Context: an optimization exercise on an open-source flow, tuned for small area. The choices shown serve that exercise and are no tape-out recipe.
Only simulation tests tie the RTL to the original design; equivalence was not proved.
The series may have gaps, and a smaller design here may also do less where the tests do not look.
In run 15 the design's own scripts or RTL, not TritonCTS, make the clock network.
The flow treats the clock pin as an ideal source. Dropping or thinning the clock tree relies on that and would not hold on a real chip.
Power is estimated from default activity; no workload was simulated.

<file path="design/flow/design.v">
`timescale 1ns / 1ps
module clock_divider(
    input wire CLK100MHZ,
    input wire reset,
    input wire [7:0] divide,
    input wire count_enable,
    output wire count_end
    );
reg[7:0] count;
assign count_end = (count == 8'h0);
always @(posedge CLK100MHZ) begin
    if(reset) begin
        count[7:0] <= 8'h0;
    end
    else begin
        if(count_enable == 1'b1) begin
            count[7:0] <= count[7:0] - 8'h1;
            if( count[7:0] == 8'h0 ) begin
                count[7:0] <= {1'b0,divide[7:1]} - 8'h1;
            end
        end
        else begin
            count[7:0] <= {1'b0,divide[7:1]} - 8'h1;
        end
    end
end
endmodule
`timescale 1ns / 1ps
module shift_register_out(
    input wire CLK100MHZ,
    input wire reset,
    input wire lsb_first,
    input wire data_load,
    input wire [31:0] data_in,
    input wire write,
    output wire sdo
    );
reg [33:0] data;
assign sdo = (lsb_first)? data[0]:data[33];
always @(posedge CLK100MHZ) begin
    if(reset) begin
        data[33:0] <= 34'h0;
    end
    else begin
        if(write == 1'b1) begin
            data[33:0] <= {1'b0,data_in[31:0],1'b0};
        end
        else if(data_load == 1'b1) begin
            if( lsb_first == 1'b1 ) begin
                data[33:0] <= {1'b0, data[33:1]};
            end
            else begin
                data[33:0] <= {data[32:0], 1'b0};
            end
        end
    end
end
endmodule
`timescale 1ns / 1ps
module shift_register_in(
    input wire CLK100MHZ,
    input wire reset,
    input wire lsb_first,
    input wire data_load,
    input wire sdi,
    input wire clear_register,
    output wire [31:0] data_out
    );
reg[31:0] data;
assign data_out[31:0] = data[31:0];
always@(posedge CLK100MHZ) begin
    if(reset) begin
        data[31:0] <= 32'h0;
    end
    else begin
        if( clear_register == 1'b1) begin
            data[31:0] <= 32'b0;
        end
        else if(data_load == 1'b1) begin
            if(lsb_first == 1'b1) begin
                data[31:0] <= {data[30:0], sdi};
            end
            else begin
                data[31:0] <= {sdi,data[31:1]};
            end
        end
    end
end
endmodule
`timescale 1ns / 1ps
module spi_fsm_module
#(
    parameter NUM_CS = 1
)
(
    input  wire CLK100MHZ,
    input  wire reset,
    input  wire [31:0] spi_config_in,
    input  wire spi_config_selected,
    input  wire [31:0] spi_data_in,
    input  wire spi_data_selected,
    input  wire sdi,
    output wire busy,
    output wire [31:0] spi_data_out,
    output wire data_write,
    output wire sdo,
    output wire cpha,
    output wire cpol,
    output wire cspol,
    output wire slave_en,
    output wire cs_next,
    output wire sck_next,
    output wire[NUM_CS-1:0] cs_val
);
reg config_lsb_first;
reg config_slave_en;
reg config_end_spi;
reg[4:0] config_dummy;
reg[7:0] config_cs;
reg[4:0] config_length;
reg config_cspol;
reg config_cpol;
reg config_cpha;
reg[7:0] clk_div;
reg busy_state;
reg spi_start;
reg [4:0] data_remain;
reg data_load;
reg sck_next_state;
reg cs_next_state;
reg spi_counter_state;
reg write_en;
reg initialize_reg;
reg [31:0] data_buffer;
wire spi_counter_end;
wire reduced_config_cpha;
typedef enum logic [3:0] {IDLE, LOW, HIGH, WAIT_LOW, LAST_HIGH, LAST_LOW, EXTEND_LOW} state_type;
state_type spi_fsm_state;
assign busy = busy_state;
assign cpha = config_cpha;
assign cpol = config_cpol;
assign cspol = config_cspol;
assign slave_en = config_slave_en;
assign cs_next = cs_next_state;
assign sck_next = sck_next_state;
assign cs_val[NUM_CS-1:0] = config_cs[NUM_CS-1:0];
assign reduced_config_cpha = config_cpha ^ config_slave_en;
assign data_write = write_en;
clock_divider clock_divider_0 (
    .CLK100MHZ(CLK100MHZ),
    .reset(reset),
    .divide(clk_div),
    .count_enable(spi_counter_state),
    .count_end(spi_counter_end)
);
shift_register_out shift_register_out_0(
    .CLK100MHZ(CLK100MHZ),
    .reset(reset),
    .lsb_first(config_lsb_first),
    .data_load(data_load),
    .data_in(data_buffer),
    .write(initialize_reg),
    .sdo(sdo)
);
shift_register_in shift_register_in_0(
    .CLK100MHZ(CLK100MHZ),
    .reset(reset),
    .lsb_first(config_lsb_first),
    .data_load(data_load),
    .sdi(sdi),
    .clear_register(initialize_reg),
    .data_out(spi_data_out)
);
always @(posedge CLK100MHZ) begin
    if(reset) begin
        spi_start <= 1'b0;
        data_buffer[31:0] <= 32'h0;
        {config_lsb_first, config_slave_en, config_end_spi, config_dummy, config_cs, config_length, config_cspol, config_cpol, config_cpha, clk_div} <= 32'h0;
    end
    else begin
        if( spi_config_selected & ~busy_state) begin
            {config_lsb_first, config_slave_en, config_end_spi, config_dummy, config_cs, config_length, config_cspol, config_cpol, config_cpha, clk_div} <= spi_config_in;
        end
        spi_start <= spi_data_selected & ~busy_state;
        data_buffer[31:0] <= spi_data_in[31:0];
    end
end
always @(posedge CLK100MHZ) begin
    if(reset) begin
        busy_state <= 1'b0;
        spi_fsm_state <= IDLE;
        data_remain[4:0] <= 5'h0;
        data_load <= 1'b0;
        sck_next_state <= 1'b0;
        cs_next_state <= 1'b0;
        spi_counter_state <= 1'b0;
        write_en <= 1'b0;
        initialize_reg <= 1'b0;
    end
    else begin
        case(spi_fsm_state)
            IDLE:
            begin
                data_remain[4:0] <= config_length[4:0];
                if(spi_start == 1'b1) begin
                    busy_state <= 1'b1;
                    cs_next_state <= 1'b1;
                    if(reduced_config_cpha == 1'b0) begin
                        data_load <= 1'b1;
                        spi_fsm_state <= LOW;
                    end
                    else begin
                        data_load <= 1'b0;
                        spi_fsm_state <= EXTEND_LOW;
                    end
                    spi_counter_state <= 1'b1;
                    sck_next_state <= 1'b0;
                    write_en <= 1'b0;
                    initialize_reg <= 1'b0;
                end
                else begin
                    cs_next_state <= 1'b0;
                    sck_next_state <= 1'b0;
                    busy_state <= spi_data_selected;
                    data_load <= 1'b0;
                    spi_counter_state <= 1'b0;
                    initialize_reg <= 1'b1;
                    write_en <= 1'b0;
                end
            end
            LOW:
            begin
                initialize_reg <= 1'b0;
                if(spi_counter_end == 1'b1) begin
                    if(data_remain[4:0] == 5'h0) begin
                        spi_fsm_state <= LAST_HIGH;
                        sck_next_state <= 1'b1;
                        if( reduced_config_cpha == 1'b1 ) begin
                            data_load <= 1'b1;
                        end
                        else begin
                            data_load <= 1'b0;
                        end
                    end
                    else begin
                        spi_fsm_state <= HIGH;
                        sck_next_state <= 1'b1;
                        if( reduced_config_cpha == 1'b1 ) begin
                            data_load <= 1'b1;
                        end
                        else begin
                            data_load <= 1'b0;
                        end
                    end
                end
                else begin
                    sck_next_state <= 1'b0;
                    data_load <= 1'b0;
                end
            end
            HIGH:
            begin
                if( spi_counter_end == 1'b1 ) begin
                    data_remain[4:0] <= data_remain[4:0] - 5'h1;
                    spi_fsm_state <= LOW;
                    if( reduced_config_cpha == 1'b1 ) begin
                        data_load <= 1'b0;
                    end
                    else begin
                        data_load <= 1'b1;
                    end
                    sck_next_state <= 1'b0;
                end
                else begin
                    sck_next_state <= 1'b1;
                    data_load <= 1'b0;
                end
            end
            WAIT_LOW:
            begin
                data_remain[4:0] <= config_length[4:0];
                if(spi_start == 1'b1) begin
                    busy_state <= 1'b1;
                    if(reduced_config_cpha == 1'b0) begin
                        spi_fsm_state <= LOW;
                        data_load <= 1'b1;
                    end
                    else begin
                        spi_fsm_state <= EXTEND_LOW;
                        data_load <= 1'b0;
                    end
                    write_en <= 1'b0;
                    spi_counter_state <= 1'b1;
                    initialize_reg <= 1'b0;
                    sck_next_state <= 1'b0;
                end
                else begin
                    initialize_reg <= 1'b1;
                    spi_counter_state <= 1'b0;
                    busy_state <= 1'b0;
                    data_load <= 1'b0;
                    write_en <= 1'b0;
                    sck_next_state <= 1'b0;
                end
            end
            LAST_HIGH:
            begin
                if(spi_counter_end == 1'b1) begin
                    spi_fsm_state <= LAST_LOW;
                    if( reduced_config_cpha == 1'b1 ) begin
                        data_load <= 1'b0;
                    end
                    else if( config_slave_en == 1'b0) begin
                        data_load <= 1'b1;
                    end
                    sck_next_state <= 1'b0;
                end
                else begin
                    sck_next_state <= 1'b1;
                    data_load <= 1'b0;
                end
            end
            LAST_LOW:
            begin
                if(spi_counter_end == 1'b1) begin
                    if(config_end_spi == 1'b1) begin
                        sck_next_state <= 1'b0;
                        spi_fsm_state <= IDLE;
                        data_load <= 1'b0;
                        busy_state <= 1'b1;
                        write_en <= config_slave_en;
                        cs_next_state <= 1'b0;
                    end
                    else begin
                        spi_fsm_state <= WAIT_LOW;
                        sck_next_state <= 1'b0;
                        data_load <= 1'b0;
                        busy_state <= 1'b1;
                        write_en <= config_slave_en;
                    end
                end
                else begin
                    sck_next_state <= 1'b0;
                    data_load <= 1'b0;
                end
            end
            EXTEND_LOW:
            begin
                initialize_reg <= 1'b0;
                if(spi_counter_end == 1'b1) begin
                    begin
                        spi_fsm_state <= LOW;
                        sck_next_state <= 1'b0;
                        data_load <= 1'b0;
                    end
                end
                else begin
                    sck_next_state <= 1'b0;
                    data_load <= 1'b0;
                end
            end
        endcase
    end
end
endmodule
`timescale 1ns / 1ps
module spi_multiple_single_output
#(
    parameter NUM_CS = 1
)
(
    input wire CLK100MHZ,
    input wire cpol,
    input wire cspol,
    input wire slave_en,
    input wire cs_next,
    input wire sdo,
    input wire sck_next,
    input wire [NUM_CS - 1:0]cs_val,
    output wire io_out,
    output wire io_oe,
    output wire sck,
    output wire [NUM_CS - 1:0] cs
);
genvar i;
reg sck_buffer;
reg[NUM_CS -1 :0] cs_buffer;
generate
    for (i = 0; i < NUM_CS; i = i + 1) begin : io_buf_gen
        always @(posedge CLK100MHZ) begin
            cs_buffer[i] <= ~ ( cspol ^( cs_next && cs_val[i] ));
        end
    end
endgenerate
assign io_out = sdo;
assign io_oe = ~slave_en;
assign sck = sck_buffer;
assign cs[NUM_CS-1:0] = cs_buffer[NUM_CS-1:0];
always @(posedge CLK100MHZ) begin
    sck_buffer <= sck_next ^ cpol;
end
endmodule
`timescale 1ns / 1ps
module dac8734_spi (
    input  wire        clk,
    input  wire        reset,
    input  wire [31:0] spi_config_in,
    input  wire        spi_config_selected,
    input  wire [31:0] spi_data_in,
    input  wire        spi_data_selected,
    input  wire        sdi,
    output wire        busy,
    output wire [31:0] spi_data_out,
    output wire        data_write,
    output wire        io_out,
    output wire        io_oe,
    output wire        sck,
    output wire [7:0]  cs
);
localparam NUM_CS = 8;
wire sdo;
wire cpha;
wire cpol;
wire cspol;
wire slave_en;
wire cs_next;
wire sck_next;
wire [NUM_CS-1:0] cs_val;
spi_fsm_module #(
    .NUM_CS                              (NUM_CS)
) spi_fsm_inst (
    .CLK100MHZ                           (clk),
    .reset                               (reset),
    .spi_config_in                       (spi_config_in),
    .spi_config_selected                 (spi_config_selected),
    .spi_data_in                         (spi_data_in),
    .spi_data_selected                   (spi_data_selected),
    .sdi                                 (sdi),
    .busy                                (busy),
    .spi_data_out                        (spi_data_out),
    .data_write                          (data_write),
    .sdo                                 (sdo),
    .cpha                                (cpha),
    .cpol                                (cpol),
    .cspol                               (cspol),
    .slave_en                            (slave_en),
    .cs_next                             (cs_next),
    .sck_next                            (sck_next),
    .cs_val                              (cs_val)
);
spi_multiple_single_output #(
    .NUM_CS                              (NUM_CS)
) spi_mso_inst (
    .CLK100MHZ                           (clk),
    .cpol                                (cpol),
    .cspol                               (cspol),
    .slave_en                            (slave_en),
    .cs_next                             (cs_next),
    .sdo                                 (sdo),
    .sck_next                            (sck_next),
    .cs_val                              (cs_val),
    .io_out                              (io_out),
    .io_oe                               (io_oe),
    .sck                                 (sck),
    .cs                                  (cs)
);
endmodule
</file>
<file path="design/flow/run.sh">
#!/bin/bash
# synth_recipe.tcl (not shown) runs the flow's synth.tcl, then flattens the netlist and writes it again
# the make line also repeats each setting of config.mk as NAME=value (left out here)
make -C /OpenROAD-flow-scripts/flow DESIGN_CONFIG=/design/flow/config.mk WORK_HOME=/design/flow/orfs CLKGATE_MAP_FILE= SYNTH_SCRIPT=/design/flow/synth_recipe.tcl finish
</file>
<file path="design/flow/config.mk">
export PLATFORM = sky130hd
export DESIGN_NAME = dac8734_spi
export DESIGN_NICKNAME = dac8734_spi
export VERILOG_FILES = /design/flow/design.v
export SDC_FILE = /design/flow/constraint.sdc
export NUM_CORES = 4
export LEC_CHECK = 0
export CAP_MARGIN = 20
export CORE_MARGIN = 2
export CORE_UTILIZATION = 40
export SLEW_MARGIN = 20
</file>
<file path="design/flow/constraint.sdc">
create_clock -name core_clock -period 10.0 [get_ports {clk}]
set_input_delay 2.0000 -clock core_clock [delete_from_list [all_inputs] [get_ports {clk}]]
set_output_delay 2.0000 -clock core_clock [all_outputs]
set_load 0.01 [all_outputs]
</file>
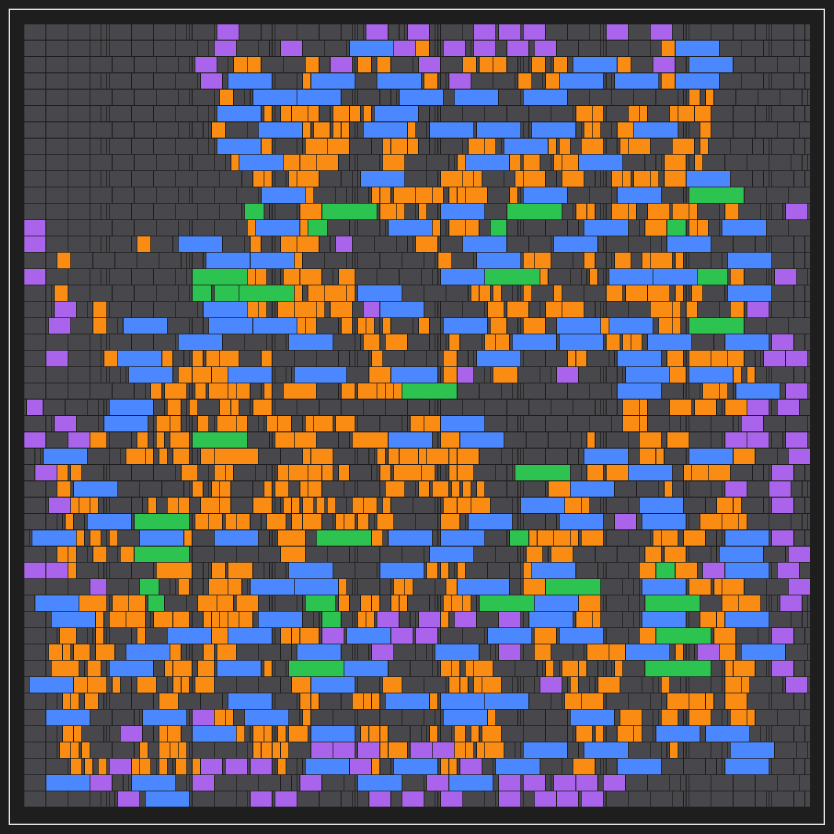
*Placed cells, one color a class, run 1*
(6 px per um) Fill, decap, tap and diode cells in gray.
| color | class | cells |
|---|---|---|
| green | clock drivers and dummy loads | 32 |
| orange | combinational and other logic | 568 |
| blue | sequential cells | 157 |
| purple | remaining buffers and delay cells | 111 |

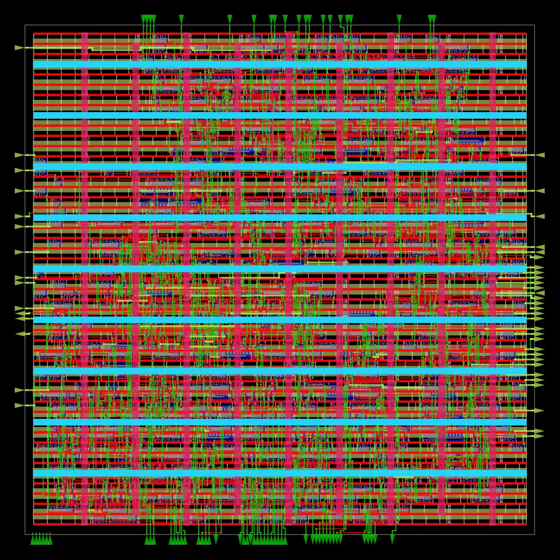
*Top view of the die, run 1*
Die Ht: 136 um
post-layout instance count excluding filler cells: 1093

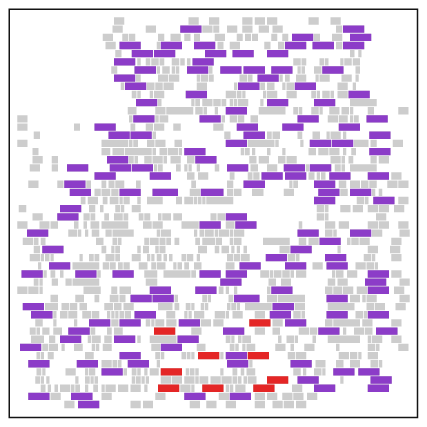
*Flops by top-level scope, run 1*
(3 px per um) Other cells in gray.
| color | scope | flops | where |
|---|---|---|---|
| purple | `spi_fsm_inst` | 148 | all over the die |
| red | `spi_mso_inst` | 9 | south |

==> impl_metrics.ini, run 1 <==
[cts]
cts_tree = done
cts_sinks = 157
ctsResizeCount = 0

[logic_synthesis]
yosysUniqueCellTypes = 57
post_synth_xor_area_fraction_pct = 2.40
synth_top_family_by_area = compound AO/OA/AOI/OAI gates
ys_seq_elements = 157
synth_area_leaders = dfxtp_1 (45%), mux2i_1 (9.2%), a211oi_1 (7.6%)
synth-seq-area-share_pct = 45.4
ys_top_cells_by_count = dfxtp_1 (157), nor2_1 (116), a21oi_1 (77)

[final_layout]
nonClkBufAreaFrac_pct = 12.7
n_sequential_cell = 157
n_all_inverters = 14
largest-register = spi_fsm_inst.shift_register_out_0.data
clockBufferCount = 20

[outcome]
status = timing/DRC/antenna clean

[pwr]
p_seq_share_pct = 40.1
p_clk_share_pct = 28.4
swShare_pct = 35.3

[worst_setup_path]
slowest_delay_ps = 1070
ff2ff_path_depth = 6
start_kind = flip-flop
reg2reg_slack_ps = 7380
rr_startpoint = spi_fsm_inst.spi_fsm_state[1]

[min_path]
min_path_type = flip-flop to flip-flop

[floorplan]
num_io_pins = 114
die_area_mm2 = 0.0184

[route]
antenna_left = 0
vias_per_cell = 5.14

[timing]
clock_skew_ps = 9.25
hold_viol_final = 0

[place]
placed_area_mm2 = 0.00802

[run]
maxCapViolations = 0

[global_routing]
grt_util_met1_pct = 23.1
==> run 2: changes to the inputs <==
==> design/flow/design.v (replaced) <==
`timescale 1ns / 1ps
module dac8734_spi (
    input  wire        clk,
    input  wire        reset,
    input  wire [31:0] spi_config_in,
    input  wire        spi_config_selected,
    input  wire [31:0] spi_data_in,
    input  wire        spi_data_selected,
    input  wire        sdi,
    output wire        busy,
    output wire [31:0] spi_data_out,
    output wire        data_write,
    output wire        io_out,
    output wire        io_oe,
    output wire        sck,
    output wire [7:0]  cs
);
localparam [3:0] IDLE0      = 4'b0000,
                 IDLE       = 4'b0010,
                 WAIT0      = 4'b0100,
                 WAIT       = 4'b0110,
                 LOW        = 4'b1000,
                 HIGH       = 4'b1100,
                 LAST_HIGH  = 4'b1110,
                 LAST_LOW   = 4'b1010,
                 EXTEND_LOW = 4'b1001;
reg [3:0] state;
reg       lsb_first, slave_en, end_spi, cspol, cpol, cpha;
reg [7:0] cs_val;
reg [4:0] length;
reg [7:1] clk_div;
reg        busy_state;
reg        spi_start;
reg        data_load;
reg  [4:0] data_remain;
reg  [7:0] count;
reg        sdo;
reg [32:1] tx;
reg [31:0] rx;
reg        sck_buffer;
reg  [7:0] cs_buffer;
wire in_frame  = state[3];
wire init      = ~state[3] & state[1];
wire cs_next   = state[3] | state[2];
wire sck_next  = state[3] & state[2];
wire start     = init & spi_start;
wire rcpha     = cpha ^ slave_en;
wire count_end = (count == 8'h0);
reg [3:0] state_n;
reg       data_load_n;
always @(*) begin
    state_n     = state;
    data_load_n = 1'b0;
    case (state)
        IDLE0, IDLE: begin
            if (start) begin
                state_n     = rcpha ? EXTEND_LOW : LOW;
                data_load_n = ~rcpha;
            end else begin
                state_n     = IDLE;
            end
        end
        WAIT0, WAIT: begin
            if (start) begin
                state_n     = rcpha ? EXTEND_LOW : LOW;
                data_load_n = ~rcpha;
            end else begin
                state_n     = WAIT;
            end
        end
        LOW: if (count_end) begin
            state_n     = (data_remain == 5'h0) ? LAST_HIGH : HIGH;
            data_load_n = rcpha;
        end
        HIGH: if (count_end) begin
            state_n     = LOW;
            data_load_n = ~rcpha;
        end
        LAST_HIGH: if (count_end) begin
            state_n     = LAST_LOW;
            data_load_n = ~rcpha & ~slave_en;
        end
        LAST_LOW: if (count_end) begin
            state_n     = end_spi ? IDLE0 : WAIT0;
        end
        EXTEND_LOW: if (count_end) begin
            state_n     = LOW;
        end
        default: ;
    endcase
end
wire init_n = ~state_n[3] & state_n[1];
always @(posedge clk) begin
    if (reset) begin
        state      <= IDLE0;
        busy_state <= 1'b0;
        data_load  <= 1'b0;
        {lsb_first, slave_en, end_spi, cs_val, length, cspol, cpol, cpha, clk_div} <= 26'h0;
    end else begin
        state     <= state_n;
        data_load <= data_load_n;
        if (~in_frame)
            busy_state <= start | (spi_data_selected & ~state[2]);
        if (spi_config_selected & ~busy_state)
            {lsb_first, slave_en, end_spi, cs_val, length, cspol, cpol, cpha, clk_div} <=
                {spi_config_in[31:29], spi_config_in[23:1]};
    end
end
always @(posedge clk) begin
    spi_start <= spi_data_selected & ~busy_state;
    if (~in_frame)
        data_remain <= length;
    else if (state == HIGH && count_end)
        data_remain <= data_remain - 5'h1;
    if (in_frame & ~count_end)
        count <= count - 8'h1;
    else
        count <= {1'b0, clk_div} - 8'h1;
    if (init_n)
        tx <= spi_data_in;
    else if (data_load)
        tx <= lsb_first ? {1'b0, tx[32:2]} : {tx[31:1], 1'b0};
    sck_buffer <= sck_next ^ cpol;
    cs_buffer  <= ~({8{cspol}} ^ ({8{cs_next}} & cs_val));
end
always @(posedge clk) begin
    if (reset | init) begin
        sdo <= 1'b0;
        rx  <= 32'h0;
    end else if (data_load) begin
        sdo <= lsb_first ? tx[1] : tx[32];
        rx  <= lsb_first ? {rx[30:0], sdi} : {sdi, rx[31:1]};
    end
end
assign busy         = busy_state;
assign spi_data_out = rx;
assign data_write   = slave_en & ~state[3] & ~state[1] & (state[2] | busy_state);
assign io_out       = sdo;
assign io_oe        = ~slave_en;
assign sck          = sck_buffer;
assign cs           = cs_buffer;
endmodule
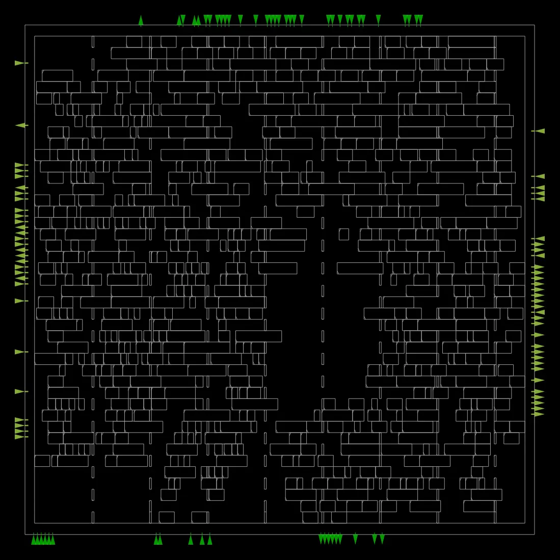
*Placement view, run 2*
Seq/total area: 38.2%
FF+latch count: 120
Core Region: 0.0138 mm2

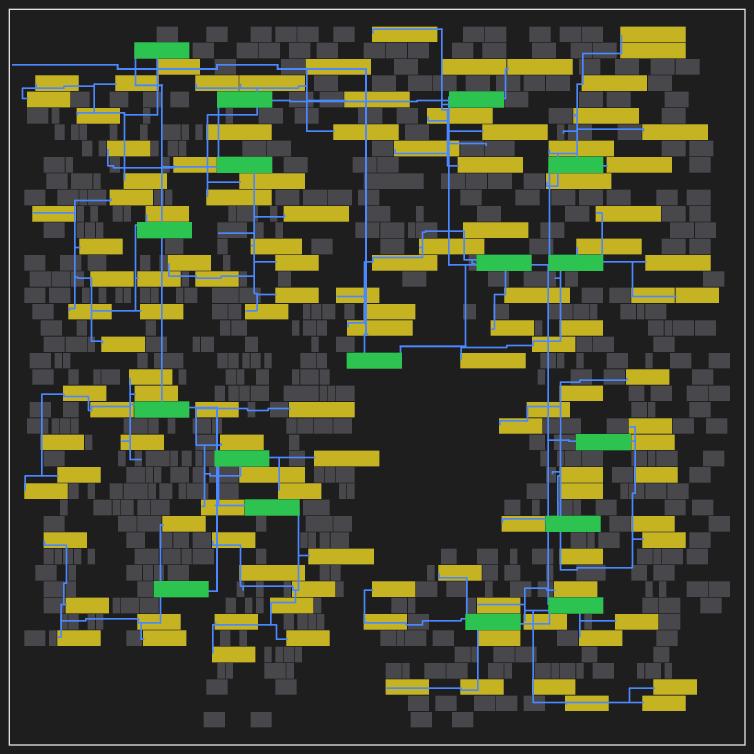
*Clock distribution, run 2*
(6 px per um)
[yellow] flip-flops | count: 120
[blue] clock wires | length: 1580 um
[green] clock drivers | count: 17
routed clock nets: 18

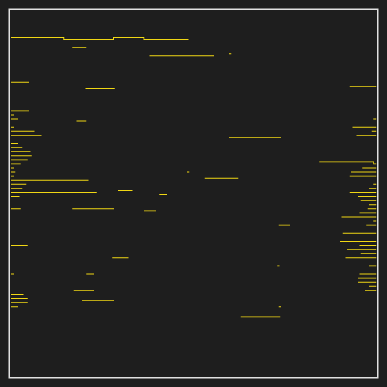
*The metal 3 layer, run 2*
(3 px per um)
nets with wire on the layer: 65
main direction: horizontal
longest straight run: 28.3 um

==> run 2 against run 1 <==
Effect of this change: still clean on timing, DRC and antenna; first-iteration DRC count fell by 44%; clock power fell by 18%; synthesized cell count fell by 32%; non-clock buffer count fell by 1; sequential power fell by 18%; via count fell by 25%; cell area fell by 16%; critical path depth rose by 1; hold slack improved by 14 ps; maximum frequency rose by 17%; critical endpoint is now data_write; highest routed layer unchanged.
==> impl_metrics.ini, run 2 <==
[outcome]
status = timing/DRC/antenna clean

[min_path]
min_path_type = flip-flop to flip-flop
hold_end = sck_buffer

[cts]
cts_tree = done
clock_latency_ps = 420
ctsResizeCount = 0
cts_sinks = 120

[floorplan]
num_io_pins = 114
die_y_um = 122
start_util_pct = 40.7
die_area_mm2 = 0.0150

[final_layout]
n_all_inverters = 10
clockBufferCount = 28
nonClkBufAreaFrac_pct = 15.3
multi_input_area_share_pct = 35.7
area_delta_synth_final_pct = 29.7
multiInputGateArea_mm2 = 0.00259
layout.cells.non_filler = 821

[worst_setup_path]
r2r_end = tx[22]
rr_startpoint = count[1]
ff2ff_path_depth = 5
cp_num_buf_inv = 1
reg2reg_slack_ps = 6860
slowest_delay_ps = 600
start_kind = flip-flop

[global_routing]
grt_util_met1_pct = 20.8
use_met2_pct = 25.9
grtUsageTotal_pct = 16.4
grt_pass1_wl_mm = 19.2

[timing]
hold_viol_final = 0
setup-tns-final_ps = 0
maxSlewViolCount = 0
setup_ws_ps = 6150
clock_skew_ps = 9.69

[pwr]
p_seq_share_pct = 43.8
swShare_pct = 27.9
vdd_drop_max_mv = 0.100
p_switching_mw = 0.478
powerSeq_mw = 0.752
p_clk_share_pct = 31.3

[logic_synthesis]
synth_top_family_by_area = multiplexers
synth_fa_ha_area_share_pct = 0.670
post_synth_xor_area_fraction_pct = 2.97
yosysUniqueCellTypes = 48
synthMuxAreaShare_pct = 19.3
synth_area_leaders = dfxtp_1 (30%), edfxtp_1 (20%), mux2_2 (11%)
ys_top_cells_by_count = dfxtp_1 (83), nand2_1 (69), mux2_2 (56)
ys_seq_elements = 120
synth-seq-area-share_pct = 49.5

[run]
maxCapViolations = 0

[route]
vias_per_cell = 5.11
routed_wl_mm = 11.8
antenna_left = 0

[place]
post-place-ws_ps = 6010
placed_area_mm2 = 0.00672
==> run 3: changes to the inputs <==
==> design/flow/flow/run.sh (new file) <==
#!/bin/bash
# Own layout flow: the standard ORFS flow (standard.sh, unchanged synthesis),
# with smaller port buffers and a leaner clock tree, set through the ORFS
# variables BUFFER_PORTS_ARGS and CTS_ARGS. Each tool's output goes to its own
# log file here; ORFS's per-step logs stay under orfs/logs/.
set -euo pipefail
source flow/knobs.sh
bash standard.sh > standard.log 2>&1
==> design/flow/flow/knobs.sh (new file) <==
export BUFFER_PORTS_ARGS="-buffer_cell sky130_fd_sc_hd__buf_1"
export CTS_ARGS="-sink_clustering_enable -repair_clock_nets -dont_use_dummy_load"
==> design/flow/standard.sh (new file) <==
#!/bin/bash
# synth_recipe.tcl (not shown) runs the flow's synth.tcl, then flattens the netlist and writes it again
# the make line also repeats each setting of config.mk as NAME=value (left out here)
make -C /OpenROAD-flow-scripts/flow DESIGN_CONFIG=/design/flow/config.mk WORK_HOME=/design/flow/orfs CLKGATE_MAP_FILE= SYNTH_SCRIPT=/design/flow/synth_recipe.tcl "${@:-finish}"
removed: design/flow/run.sh
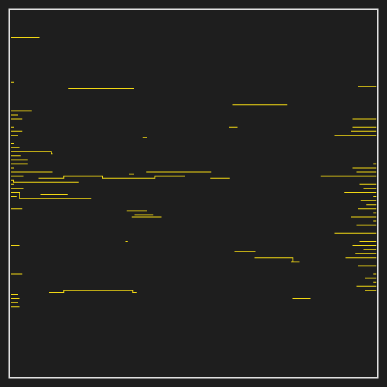
*The metal 3 layer, run 3*
(3 px per um)
longest straight run: 23.7 um
nets with wire on the layer: 65
main direction: horizontal

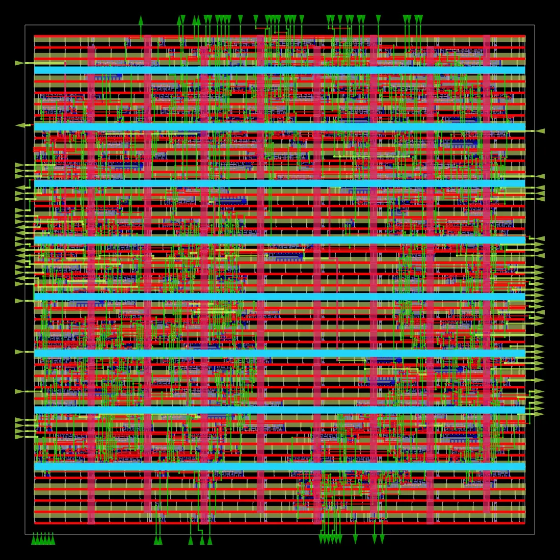
*Top view of the die, run 3*
Die W: 122 um
design area: 0.00648 mm2

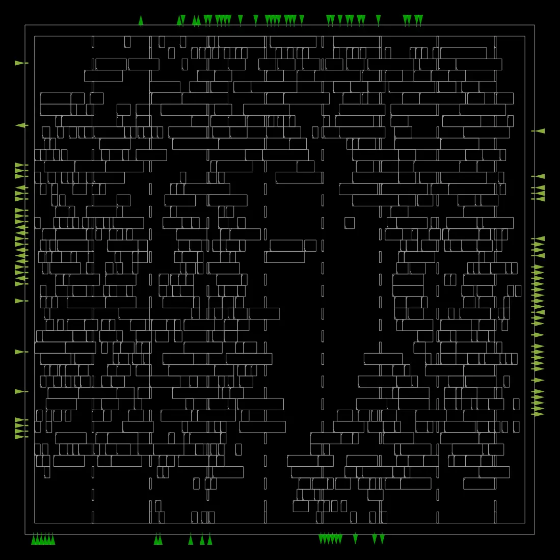
*Placement view, run 3*
# rows: 43
fin util: 47.1%

==> run 3 against run 2 <==
Effect of this change: largest cell class unchanged; sequential share of layout area is 4.6 points higher; maximum frequency is 7.2% higher; routed wire length is 3.2% lower; via count is 0.24% lower; clock-buffer cell count is 11 lower; total power is 6.2% lower; cell area is 11% lower; sequential power is 0.5% lower; synthesized cell count stayed put; clock power is 12% lower; clock skew is 3.1 ps higher.
==> impl_metrics.ini, run 3 <==
[route]
antenna_left = 0
routed_wl_mm = 11.5
vias_per_cell = 5.19

[min_path]
min_path_type = flip-flop to flip-flop
hold_end = slave_en

[timing]
maxSlewViolCount = 0
setup_ws_ps = 6400
hold_viol_final = 0
worst_pin_slew_ps = 1050
clock_skew_ps = 12.8
setup-tns-final_ps = 0

[final_layout]
multiInputGateArea_mm2 = 0.00259
layout.cells.non_filler = 807
n_all_inverters = 10
area_delta_synth_final_pct = 15.7
seq_share_pct = 42.8
n_sequential_cell = 120

[global_routing]
grt_util_met1_pct = 21.1
antenna_found_initial = 0
grtUsageTotal_pct = 16.4
use_met2_pct = 25.1
grt_pass1_wl_mm = 19.2

[logic_synthesis]
ys_top_cells_by_count = dfxtp_1 (83), nand2_1 (69), mux2_2 (56)
synth_area_leaders = dfxtp_1 (30%), edfxtp_1 (20%), mux2_2 (11%)
synthMuxAreaShare_pct = 19.3
yosysUniqueCellTypes = 48
ys_seq_elements = 120
synth_top_family_by_area = multiplexers
synth-seq-area-share_pct = 49.5
synth_top_flop_cell = dfxtp_1

[worst_setup_path]
r2r_end = tx[24]
start_kind = flip-flop
rr_startpoint = count[1]
cp_num_buf_inv = 0
crit_fanout = 33
slowest_delay_ps = 870
ff2ff_path_depth = 5
reg2reg_slack_ps = 6400

[place]
placed_area_mm2 = 0.00606
post-place-ws_ps = 6410

[pwr]
swShare_pct = 28.5
vdd_drop_max_mv = 0.126
powerSeq_mw = 0.748
p_switching_mw = 0.458
p_clk_share_pct = 29.4

[floorplan]
num_io_pins = 114
start_util_pct = 40.7
die_area_mm2 = 0.0150
core_mm2 = 0.0138

[outcome]
status = timing/DRC/antenna clean

[cts]
cts_tree = done
ctsResizeCount = 0
cts_sinks = 120
==> run 4: changes to the inputs <==
==> design/flow/flow/knobs.sh (replaced) <==
export BUFFER_PORTS_ARGS="-buffer_cell sky130_fd_sc_hd__buf_1"
export CTS_ARGS="-sink_clustering_enable -repair_clock_nets -dont_use_dummy_load -buf_list sky130_fd_sc_hd__clkbuf_8 -sink_clustering_size 40 -sink_clustering_max_diameter 100"
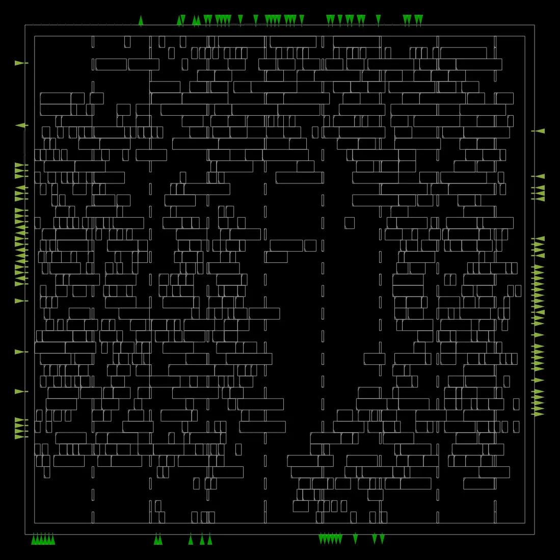
*Placement view, run 4*
fin util: 45.9%
post-layout instance count excluding filler cells: 808
Filler Cell Count: 1379
Well Taps: 180
Seq/total area: 44.0%

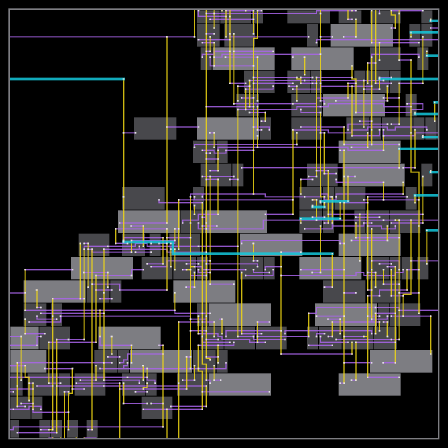
*Zoomed window, run 4*
Window x 67 to 117, y 6 to 56 um. Cells in gray, sequential cells in the stronger gray; small squares are vias.
| color | layer |
|---|---|
| purple | metal 1 |
| yellow | metal 2 |
| cyan | metal 3 |
most frequent: a211oi_1 (26), mux2i_1 (25), nor2_1 (24)
cells with their middle in the window: 121
netlist names of flops here include: `rx` (23)
sequential cells in the window: 23

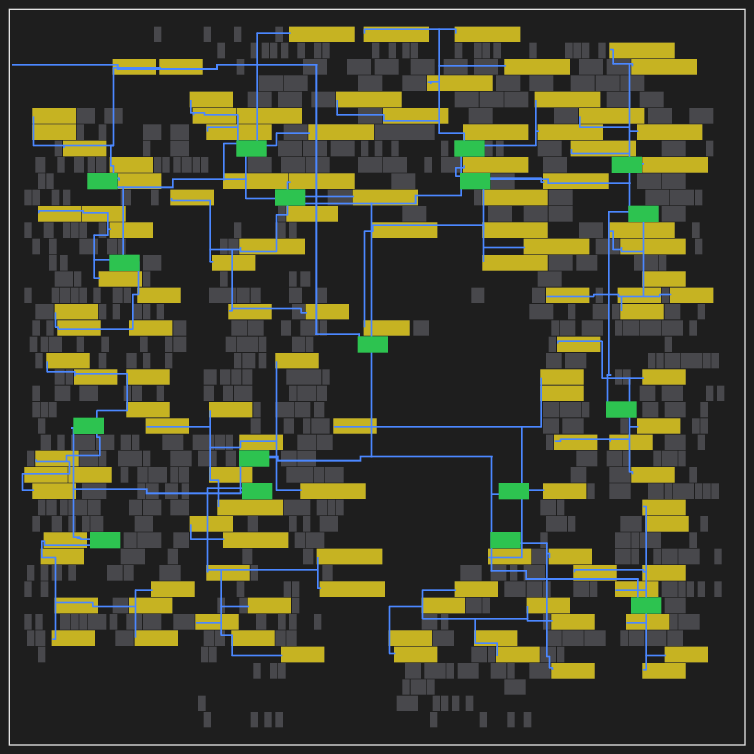
*Clock distribution, run 4*
(6 px per um)
[green] clock drivers | count: 17
[blue] clock wires | length: 1540 um
[yellow] flip-flops | count: 120
routed clock nets: 18

==> run 4 against run 3 <==
Effect of this change: global-route usage down 0.25 points; clock skew up 6.9 ps; combinational power up 3%; synthesized cell count unchanged; core utilization down 1.2 points; non-clock buffer count up 1; highest routed layer unchanged.
==> impl_metrics.ini, run 4 <==
[outcome]
status = timing/DRC/antenna clean

[place]
placed_area_mm2 = 0.00606
post-place-ws_ps = 6410

[logic_synthesis]
synth_area_leaders = dfxtp_1 (30%), edfxtp_1 (20%), mux2_2 (11%)
synthMuxAreaShare_pct = 19.3
synth_top_family_by_area = multiplexers
synth_top_flop_cell = dfxtp_1

[run]
maxCapViolations = 0

[timing]
setup_ws_ps = 6540
worst_pin_slew_ps = 991
maxSlewViolCount = 0
hold_viol_final = 0

[floorplan]
die_area_mm2 = 0.0150
die_y_um = 122
start_util_pct = 40.7
die_w_um = 122
core_mm2 = 0.0138
fp-row-count = 43

[final_layout]
n_all_inverters = 10
multi_input_area_share_pct = 41.0
multiInputGateArea_mm2 = 0.00259
clockBufferCount = 17
n_sequential_cell = 120

[worst_setup_path]
slowest_delay_ps = 570
start_kind = flip-flop
reg2reg_slack_ps = 6650
crit_fanout = 13
r2r_end = tx[24]

[route]
routed_wl_mm = 11.4
antenna_left = 0
vias_per_cell = 5.14

[min_path]
hold_end = slave_en
min_path_type = flip-flop to flip-flop

[pwr]
vdd_drop_max_mv = 0.124
p_switching_mw = 0.437
swShare_pct = 30.0

[cts]
ctsResizeCount = 0
clock_latency_ps = 440
cts_tree = done
cts_sinks = 120
==> run 5: changes to the inputs <==
==> design/flow/flow/knobs.sh (replaced) <==
export BUFFER_PORTS_ARGS="-buffer_cell sky130_fd_sc_hd__buf_1"
export CTS_ARGS="-sink_clustering_enable -repair_clock_nets -dont_use_dummy_load -buf_list sky130_fd_sc_hd__clkbuf_4 -root_buf sky130_fd_sc_hd__clkbuf_8"
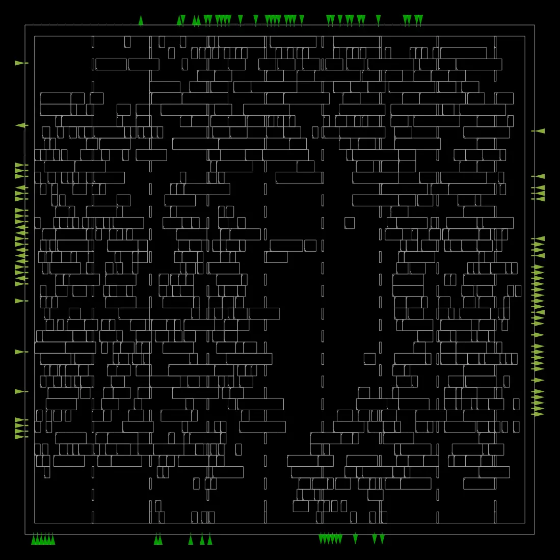
*Placement view, run 5*
Seq/total area: 44.9%
Filler Cell Count: 1403
fin util: 44.9%

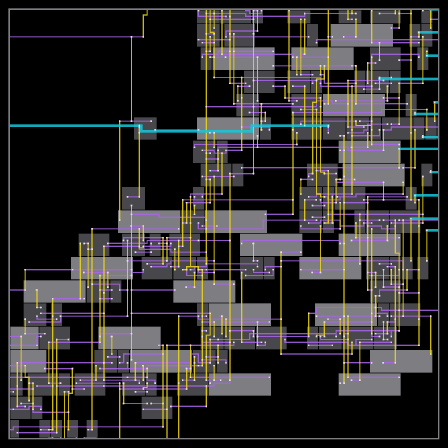
*Zoomed window, run 5*
Window x 67 to 117, y 6 to 56 um. Cells in gray, sequential cells in the stronger gray; small squares are vias.
| color | layer |
|---|---|
| purple | metal 1 |
| yellow | metal 2 |
| cyan | metal 3 |
sequential cells in the window: 23
cells with their middle in the window: 121
netlist names of flops here include: `rx` (23)
most frequent: a211oi_1 (26), mux2i_1 (25), nor2_1 (24)

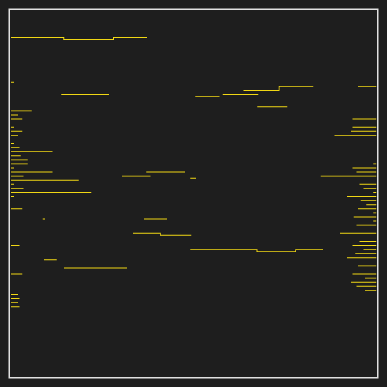
*The metal 3 layer, run 5*
(3 px per um)
nets with wire on the layer: 65
wire length on this layer: 578 um
longest straight run: 26.4 um
main direction: horizontal
share of all routed wire: 5.1%

==> run 5 against run 4 <==
Effect of this change: still clean; clock skew increased by 12 ps; critical path depth increased by 2; die area unchanged; total power decreased by 6.2%; synthesized cell count unchanged; synthesized area unchanged; hold slack improved by 4.2 ps; sequential share of layout area increased by 0.91 points; via count decreased by 0.19%; cell area decreased by 2.0%; setup slack got worse by 150 ps; first-iteration DRC count decreased by 5.8%; critical path type is now flip-flop to flip-flop; critical endpoint is now tx[23]; highest routed layer unchanged.
==> impl_metrics.ini, run 5 <==
[global_routing]
use_met2_pct = 25.1
grtUsageTotal_pct = 16.0
grt_util_met1_pct = 20.8

[logic_synthesis]
synth_top_family_by_area = multiplexers
synth-seq-area-share_pct = 49.5
ys_top_cells_by_count = dfxtp_1 (83), nand2_1 (69), mux2_2 (56)
ys_seq_elements = 120
post_synth_xor_area_fraction_pct = 2.97
synth_area_leaders = dfxtp_1 (30%), edfxtp_1 (20%), mux2_2 (11%)
synth_fa_ha_area_share_pct = 0.670

[pwr]
p_seq_share_pct = 54.6
p_switching_mw = 0.423
powerSeq_mw = 0.745
vdd_drop_max_mv = 0.114

[floorplan]
fp-row-count = 43
die_area_mm2 = 0.0150
core_mm2 = 0.0138
die_w_um = 122

[cts]
clock_latency_ps = 410
cts_sinks = 120
cts_tree = done

[route]
routed_wl_mm = 11.3
antenna_left = 0
vias_per_cell = 5.14

[outcome]
status = timing/DRC/antenna clean

[final_layout]
multi_input_area_share_pct = 41.9
clockBufferCount = 17
n_sequential_cell = 120

[timing]
maxSlewViolCount = 0
setup-tns-final_ps = 0
setup_ws_ps = 6390
clock_skew_ps = 31.7

[worst_setup_path]
start_kind = flip-flop
ff2ff_path_depth = 5

[min_path]
min_path_type = flip-flop to flip-flop

[run]
maxCapViolations = 0

[place]
placed_area_mm2 = 0.00606
==> run 6: changes to the inputs <==
--- a/design/flow/design.v
+++ b/design/flow/design.v
@@ -37,4 +37,4 @@
 reg        sdo;
-reg [32:1] tx;
-reg [31:0] rx;
+reg [31:0] sr;
+reg  [5:0] nbits;
 reg        sck_buffer;
@@ -91,3 +91,8 @@
 end
-wire init_n = ~state_n[3] & state_n[1];
+wire load_sr = ~in_frame & ~start & (init | ~busy_state);
+integer i;
+reg [31:0] rx_mask;
+always @(*)
+    for (i = 0; i < 32; i = i + 1)
+        rx_mask[i] = lsb_first ? (nbits > i) : (nbits > 31 - i);
 always @(posedge clk) begin
@@ -118,6 +123,7 @@
         count <= {1'b0, clk_div} - 8'h1;
-    if (init_n)
-        tx <= spi_data_in;
+    if (load_sr)
+        for (i = 0; i < 32; i = i + 1)
+            sr[i] <= spi_data_in[31 - i];
     else if (data_load)
-        tx <= lsb_first ? {1'b0, tx[32:2]} : {tx[31:1], 1'b0};
+        sr <= lsb_first ? {sr[30:0], sdi} : {sdi, sr[31:1]};
     sck_buffer <= sck_next ^ cpol;
@@ -127,7 +133,7 @@
     if (reset | init) begin
-        sdo <= 1'b0;
-        rx  <= 32'h0;
+        sdo   <= 1'b0;
+        nbits <= 6'h0;
     end else if (data_load) begin
-        sdo <= lsb_first ? tx[1] : tx[32];
-        rx  <= lsb_first ? {rx[30:0], sdi} : {sdi, rx[31:1]};
+        sdo   <= ~nbits[5] & (lsb_first ? sr[31] : sr[0]);
+        nbits <= nbits + 6'h1;
     end
@@ -135,3 +141,3 @@
 assign busy         = busy_state;
-assign spi_data_out = rx;
+assign spi_data_out = sr & rx_mask;
 assign data_write   = slave_en & ~state[3] & ~state[1] & (state[2] | busy_state);
--- a/design/flow/config.mk
+++ b/design/flow/config.mk
@@ -7,5 +7,6 @@
 export LEC_CHECK = 0
+export ABC_AREA = 1
 export CAP_MARGIN = 20
 export CORE_MARGIN = 2
-export CORE_UTILIZATION = 40
+export CORE_UTILIZATION = 65
 export SLEW_MARGIN = 20
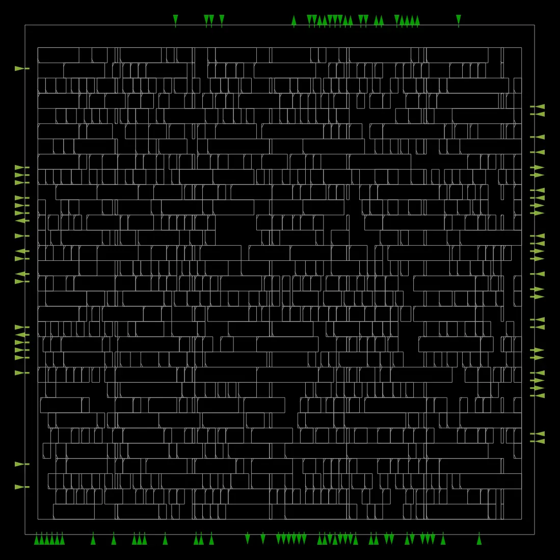
*Placement view, run 6*
Well Taps: 99
# rows: 31
post-layout instance count excluding filler cells: 822

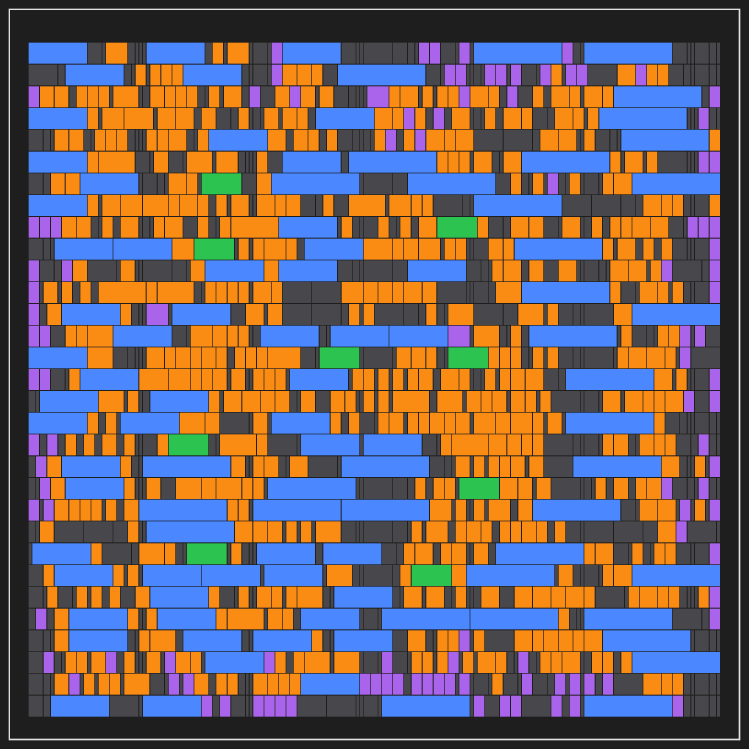
*Placed cells, one color a class, run 6*
(8 px per um) Fill, decap, tap and diode cells in gray.
| color | class | cells |
|---|---|---|
| orange | combinational and other logic | 510 |
| blue | sequential cells | 94 |
| green | clock drivers | 9 |
| purple | remaining buffers and delay cells | 110 |

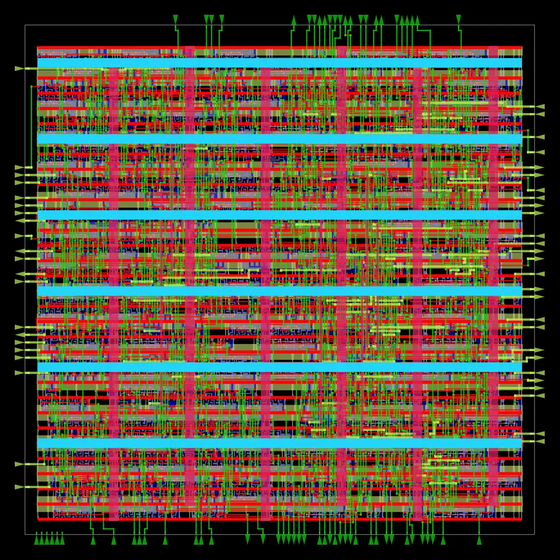
*Top view of the die, run 6*
Total Wirelength: 11.7 mm
Die Ht: 91.1 um
design area: 0.00545 mm2

==> run 6 against run 5 <==
Effect of this change: cell area is 12% lower; register-to-register slack better by 210 ps; via count is 13% higher; first-iteration DRC count is 27% higher; die area is 45% lower; core utilization is 30 points higher; maximum frequency is 22% lower; hold slack worse by 6.0 ps; setup slack worse by 1000 ps; global-route usage is 12 points higher; critical path type is now flip-flop to output port; largest power group unchanged.
==> impl_metrics.ini, run 6 <==
[global_routing]
antenna_found_initial = 0
grt_pass1_wl_mm = 19.2
use_met2_pct = 51.7
grt_util_met1_pct = 33.3
grtUsageTotal_pct = 28.1

[place]
placed_area_mm2 = 0.00533
post-place-ws_ps = 5990

[timing]
worst_pin_slew_ps = 1010
maxSlewViolCount = 0
clock_skew_ps = 23.1
setup_ws_ps = 5350
hold_viol_final = 0
setup-tns-final_ps = 0

[min_path]
min_path_type = flip-flop to flip-flop
hold_end = spi_start

[final_layout]
multiInputGateArea_mm2 = 0.00232
largest-register = sr
clockBufferCount = 9
fillers = 598
post-route-util_pct = 74.8
area_delta_synth_final_pct = 10.6
n_all_inverters = 56
nonClkBufAreaFrac_pct = 7.78
seq_share_pct = 41.3

[floorplan]
start_util_pct = 67.6
die_area_mm2 = 0.00830
core_mm2 = 0.00729
num_io_pins = 114
die_w_um = 91.1

[logic_synthesis]
synth_compound_gate_area_share_pct = 18.4
ys_seq_elements = 94
synth-seq-area-share_pct = 45.7
syn_area_mm2 = 0.00493
synth_edf_count = 37
yosysUniqueCellTypes = 43
synth_fa_ha_area_share_pct = 1.78
synth_top_family_by_area = simple AND/OR/NAND/NOR gates
synth_top_flop_cell = dfxtp_1
post_synth_xor_area_fraction_pct = 2.49
ys_top_cells_by_count = nand2_1 (130), nor2_1 (91), dfxtp_1 (57)

[pwr]
p_seq_share_pct = 49.1
vdd_drop_max_mv = 0.182
p_switching_mw = 0.536
powerSeq_mw = 0.667

[outcome]
status = timing/DRC/antenna clean

[worst_setup_path]
crit_fanout = 39
reg2reg_slack_ps = 6600
r2r_end = sr[15]
rr_startpoint = state[3]
start_kind = flip-flop
ff2ff_path_depth = 8

[cts]
clock_latency_ps = 350
ctsResizeCount = 0
cts_tree = done

[run]
maxCapViolations = 0

[route]
antenna_left = 0
vias_per_cell = 5.68
==> run 7: changes to the inputs <==
--- a/design/flow/config.mk
+++ b/design/flow/config.mk
@@ -10,3 +10,3 @@
 export CORE_MARGIN = 2
-export CORE_UTILIZATION = 65
+export CORE_UTILIZATION = 40
 export SLEW_MARGIN = 20
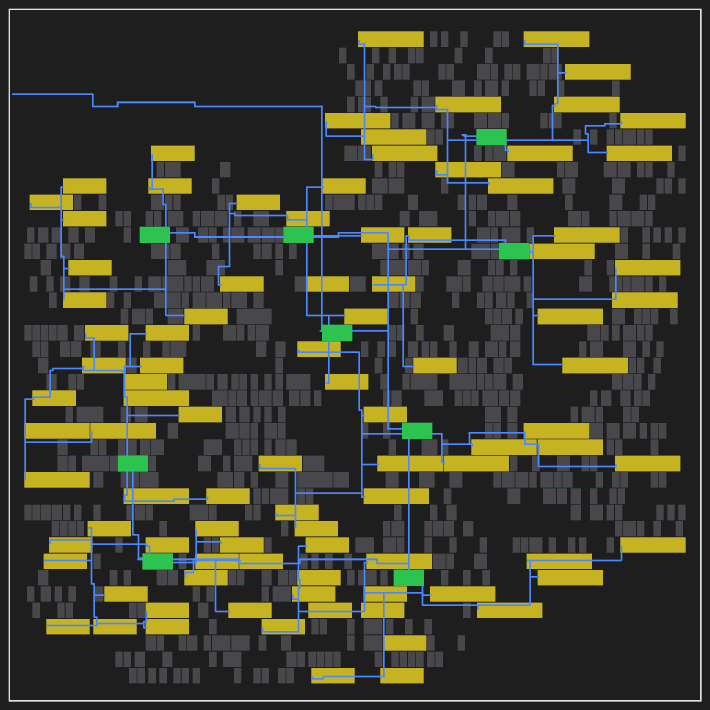
*Clock distribution, run 7*
(6 px per um)
[yellow] flip-flops | count: 94
[green] clock drivers | count: 9
[blue] clock wires | length: 1200 um
routed clock nets: 10
flops lie: all over the die

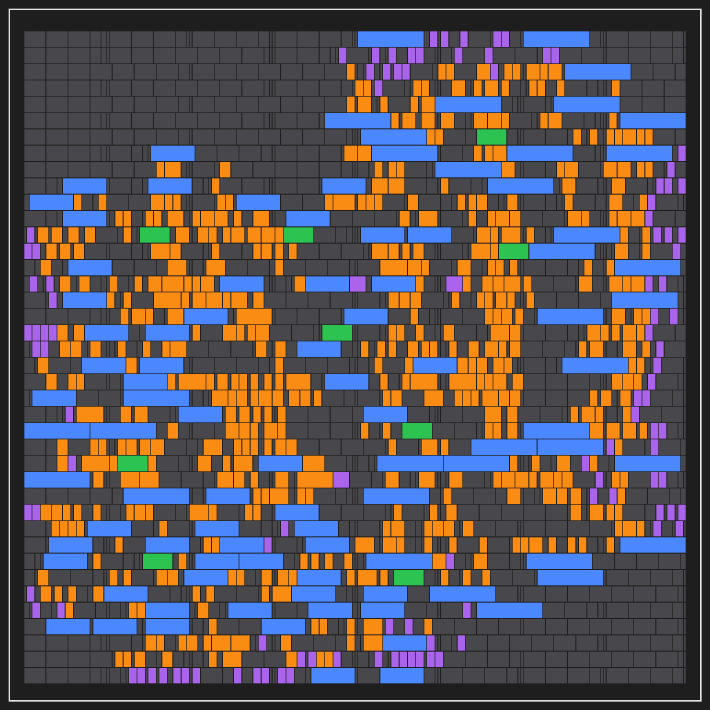
*Placed cells, one color a class, run 7*
(6 px per um) Fill, decap, tap and diode cells in gray.
| color | class | cells |
|---|---|---|
| blue | sequential cells | 94 |
| purple | remaining buffers and delay cells | 110 |
| green | clock drivers | 9 |
| orange | combinational and other logic | 510 |

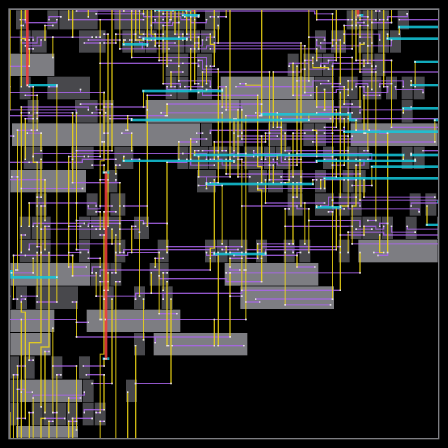
*Zoomed window, run 7*
Window x 61 to 111, y 4 to 54 um. Cells in gray, sequential cells in the stronger gray; small squares are vias.
| color | layer |
|---|---|
| cyan | metal 3 |
| red | metal 4 |
| purple | metal 1 |
| yellow | metal 2 |
cells with their middle in the window: 148
sequential cells in the window: 18
most frequent: nand2_1 (32), buf_1 (30), nor2_1 (15)
netlist names of flops here include: `sr` (13), `cs_buffer` (4)

==> run 7 against run 6 <==
Effect of this change: still clean; register-to-register slack improved by 20 ps; routed wire length rose by 6.1%; final cell count rose by 5.8%; synthesized cell count did not move; core utilization fell by 29 points; global-route usage fell by 9.1 points; maximum frequency rose by 7.9%; flip-flop and latch count did not move; clock-buffer cell count did not move; total power fell by 0.30%; combinational power fell by 1%; critical endpoint is now spi_data_out[13]; highest routed layer unchanged.
==> impl_metrics.ini, run 7 <==
[floorplan]
die_y_um = 115
die_area_mm2 = 0.0132

[place]
post-place-ws_ps = 6180
placed_area_mm2 = 0.00539

[timing]
hold_viol_final = 0
setup_ws_ps = 5700

[logic_synthesis]
yosysUniqueCellTypes = 43
synth-seq-area-share_pct = 45.7
synth_area_leaders = dfxtp_1 (23%), edfxtp_1 (23%), nand2_1 (9.9%)
synthMuxAreaShare_pct = 0
ys_top_cells_by_count = nand2_1 (130), nor2_1 (91), dfxtp_1 (57)

[cts]
cts_tree = done

[min_path]
hold_end = spi_start

[pwr]
p_clk_share_pct = 14.9
p_switching_mw = 0.533

[final_layout]
largest-register = sr
n_sequential_cell = 94
layout.cells.non_filler = 870
stdcell_area_mm2 = 0.00551
seq_share_pct = 40.8

[route]
antenna_left = 0
vias_per_cell = 5.33

[outcome]
status = timing/DRC/antenna clean

[global_routing]
grtUsageTotal_pct = 19.0

[worst_setup_path]
slowest_delay_ps = 560
==> run 8: changes to the inputs <==
--- a/design/flow/config.mk
+++ b/design/flow/config.mk
@@ -7,3 +7,2 @@
 export LEC_CHECK = 0
-export ABC_AREA = 1
 export CAP_MARGIN = 20
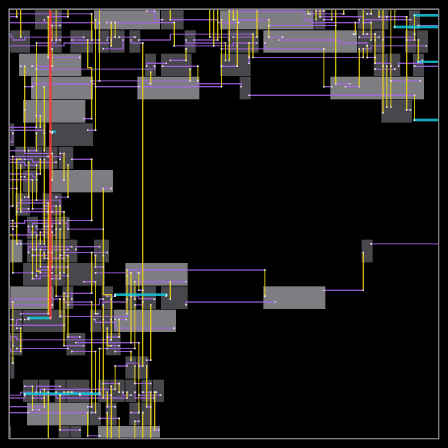
*Zoomed window, run 8*
Window x 62 to 112, y 4 to 54 um. Cells in gray, sequential cells in the stronger gray; small squares are vias.
| color | layer |
|---|---|
| yellow | metal 2 |
| red | metal 4 |
| cyan | metal 3 |
| purple | metal 1 |
most frequent: nand2_1 (14), buf_1 (13), dfxtp_1 (11)
netlist names of flops here include: `sr` (3), `state` (2)
sequential cells in the window: 15
cells with their middle in the window: 89

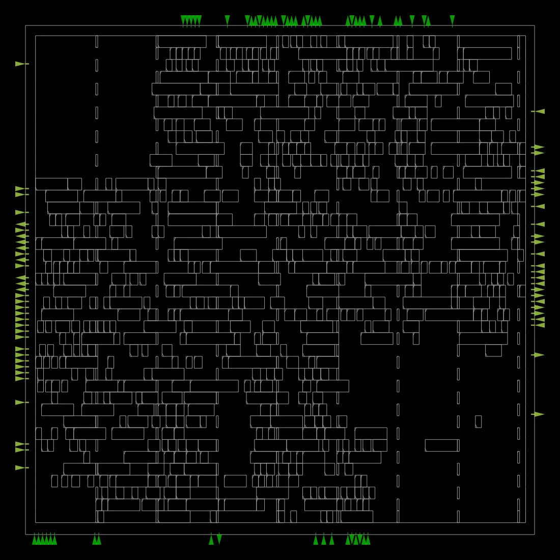
*Placement view, run 8*
FF+latch count: 94
# rows: 41
Core Region: 0.0125 mm2
post-layout instance count excluding filler cells: 847

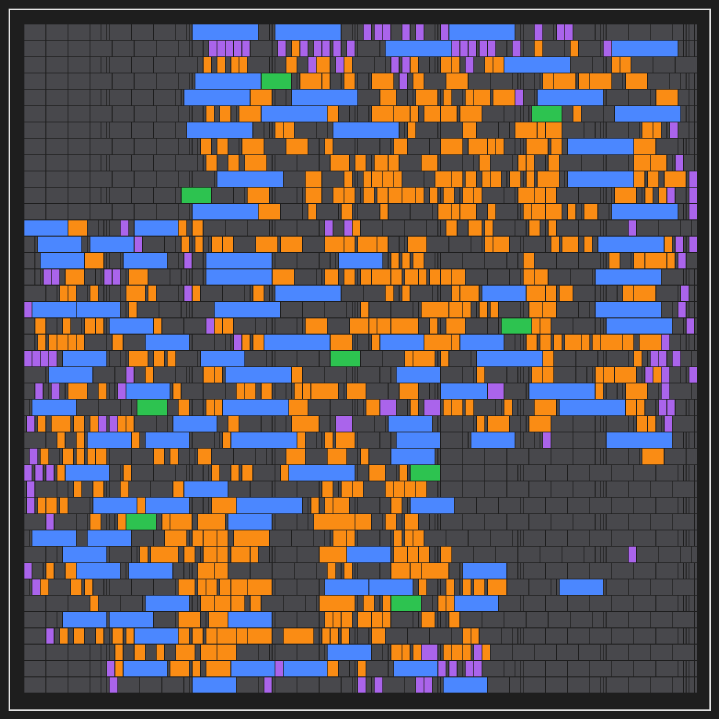
*Placed cells, one color a class, run 8*
(6 px per um) Fill, decap, tap and diode cells in gray.
| color | class | cells |
|---|---|---|
| blue | sequential cells | 94 |
| orange | combinational and other logic | 460 |
| purple | remaining buffers and delay cells | 112 |
| green | clock drivers | 9 |

==> run 8 against run 7 <==
Effect of this change: clock skew grew 6.0 ps; critical path depth is the same; synthesized area grew 2.8%; flip-flop and latch count is the same; die area grew 2.7%; clock-buffer cell count is the same; core utilization shrank 0.44 points; via count shrank 4.0%; global-route usage is essentially flat; first-iteration DRC count shrank 34%; maximum frequency shrank 7.7%; synthesized cell count shrank 5.8%; critical endpoint unchanged; largest power group unchanged.
==> impl_metrics.ini, run 8 <==
[pwr]
p_switching_mw = 0.350
powerSeq_mw = 0.577
swShare_pct = 33.9
p_clk_share_pct = 19.8
vdd_drop_max_mv = 0.0920
p_seq_share_pct = 55.8

[worst_setup_path]
start_kind = flip-flop
cp_num_buf_inv = 2
rr_startpoint = state[3]
crit_fanout = 23
reg2reg_slack_ps = 7800
r2r_end = sr[14]
slowest_delay_ps = 850

[final_layout]
post-route-util_pct = 45.5
clockBufferCount = 9
multiInputGateArea_mm2 = 0.00257
fillers = 1304
area_delta_synth_final_pct = 12.2
n_all_inverters = 24
stdcell_area_mm2 = 0.00569
seq_share_pct = 39.6

[timing]
clock_skew_ps = 35.8
setup-tns-final_ps = 0
worst_pin_slew_ps = 922
hold_viol_final = 0

[global_routing]
grt_pass1_wl_mm = 20.0
grt_util_met1_pct = 26.4
use_met2_pct = 27.9

[logic_synthesis]
synth_fa_ha_area_share_pct = 1.73
ys_seq_elements = 94
synth-seq-area-share_pct = 44.4
yosysUniqueCellTypes = 50
ys_top_cells_by_count = a21oi_1 (89), nand2_1 (85), nor2_1 (72)
synthMuxAreaShare_pct = 8.14
syn_area_mm2 = 0.00507

[outcome]
status = timing/DRC/antenna clean

[min_path]
min_path_type = flip-flop to flip-flop

[floorplan]
die_area_mm2 = 0.0136
die_y_um = 117
tapCellCount = 172

[cts]
cts_tree = done
cts_sinks = 94
clock_latency_ps = 400
ctsResizeCount = 0

[route]
routed_wl_mm = 12.7
antenna_left = 0
vias_per_cell = 5.26

[place]
placed_area_mm2 = 0.00556
==> run 9: changes to the inputs <==
--- a/design/flow/design.v
+++ b/design/flow/design.v
@@ -47,3 +47,3 @@
 wire rcpha     = cpha ^ slave_en;
-wire count_end = (count == 8'h0);
+wire count_end = (count == 8'h1);
 reg [3:0] state_n;
@@ -94,5 +94,22 @@
 reg [31:0] rx_mask;
+wire [1:0] p = nbits[4:3];
+wire [2:0] q = nbits[2:0];
+wire [3:0] g = {1'b0, p[1] & p[0], p[1], p[1] | p[0]};
+wire [3:0] e = {p[1] & p[0], p[1] & ~p[0], ~p[1] & p[0], ~p[1] & ~p[0]};
+wire [7:0] t;
+assign t[0] = |q;
+assign t[1] = q[2] | q[1];
+assign t[2] = q[2] | (q[1] & q[0]);
+assign t[3] = q[2];
+assign t[4] = q[2] & (q[1] | q[0]);
+assign t[5] = q[2] & q[1];
+assign t[6] = q[2] & q[1] & q[0];
+assign t[7] = 1'b0;
+wire [3:0] rg = nbits[5] ? 4'hf : lsb_first ? g : {g[0], g[1], g[2], g[3]};
+wire [3:0] re = lsb_first ? e : {e[0], e[1], e[2], e[3]};
+wire [7:0] ct = lsb_first ? t : {t[0], t[1], t[2], t[3], t[4], t[5], t[6], t[7]};
+wire [3:0] rge = rg | re;
 always @(*)
     for (i = 0; i < 32; i = i + 1)
-        rx_mask[i] = lsb_first ? (nbits > i) : (nbits > 31 - i);
+        rx_mask[i] = rge[i / 8] & (rg[i / 8] | ct[i % 8]);
 always @(posedge clk) begin
@@ -122,3 +139,3 @@
     else
-        count <= {1'b0, clk_div} - 8'h1;
+        count <= {1'b0, clk_div};
     if (load_sr)
==> design/flow/flow/knobs.sh (replaced) <==
export BUFFER_PORTS_ARGS="-buffer_cell sky130_fd_sc_hd__buf_1"
export CTS_ARGS="-sink_clustering_enable -repair_clock_nets -dont_use_dummy_load -buf_list sky130_fd_sc_hd__clkbuf_4 -root_buf sky130_fd_sc_hd__clkbuf_8 -sink_clustering_size 24 -sink_clustering_max_diameter 80"
--- a/design/flow/config.mk
+++ b/design/flow/config.mk
@@ -7,2 +7,3 @@
 export LEC_CHECK = 0
+export ABC_AREA = 1
 export CAP_MARGIN = 20
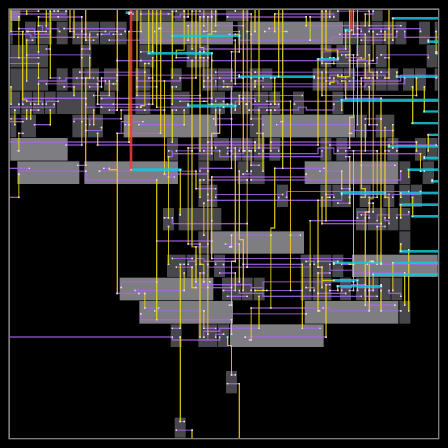
*Zoomed window, run 9*
Window x 59 to 109, y 3 to 53 um. Cells in gray, sequential cells in the stronger gray; small squares are vias.
| color | layer |
|---|---|
| yellow | metal 2 |
| purple | metal 1 |
| cyan | metal 3 |
| red | metal 4 |
sequential cells in the window: 14
cells with their middle in the window: 134
most frequent: nand2_1 (30), nor2_1 (24), buf_1 (21)
netlist names of flops here include: `sr` (12), `nbits` (2)

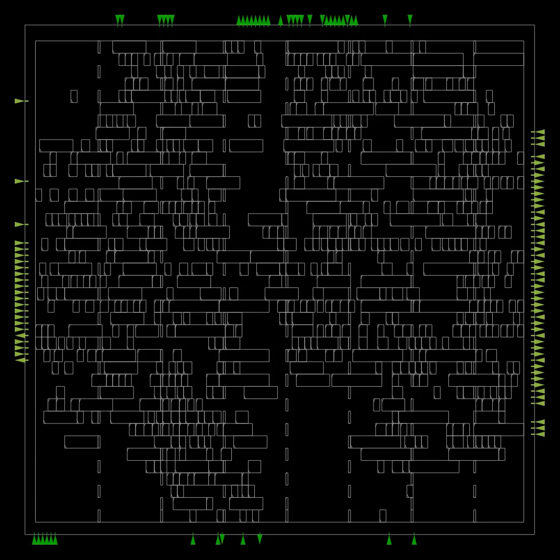
*Placement view, run 9*
Core Region: 0.0114 mm2
fin util: 46.3%
# rows: 39
Filler Cell Count: 1175
post-layout instance count excluding filler cells: 851

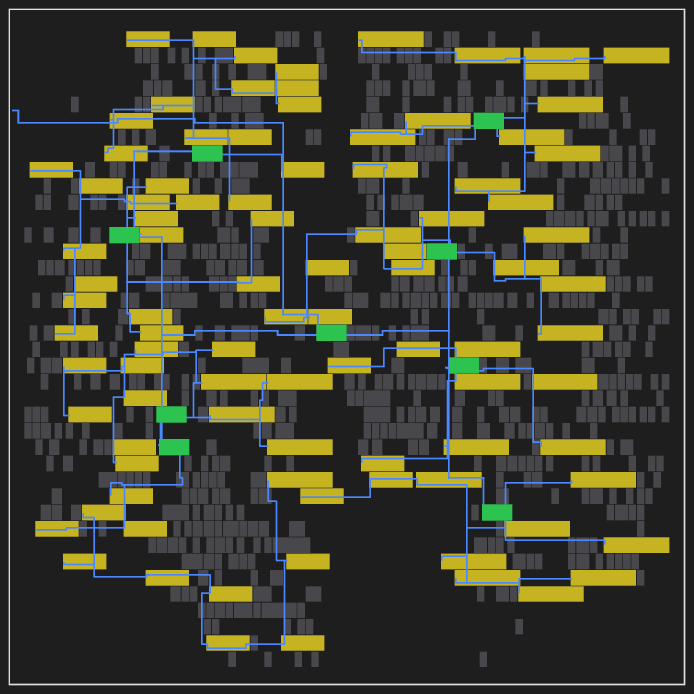
*Clock distribution, run 9*
(6 px per um)
[blue] clock wires | length: 1220 um
[green] clock drivers | count: 9
[yellow] flip-flops | count: 94
flops lie: all over the die

==> run 9 against run 8 <==
Effect of this change: still clean on timing, DRC and antenna; total power is 27% higher; clock skew is 18 ps lower; cell area is 7.2% lower; first-iteration DRC count grew 140%; critical path depth grew 1; maximum frequency up 0.66%; hold slack got worse by 4.6 ps; synthesized area decreased by 7.5%; core utilization rose by 0.79 points; sequential share of layout area rose by 3.0 points; synthesized cell count increased by 2.7%; register-to-register slack worse by 300 ps; critical path type unchanged; largest power group unchanged.
==> impl_metrics.ini, run 9 <==
[final_layout]
area_delta_synth_final_pct = 12.6
largest-register = sr
multi_input_area_share_pct = 40.6
clockBufferCount = 9
nonClkBufAreaFrac_pct = 8.32

[run]
maxCapViolations = 0

[worst_setup_path]
r2r_end = sr[2]
crit_fanout = 43
slowest_delay_ps = 650
start_kind = flip-flop
cp_num_buf_inv = 4

[timing]
maxSlewViolCount = 0
hold_viol_final = 0
setup-tns-final_ps = 0

[global_routing]
use_met2_pct = 29.8
antenna_found_initial = 0
grt_pass1_wl_mm = 19.4

[logic_synthesis]
ys_top_cells_by_count = nor2_1 (146), nand2_1 (124), o21ai_0 (75)
synth_top_flop_cell = dfxtp_1
synth-seq-area-share_pct = 48.0
synth_compound_gate_area_share_pct = 16.3
ys_seq_elements = 94
synth_top_family_by_area = simple AND/OR/NAND/NOR gates
synthMuxAreaShare_pct = 0

[pwr]
powerSeq_mw = 0.672
p_seq_share_pct = 51.3

[cts]
cts_tree = done
ctsResizeCount = 0

[floorplan]
num_io_pins = 114
tapCellCount = 143
die_y_um = 112

[min_path]
min_path_type = flip-flop to flip-flop

[route]
routed_wl_mm = 11.8

[outcome]
status = timing/DRC/antenna clean
==> run 10: changes to the inputs <==
==> design/flow/flow/knobs.sh (replaced) <==
export BUFFER_PORTS_ARGS="-buffer_cell sky130_fd_sc_hd__buf_1"
export CTS_ARGS="-sink_clustering_enable -repair_clock_nets -dont_use_dummy_load -buf_list sky130_fd_sc_hd__clkbuf_16 -root_buf sky130_fd_sc_hd__clkbuf_16 -sink_clustering_size 30"
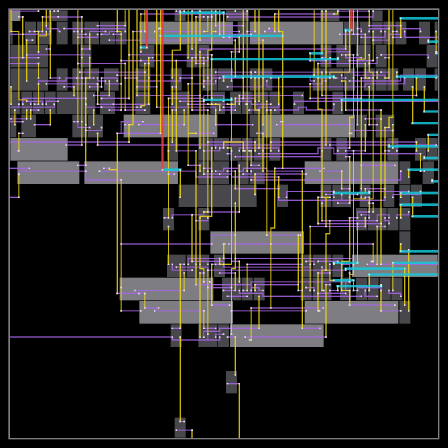
*Zoomed window, run 10*
Window x 59 to 109, y 3 to 53 um. Cells in gray, sequential cells in the stronger gray; small squares are vias.
| color | layer |
|---|---|
| purple | metal 1 |
| cyan | metal 3 |
| red | metal 4 |
| yellow | metal 2 |
netlist names of flops here include: `sr` (12), `nbits` (2)
most frequent: nand2_1 (30), nor2_1 (24), buf_1 (21)
cells with their middle in the window: 134
sequential cells in the window: 14

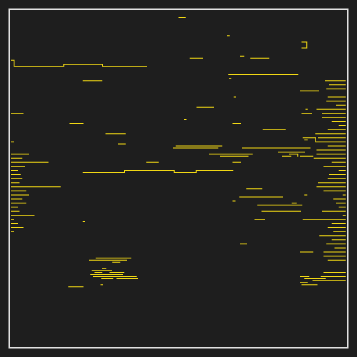
*The metal 3 layer, run 10*
(3 px per um)
nets with wire on the layer: 110
longest straight run: 23.0 um

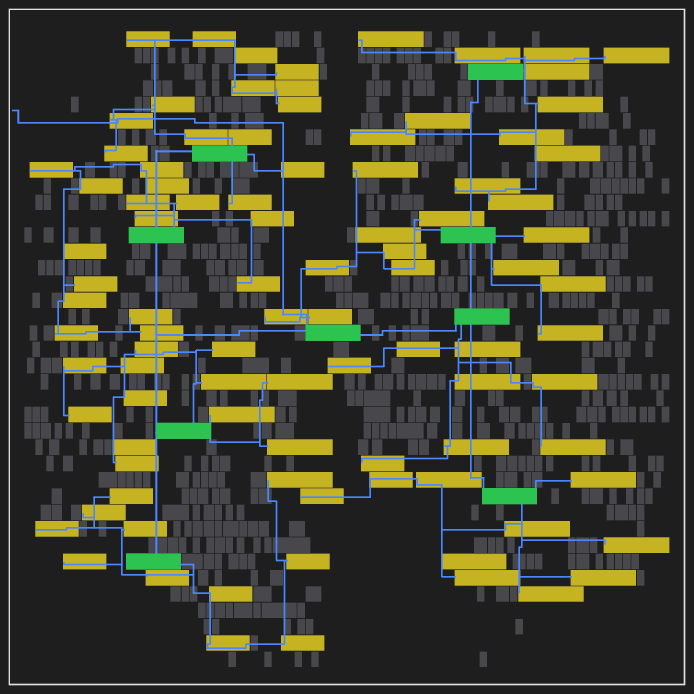
*Clock distribution, run 10*
(6 px per um)
[yellow] flip-flops | count: 94
[green] clock drivers | count: 9
[blue] clock wires | length: 1190 um
routed clock nets: 10

==> run 10 against run 9 <==
Effect of this change: largest cell class unchanged; non-clock buffer count unchanged; final cell count unchanged; total power is 6.7% higher; still clean on timing, DRC and antenna; first-iteration DRC count up 16%; sequential power barely moved; core utilization is 0.89 points higher; critical path depth stayed put; clock-buffer cell count unchanged; clock skew down 8.1 ps; hold slack worse by 3.9 ps; synthesized area did not move.
==> impl_metrics.ini, run 10 <==
[route]
routed_wl_mm = 11.8
vias_per_cell = 5.16
antenna_left = 0

[timing]
maxSlewViolCount = 0
setup-tns-final_ps = 0
setup_ws_ps = 5430

[floorplan]
die_w_um = 112
fp-row-count = 39
die_area_mm2 = 0.0126
core_mm2 = 0.0114
die_y_um = 112

[global_routing]
grt_pass1_wl_mm = 19.5
grtUsageTotal_pct = 19.0
use_met2_pct = 30.2

[final_layout]
post-route-util_pct = 47.1
n_all_inverters = 38
fillers = 1174
nonClkBufAreaFrac_pct = 8.16
multiInputGateArea_mm2 = 0.00214
layout.cells.non_filler = 851
largest-register = sr

[place]
post-place-ws_ps = 5740

[logic_synthesis]
yosysUniqueCellTypes = 30
synth_top_family_by_area = simple AND/OR/NAND/NOR gates
synth_compound_gate_area_share_pct = 16.3
synth_top_flop_cell = dfxtp_1
post_synth_xor_area_fraction_pct = 2.80
synth_fa_ha_area_share_pct = 1.87
synth_edf_count = 37
ys_seq_elements = 94
synth-seq-area-share_pct = 48.0

[pwr]
powerSeq_mw = 0.673
p_clk_share_pct = 20.6
swShare_pct = 36.9

[worst_setup_path]
reg2reg_slack_ps = 7510
start_kind = flip-flop
rr_startpoint = state[3]
slowest_delay_ps = 600
cp_num_buf_inv = 4

[cts]
cts_sinks = 94
ctsResizeCount = 0

[outcome]
status = timing/DRC/antenna clean

[min_path]
hold_end = spi_start
min_path_type = flip-flop to flip-flop

[run]
maxCapViolations = 0
==> run 11: changes to the inputs <==
==> design/flow/flow/knobs.sh (replaced) <==
export BUFFER_PORTS_ARGS="-buffer_cell sky130_fd_sc_hd__buf_1"
export CTS_ARGS="-sink_clustering_enable -repair_clock_nets -dont_use_dummy_load -buf_list {sky130_fd_sc_hd__clkbuf_4 sky130_fd_sc_hd__clkbuf_8} -root_buf sky130_fd_sc_hd__clkbuf_8"
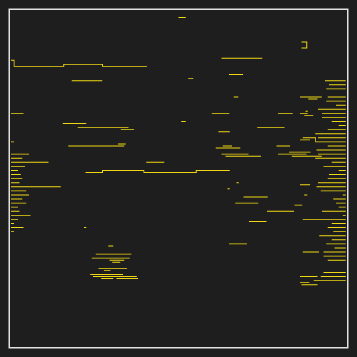
*The metal 3 layer, run 11*
(3 px per um)
share of all routed wire: 7.1%
longest straight run: 18.4 um
wire length on this layer: 829 um
main direction: horizontal

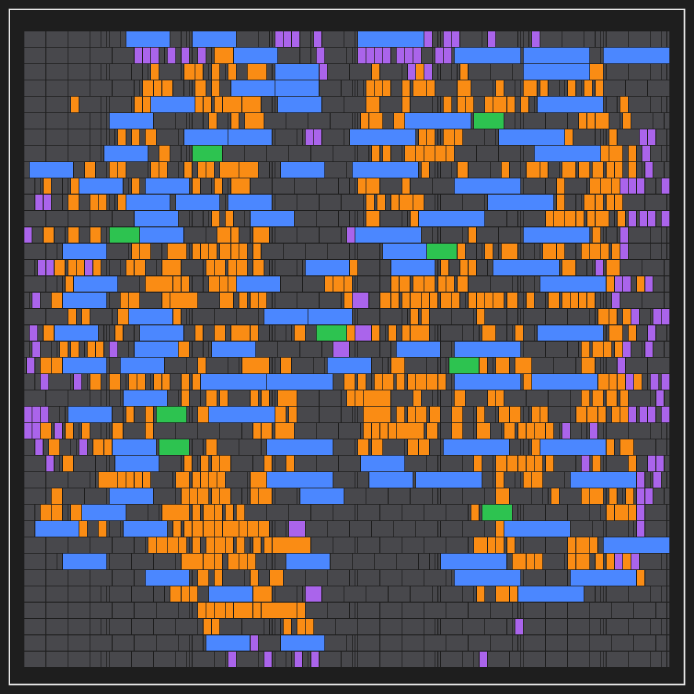
*Placed cells, one color a class, run 11*
(6 px per um) Fill, decap, tap and diode cells in gray.
| color | class | cells |
|---|---|---|
| green | clock drivers | 9 |
| purple | remaining buffers and delay cells | 112 |
| orange | combinational and other logic | 493 |
| blue | sequential cells | 94 |

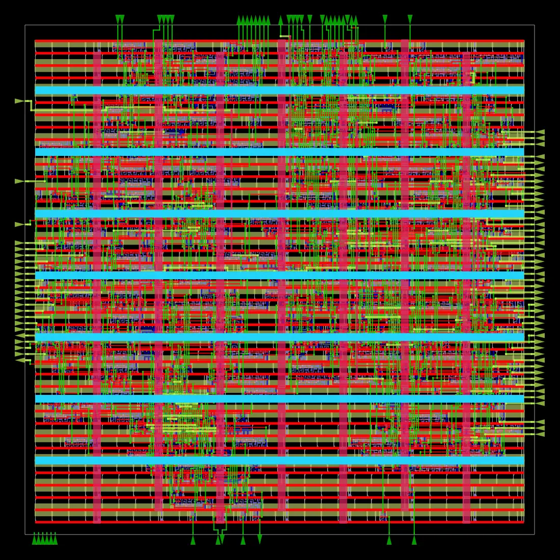
*Top view of the die, run 11*
Die W: 112 um
Total Wirelength: 11.8 mm

==> run 11 against run 10 <==
Effect of this change: non-clock buffer count unchanged; core utilization decreased by 0.89 points; routed wire length hardly changed.
==> impl_metrics.ini, run 11 <==
[min_path]
min_path_type = flip-flop to flip-flop

[worst_setup_path]
rr_startpoint = state[3]
slowest_delay_ps = 650
cp_num_buf_inv = 4
ff2ff_path_depth = 8

[final_layout]
nonClkBufAreaFrac_pct = 8.32
fillers = 1175
n_sequential_cell = 94
post-route-util_pct = 46.3
seq_share_pct = 42.6
layout.cells.non_filler = 851
stdcell_area_mm2 = 0.00528
multiInputGateArea_mm2 = 0.00214

[logic_synthesis]
synth_compound_gate_area_share_pct = 16.3
ys_top_cells_by_count = nor2_1 (146), nand2_1 (124), o21ai_0 (75)
synth_fa_ha_area_share_pct = 1.87
synth-seq-area-share_pct = 48.0
yosysUniqueCellTypes = 30
synth_top_flop_cell = dfxtp_1
syn_area_mm2 = 0.00469
post_synth_xor_area_fraction_pct = 2.80

[route]
vias_per_cell = 5.15
antenna_left = 0

[timing]
hold_viol_final = 0
maxSlewViolCount = 0
setup-tns-final_ps = 0

[floorplan]
die_area_mm2 = 0.0126
start_util_pct = 41.1
num_io_pins = 114

[pwr]
p_seq_share_pct = 51.3
powerSeq_mw = 0.672
p_clk_share_pct = 15.5

[cts]
clock_latency_ps = 360
cts_sinks = 94
ctsResizeCount = 0

[global_routing]
grt_util_met1_pct = 25.3
use_met2_pct = 29.8
grt_pass1_wl_mm = 19.4
antenna_found_initial = 0

[run]
maxCapViolations = 0

[outcome]
status = timing/DRC/antenna clean
==> run 12: changes to the inputs <==
==> design/flow/flow/knobs.sh (replaced) <==
export BUFFER_PORTS_ARGS="-buffer_cell sky130_fd_sc_hd__buf_1"
export CTS_ARGS="-sink_clustering_enable -repair_clock_nets -dont_use_dummy_load -buf_list sky130_fd_sc_hd__clkbuf_4 -root_buf sky130_fd_sc_hd__clkbuf_8"
==> run 12 against run 11 <==
Effect of this change: clock power about the same; via count unchanged; hold slack unchanged; cell area unchanged; core utilization unchanged; critical path depth unchanged; largest cell class unchanged; largest power group unchanged.
==> impl_metrics.ini, run 12 <==
[outcome]
status = timing/DRC/antenna clean

[place]
post-place-ws_ps = 5740

[worst_setup_path]
cp_num_buf_inv = 4
r2r_end = sr[2]
rr_startpoint = state[3]
reg2reg_slack_ps = 7500
ff2ff_path_depth = 8
crit_fanout = 43
start_kind = flip-flop

[cts]
clock_latency_ps = 360
cts_tree = done

[timing]
maxSlewViolCount = 0
setup-tns-final_ps = 0
setup_ws_ps = 5370

[logic_synthesis]
synth_top_flop_cell = dfxtp_1
synth_top_family_by_area = simple AND/OR/NAND/NOR gates
syn_area_mm2 = 0.00469
synth_edf_count = 37
synth_fa_ha_area_share_pct = 1.87
synth-seq-area-share_pct = 48.0
post_synth_xor_area_fraction_pct = 2.80

[route]
vias_per_cell = 5.15
antenna_left = 0
routed_wl_mm = 11.8

[final_layout]
nonClkBufAreaFrac_pct = 8.32
n_all_inverters = 38
seq_share_pct = 42.6

[pwr]
p_clk_share_pct = 15.5
swShare_pct = 38.6

[floorplan]
tapCellCount = 143
die_area_mm2 = 0.0126
die_w_um = 112

[min_path]
min_path_type = flip-flop to flip-flop
hold_end = spi_start

[global_routing]
grt_pass1_wl_mm = 19.4
grt_util_met1_pct = 25.3
use_met2_pct = 29.8
==> run 13: changes to the inputs <==
--- a/design/flow/design.v
+++ b/design/flow/design.v
@@ -46,3 +46,3 @@
 wire start     = init & spi_start;
-wire rcpha     = cpha ^ slave_en;
+wire rcpha     = cpha;
 wire count_end = (count == 8'h1);
@@ -127,3 +127,3 @@
             {lsb_first, slave_en, end_spi, cs_val, length, cspol, cpol, cpha, clk_div} <=
-                {spi_config_in[31:29], spi_config_in[23:1]};
+                {spi_config_in[31:29], spi_config_in[23:9], spi_config_in[8] ^ spi_config_in[30], spi_config_in[7:1]};
     end
--- a/design/flow/config.mk
+++ b/design/flow/config.mk
@@ -11,2 +11,3 @@
 export CORE_UTILIZATION = 40
+export GPL_TIMING_DRIVEN = 0
 export SLEW_MARGIN = 20
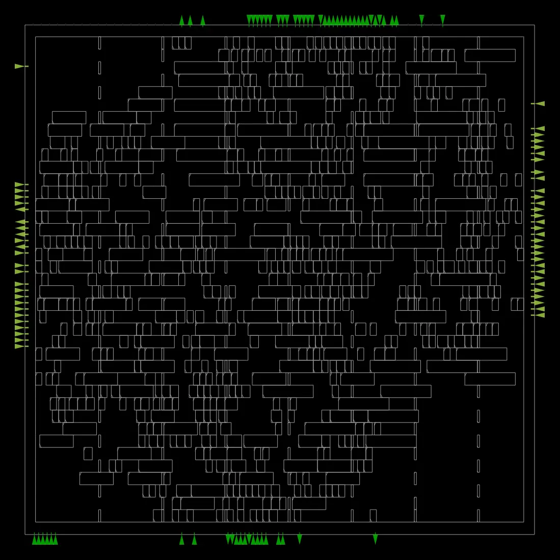
*Placement view, run 13*
Seq/total area: 42.3%
Well Taps: 143

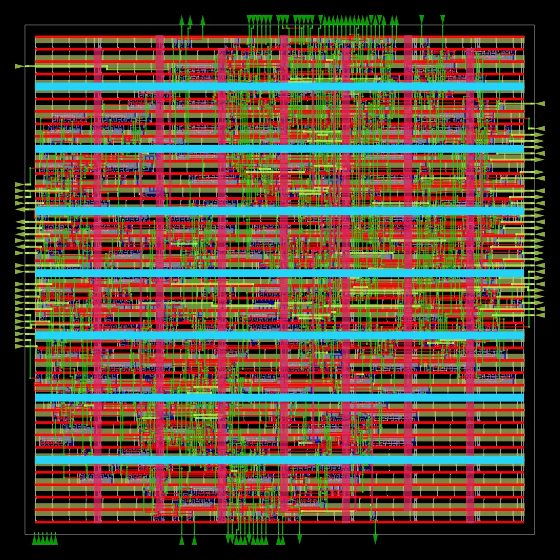
*Top view of the die, run 13*
fin util: 47.0%
Total Wirelength: 12.4 mm
Ports: 114
die area: 0.0124 mm2

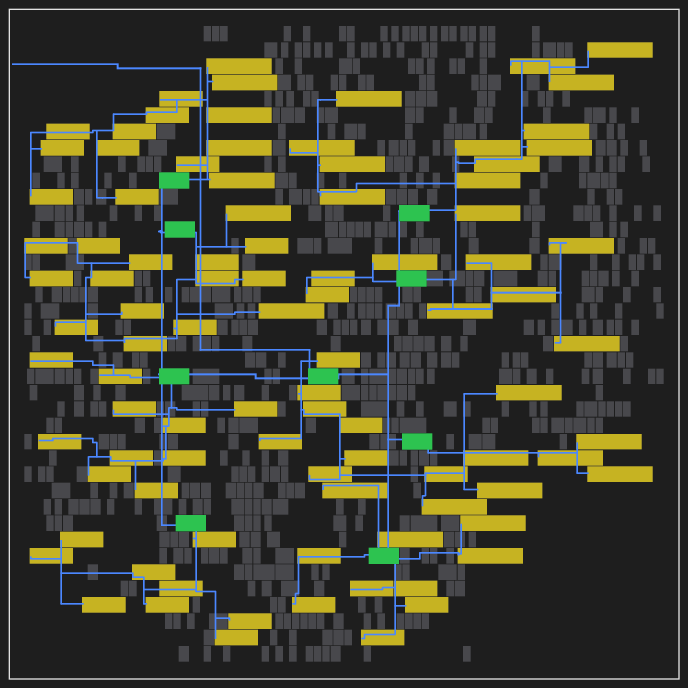
*Clock distribution, run 13*
(6 px per um)
[blue] clock wires | length: 1120 um
[yellow] flip-flops | count: 94
[green] clock drivers | count: 9
routed clock nets: 10
flops lie: all over the die

==> run 13 against run 12 <==
Effect of this change: via count is 2.1% higher; final cell count grew 1.3%; critical endpoint unchanged; combinational power rose by 7.1%; largest power group unchanged.
==> impl_metrics.ini, run 13 <==
[outcome]
status = timing/DRC/antenna clean

[final_layout]
n_sequential_cell = 94
stdcell_area_mm2 = 0.00532
multiInputGateArea_mm2 = 0.00207
area_delta_synth_final_pct = 15.3
clockBufferCount = 9
largest-register = sr

[worst_setup_path]
crit_fanout = 7
slowest_delay_ps = 610
ff2ff_path_depth = 7
reg2reg_slack_ps = 7700
cp_num_buf_inv = 2

[logic_synthesis]
synth-seq-area-share_pct = 48.8
syn_area_mm2 = 0.00461
synth_fa_ha_area_share_pct = 1.63
post_synth_xor_area_fraction_pct = 3.23
synth_area_leaders = dfxtp_1 (25%), edfxtp_1 (24%), nor2_1 (11%)

[timing]
setup-tns-final_ps = 0
hold_viol_final = 0

[floorplan]
die_y_um = 111
core_mm2 = 0.0113

[pwr]
p_seq_share_pct = 50.3
vdd_drop_max_mv = 0.0908

[global_routing]
antenna_found_initial = 0
grt_pass1_wl_mm = 19.9

[place]
post-place-ws_ps = 6070

[route]
vias_per_cell = 5.19
==> run 14: changes to the inputs <==
--- a/design/flow/config.mk
+++ b/design/flow/config.mk
@@ -11,3 +11,2 @@
 export CORE_UTILIZATION = 40
-export GPL_TIMING_DRIVEN = 0
 export SLEW_MARGIN = 20
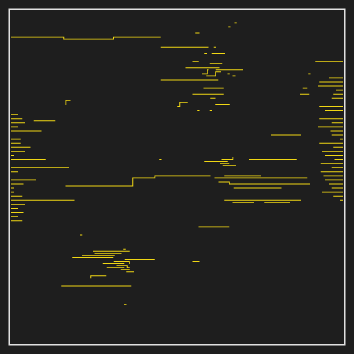
*The metal 3 layer, run 14*
(3 px per um)
main direction: horizontal
nets with wire on the layer: 96
share of all routed wire: 6.7%
wire length on this layer: 795 um
longest straight run: 30.6 um

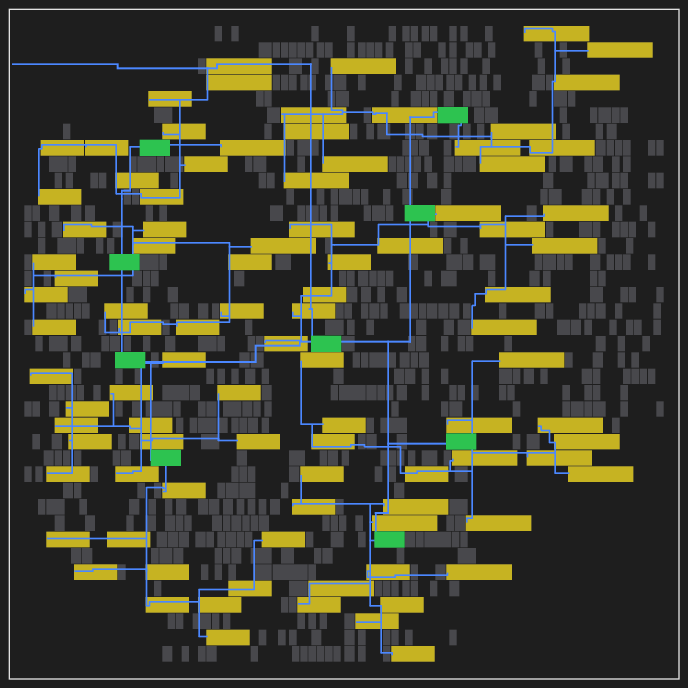
*Clock distribution, run 14*
(6 px per um)
[green] clock drivers | count: 9
[yellow] flip-flops | count: 94
[blue] clock wires | length: 1140 um
routed clock nets: 10
flops lie: all over the die

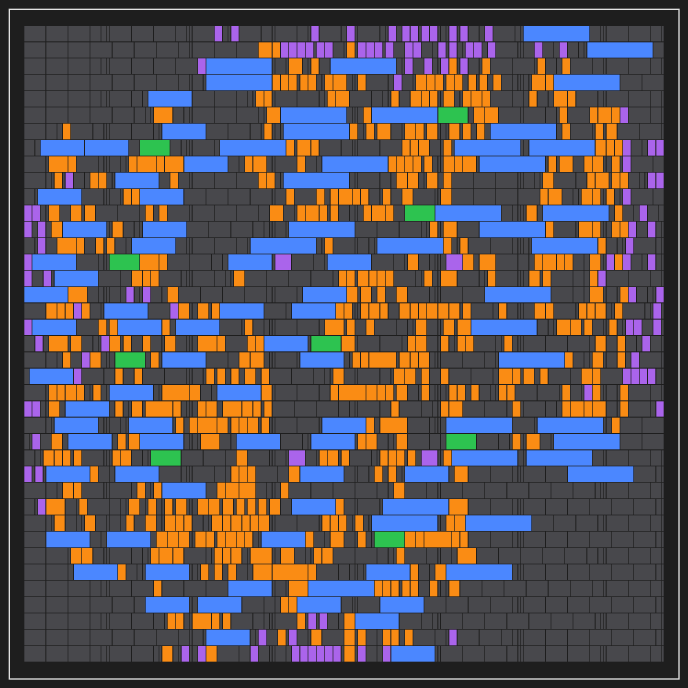
*Placed cells, one color a class, run 14*
(6 px per um) Fill, decap, tap and diode cells in gray.
| color | class | cells |
|---|---|---|
| blue | sequential cells | 94 |
| purple | remaining buffers and delay cells | 111 |
| green | clock drivers | 9 |
| orange | combinational and other logic | 483 |

==> run 14 against run 13 <==
Effect of this change: global-route usage is 0.71 points lower; combinational power is 7.1% lower; cell area is 1.8% lower; via count is 2.0% lower; core utilization is 0.84 points lower; clock skew is 9.7 ps lower; routed wire length is 5.0% lower; synthesized cell count stayed put; final cell count is 2.6% lower; critical path depth stayed put; sequential share of layout area is 0.77 points higher; synthesized area stayed put.
==> impl_metrics.ini, run 14 <==
[outcome]
status = timing/DRC/antenna clean

[logic_synthesis]
synthMuxAreaShare_pct = 0
synth_fa_ha_area_share_pct = 1.63
synth_edf_count = 37
synth_top_family_by_area = simple AND/OR/NAND/NOR gates
ys_seq_elements = 94
yosysUniqueCellTypes = 29
synth-seq-area-share_pct = 48.8
synth_compound_gate_area_share_pct = 16.8

[cts]
ctsResizeCount = 0
clock_latency_ps = 360

[timing]
worst_pin_slew_ps = 872
clock_skew_ps = 17.0
setup-tns-final_ps = 0
maxSlewViolCount = 0

[min_path]
min_path_type = flip-flop to flip-flop

[worst_setup_path]
crit_fanout = 43
r2r_end = sr[8]
ff2ff_path_depth = 8

[final_layout]
stdcell_area_mm2 = 0.00522
layout.cells.non_filler = 840
fillers = 1215
n_sequential_cell = 94
largest-register = sr

[floorplan]
core_mm2 = 0.0113
tapCellCount = 143
start_util_pct = 40.7
die_area_mm2 = 0.0124

[route]
vias_per_cell = 5.22

[pwr]
swShare_pct = 38.5
vdd_drop_max_mv = 0.122
p_clk_share_pct = 15.2
p_switching_mw = 0.502

[global_routing]
grt_pass1_wl_mm = 19.4
grtUsageTotal_pct = 19.2

[place]
post-place-ws_ps = 5470
==> run 15: changes to the inputs <==
==> design/flow/flow/run.sh (replaced) <==
#!/bin/bash
# Own layout flow: the standard ORFS flow (standard.sh, unchanged synthesis),
# with one-cell port buffers (BUFFER_PORTS_ARGS) and a small clock tree built by
# flow/my_cts.tcl (run as ORFS's PRE_CTS_TCL hook) in place of TritonCTS.
# standard.sh's output goes to standard.log here; ORFS's per-step logs stay
# under orfs/logs/.
set -euo pipefail
source flow/knobs.sh
export PRE_CTS_TCL="$PWD/flow/my_cts.tcl"
bash standard.sh > standard.log 2>&1
==> design/flow/flow/knobs.sh (replaced) <==
export BUFFER_PORTS_ARGS="-buffer_cell sky130_fd_sc_hd__buf_1"
export MY_CTS_GROUPS=4
export MY_CTS_BUF=sky130_fd_sc_hd__clkbuf_16
==> design/flow/flow/my_cts.tcl (new file) <==
set ncl [expr {[info exists ::env(MY_CTS_GROUPS)] ? $::env(MY_CTS_GROUPS) : 4}]
set bufcell [expr {[info exists ::env(MY_CTS_BUF)] ? $::env(MY_CTS_BUF) : "sky130_fd_sc_hd__clkbuf_8"}]
set block [ord::get_db_block]
set clknet [$block findNet clk]
set pts {}
foreach it [$clknet getITerms] {
  set loc [[$it getInst] getLocation]
  lappend pts [list [lindex $loc 0] [lindex $loc 1] $it]
}
set n [llength $pts]
# k-means: seeds spread along the sinks sorted by x then y
set sorted [lsort -integer -index 0 $pts]
set cents {}
for {set g 0} {$g < $ncl} {incr g} {
  set p [lindex $sorted [expr {($g * $n + $n / 2) / $ncl}]]
  lappend cents [list [lindex $p 0] [lindex $p 1]]
}
if {$ncl == 4} {
  # quadrants: split by median x, then by median y within each half
  set half [expr {$n / 2}]
  set cents {}
  foreach part [list [lrange $sorted 0 [expr {$half - 1}]] [lrange $sorted $half end]] {
    set ys [lsort -integer -index 1 $part]
    set m [llength $ys]
    foreach sub [list [lrange $ys 0 [expr {$m / 2 - 1}]] [lrange $ys [expr {$m / 2}] end]] {
      set sx 0; set sy 0
      foreach p $sub { incr sx [lindex $p 0]; incr sy [lindex $p 1] }
      lappend cents [list [expr {$sx / [llength $sub]}] [expr {$sy / [llength $sub]}]]
    }
  }
}
for {set iter 0} {$iter < 20} {incr iter} {
  set groups {}
  for {set g 0} {$g < $ncl} {incr g} { lappend groups {} }
  foreach p $pts {
    set best 0; set bd -1
    for {set g 0} {$g < $ncl} {incr g} {
      set c [lindex $cents $g]
      set d [expr {abs([lindex $p 0] - [lindex $c 0]) + abs([lindex $p 1] - [lindex $c 1])}]
      if {$bd < 0 || $d < $bd} { set bd $d; set best $g }
    }
    lset groups $best [concat [lindex $groups $best] [list $p]]
  }
  set cents {}
  foreach grp $groups {
    set sx 0; set sy 0
    foreach p $grp { incr sx [lindex $p 0]; incr sy [lindex $p 1] }
    set k [llength $grp]
    if {$k == 0} { set k 1 }
    lappend cents [list [expr {$sx / $k}] [expr {$sy / $k}]]
  }
}
set master [[ord::get_db] findMaster $bufcell]
set g 0
foreach grp $groups c $cents {
  if {[llength $grp] == 0} { continue }
  set inst [odb::dbInst_create $block $master "clkbuf_root_$g"]
  set net [odb::dbNet_create $block "clknet_root_$g"]
  $net setSigType CLOCK
  foreach p $grp {
    set it [lindex $p 2]
    $it disconnect
    $it connect $net
  }
  [$inst findITerm A] connect $clknet
  [$inst findITerm X] connect $net
  $inst setLocation [lindex $c 0] [lindex $c 1]
  $inst setPlacementStatus PLACED
  puts "my_cts: group $g: [llength $grp] sinks"
  incr g
}
puts "my_cts: $n sinks in $g groups driven by $bufcell"
# the tree is built: CTS itself has nothing left to do
rename clock_tree_synthesis {}
proc clock_tree_synthesis {args} { puts "clock_tree_synthesis skipped" }
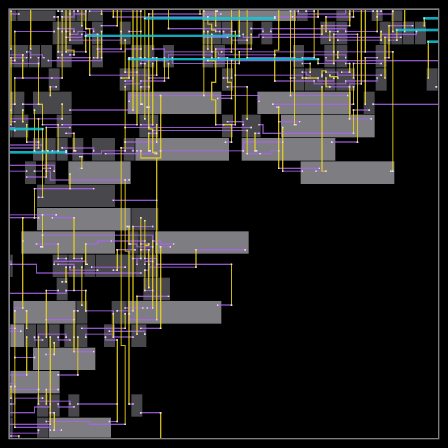
*Zoomed window, run 15*
Window x 59 to 109, y 3 to 53 um. Cells in gray, sequential cells in the stronger gray; small squares are vias.
| color | layer |
|---|---|
| yellow | metal 2 |
| cyan | metal 3 |
| purple | metal 1 |
sequential cells in the window: 15
netlist names of flops here include: `sr` (6), `data_remain` (4), `length` (4)
cells with their middle in the window: 95
most frequent: nand2_1 (22), nor2_1 (18), edfxtp_1 (10)

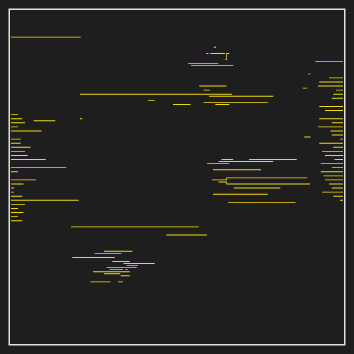
*The metal 3 layer, run 15*
(3 px per um)
share of all routed wire: 6.8%
longest straight run: 50.4 um
main direction: horizontal
wire length on this layer: 788 um
nets with wire on the layer: 87

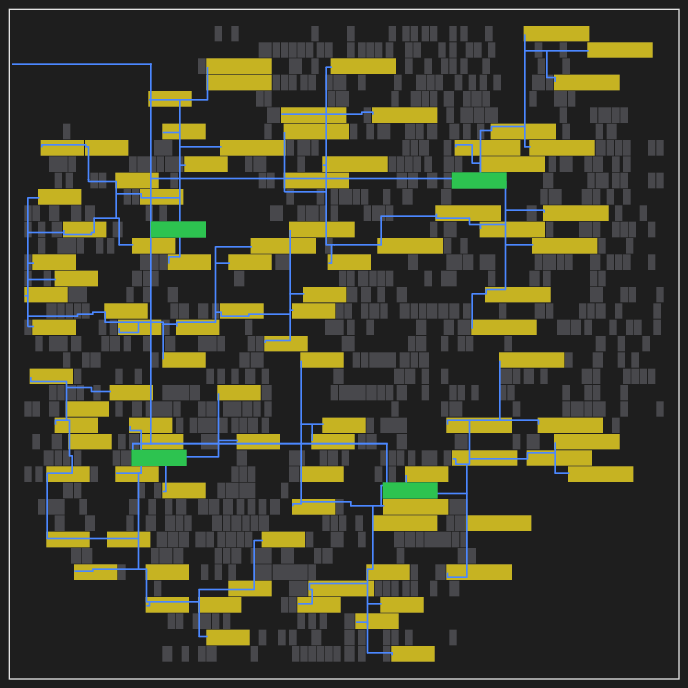
*Clock distribution, run 15*
(6 px per um)
[green] clock drivers | count: 4
[yellow] flip-flops | count: 94
[blue] clock wires | length: 1030 um
flops lie: all over the die
routed clock nets: 5

==> run 15 against run 14 <==
Effect of this change: cell area decreased by 0.46%; total power decreased by 2.4%; first-iteration DRC count grew 13%; via count shrank 1.7%; maximum frequency up 3.7%; setup slack better by 180 ps; routed wire length shrank 1.8%; sequential share of layout area increased by 0.20 points.
==> impl_metrics.ini, run 15 <==
[floorplan]
die_w_um = 111
die_area_mm2 = 0.0124
start_util_pct = 40.7
core_mm2 = 0.0113
fp-row-count = 39
num_io_pins = 114

[final_layout]
fillers = 1209
layout.cells.non_filler = 835
n_all_inverters = 42
largest-register = sr
n_sequential_cell = 94
multiInputGateArea_mm2 = 0.00208
post-route-util_pct = 45.9
seq_share_pct = 43.3
area_delta_synth_final_pct = 12.8

[timing]
hold_viol_final = 0
setup-tns-final_ps = 0
clock_skew_ps = 25.2
worst_pin_slew_ps = 911
setup_ws_ps = 5140

[route]
met1_length_mm = 5.34
routed_wl_mm = 11.6
antenna_left = 0

[logic_synthesis]
ys_seq_elements = 94
synth_compound_gate_area_share_pct = 16.8
syn_area_mm2 = 0.00461
synth_top_flop_cell = dfxtp_1
yosysUniqueCellTypes = 29
ys_top_cells_by_count = nor2_1 (134), nand2_1 (118), o21ai_0 (80)
synth_area_leaders = dfxtp_1 (25%), edfxtp_1 (24%), nor2_1 (11%)
post_synth_xor_area_fraction_pct = 3.23
synthMuxAreaShare_pct = 0
synth_edf_count = 37

[pwr]
p_clk_share_pct = 13.3
vdd_drop_max_mv = 0.135
p_switching_mw = 0.478
powerSeq_mw = 0.672
swShare_pct = 37.6
p_seq_share_pct = 52.8

[global_routing]
grt_util_met1_pct = 25.3
use_met2_pct = 29.8
grt_start_max_net_pins = 66
antenna_found_initial = 0
grt_pass1_wl_mm = 19.0
grtUsageTotal_pct = 17.9

[worst_setup_path]
start_kind = flip-flop
crit_fanout = 43
rr_startpoint = state[3]
r2r_end = sr[0]
cp_num_buf_inv = 4
ff2ff_path_depth = 8
reg2reg_slack_ps = 7570
slowest_delay_ps = 730

[cts]
ctsResizeCount = 0
clock_latency_ps = 170

[place]
placed_area_mm2 = 0.00510

[min_path]
min_path_type = flip-flop to flip-flop
hold_end = count[4]

[run]
maxCapViolations = 0

[outcome]
status = timing/DRC/antenna clean

-- static timing again, ports no longer ideal --
Ports are ideal in the flow. The routed layouts listed here were re-timed in OpenROAD. Step 1, drivers: a clkbuf_16 drives clk and a buf_2 each remaining input, both assumed. Step 2, shift: input delay + t, output delay - t, t = (earliest + latest rising clock arrival at the registers) / 2. This alone moves slack from input paths to output paths. Slacks: no drivers / after step 1 / after step 2; pairs: no drivers / after step 1.
run	shift t [ns]	setup slack, ns	slew at the worst register clock pin (ns)	worst slew at a driven data input, ns
run 1	0.461	5.506 / 5.465 / 5.926	0.07 / 0.07	0.05
run 2	0.452	6.147 / 6.107 / 6.281	0.05 / 0.05	0.06
run 3	0.447	6.404 / 6.404 / 6.404	0.05 / 0.05	0.06
run 4	0.462	6.540 / 6.506 / 6.652	0.07 / 0.07	0.06
run 5	0.426	6.389 / 6.389 / 6.389	0.11 / 0.11	0.06
run 6	0.371	5.355 / 5.324 / 5.695	0.09 / 0.09	0.03
run 7	0.388	5.696 / 5.667 / 6.054	0.10 / 0.10	0.04
run 8	0.413	5.339 / 5.305 / 5.719	0.11 / 0.11	0.05
run 9	0.384	5.369 / 5.339 / 5.722	0.09 / 0.09	0.04
run 10	0.370	5.433 / 5.398 / 5.768	0.06 / 0.06	0.04
run 11	0.384	5.369 / 5.339 / 5.722	0.09 / 0.09	0.04
run 12	0.384	5.369 / 5.339 / 5.722	0.09 / 0.09	0.04
run 13	0.379	5.638 / 5.605 / 5.983	0.09 / 0.09	0.05
run 14	0.385	4.959 / 4.926 / 5.311	0.09 / 0.09	0.05
run 15	0.235	5.139 / 5.060 / 5.296	0.11 / 0.11	0.05
After both steps setup and hold are still met in every run listed.
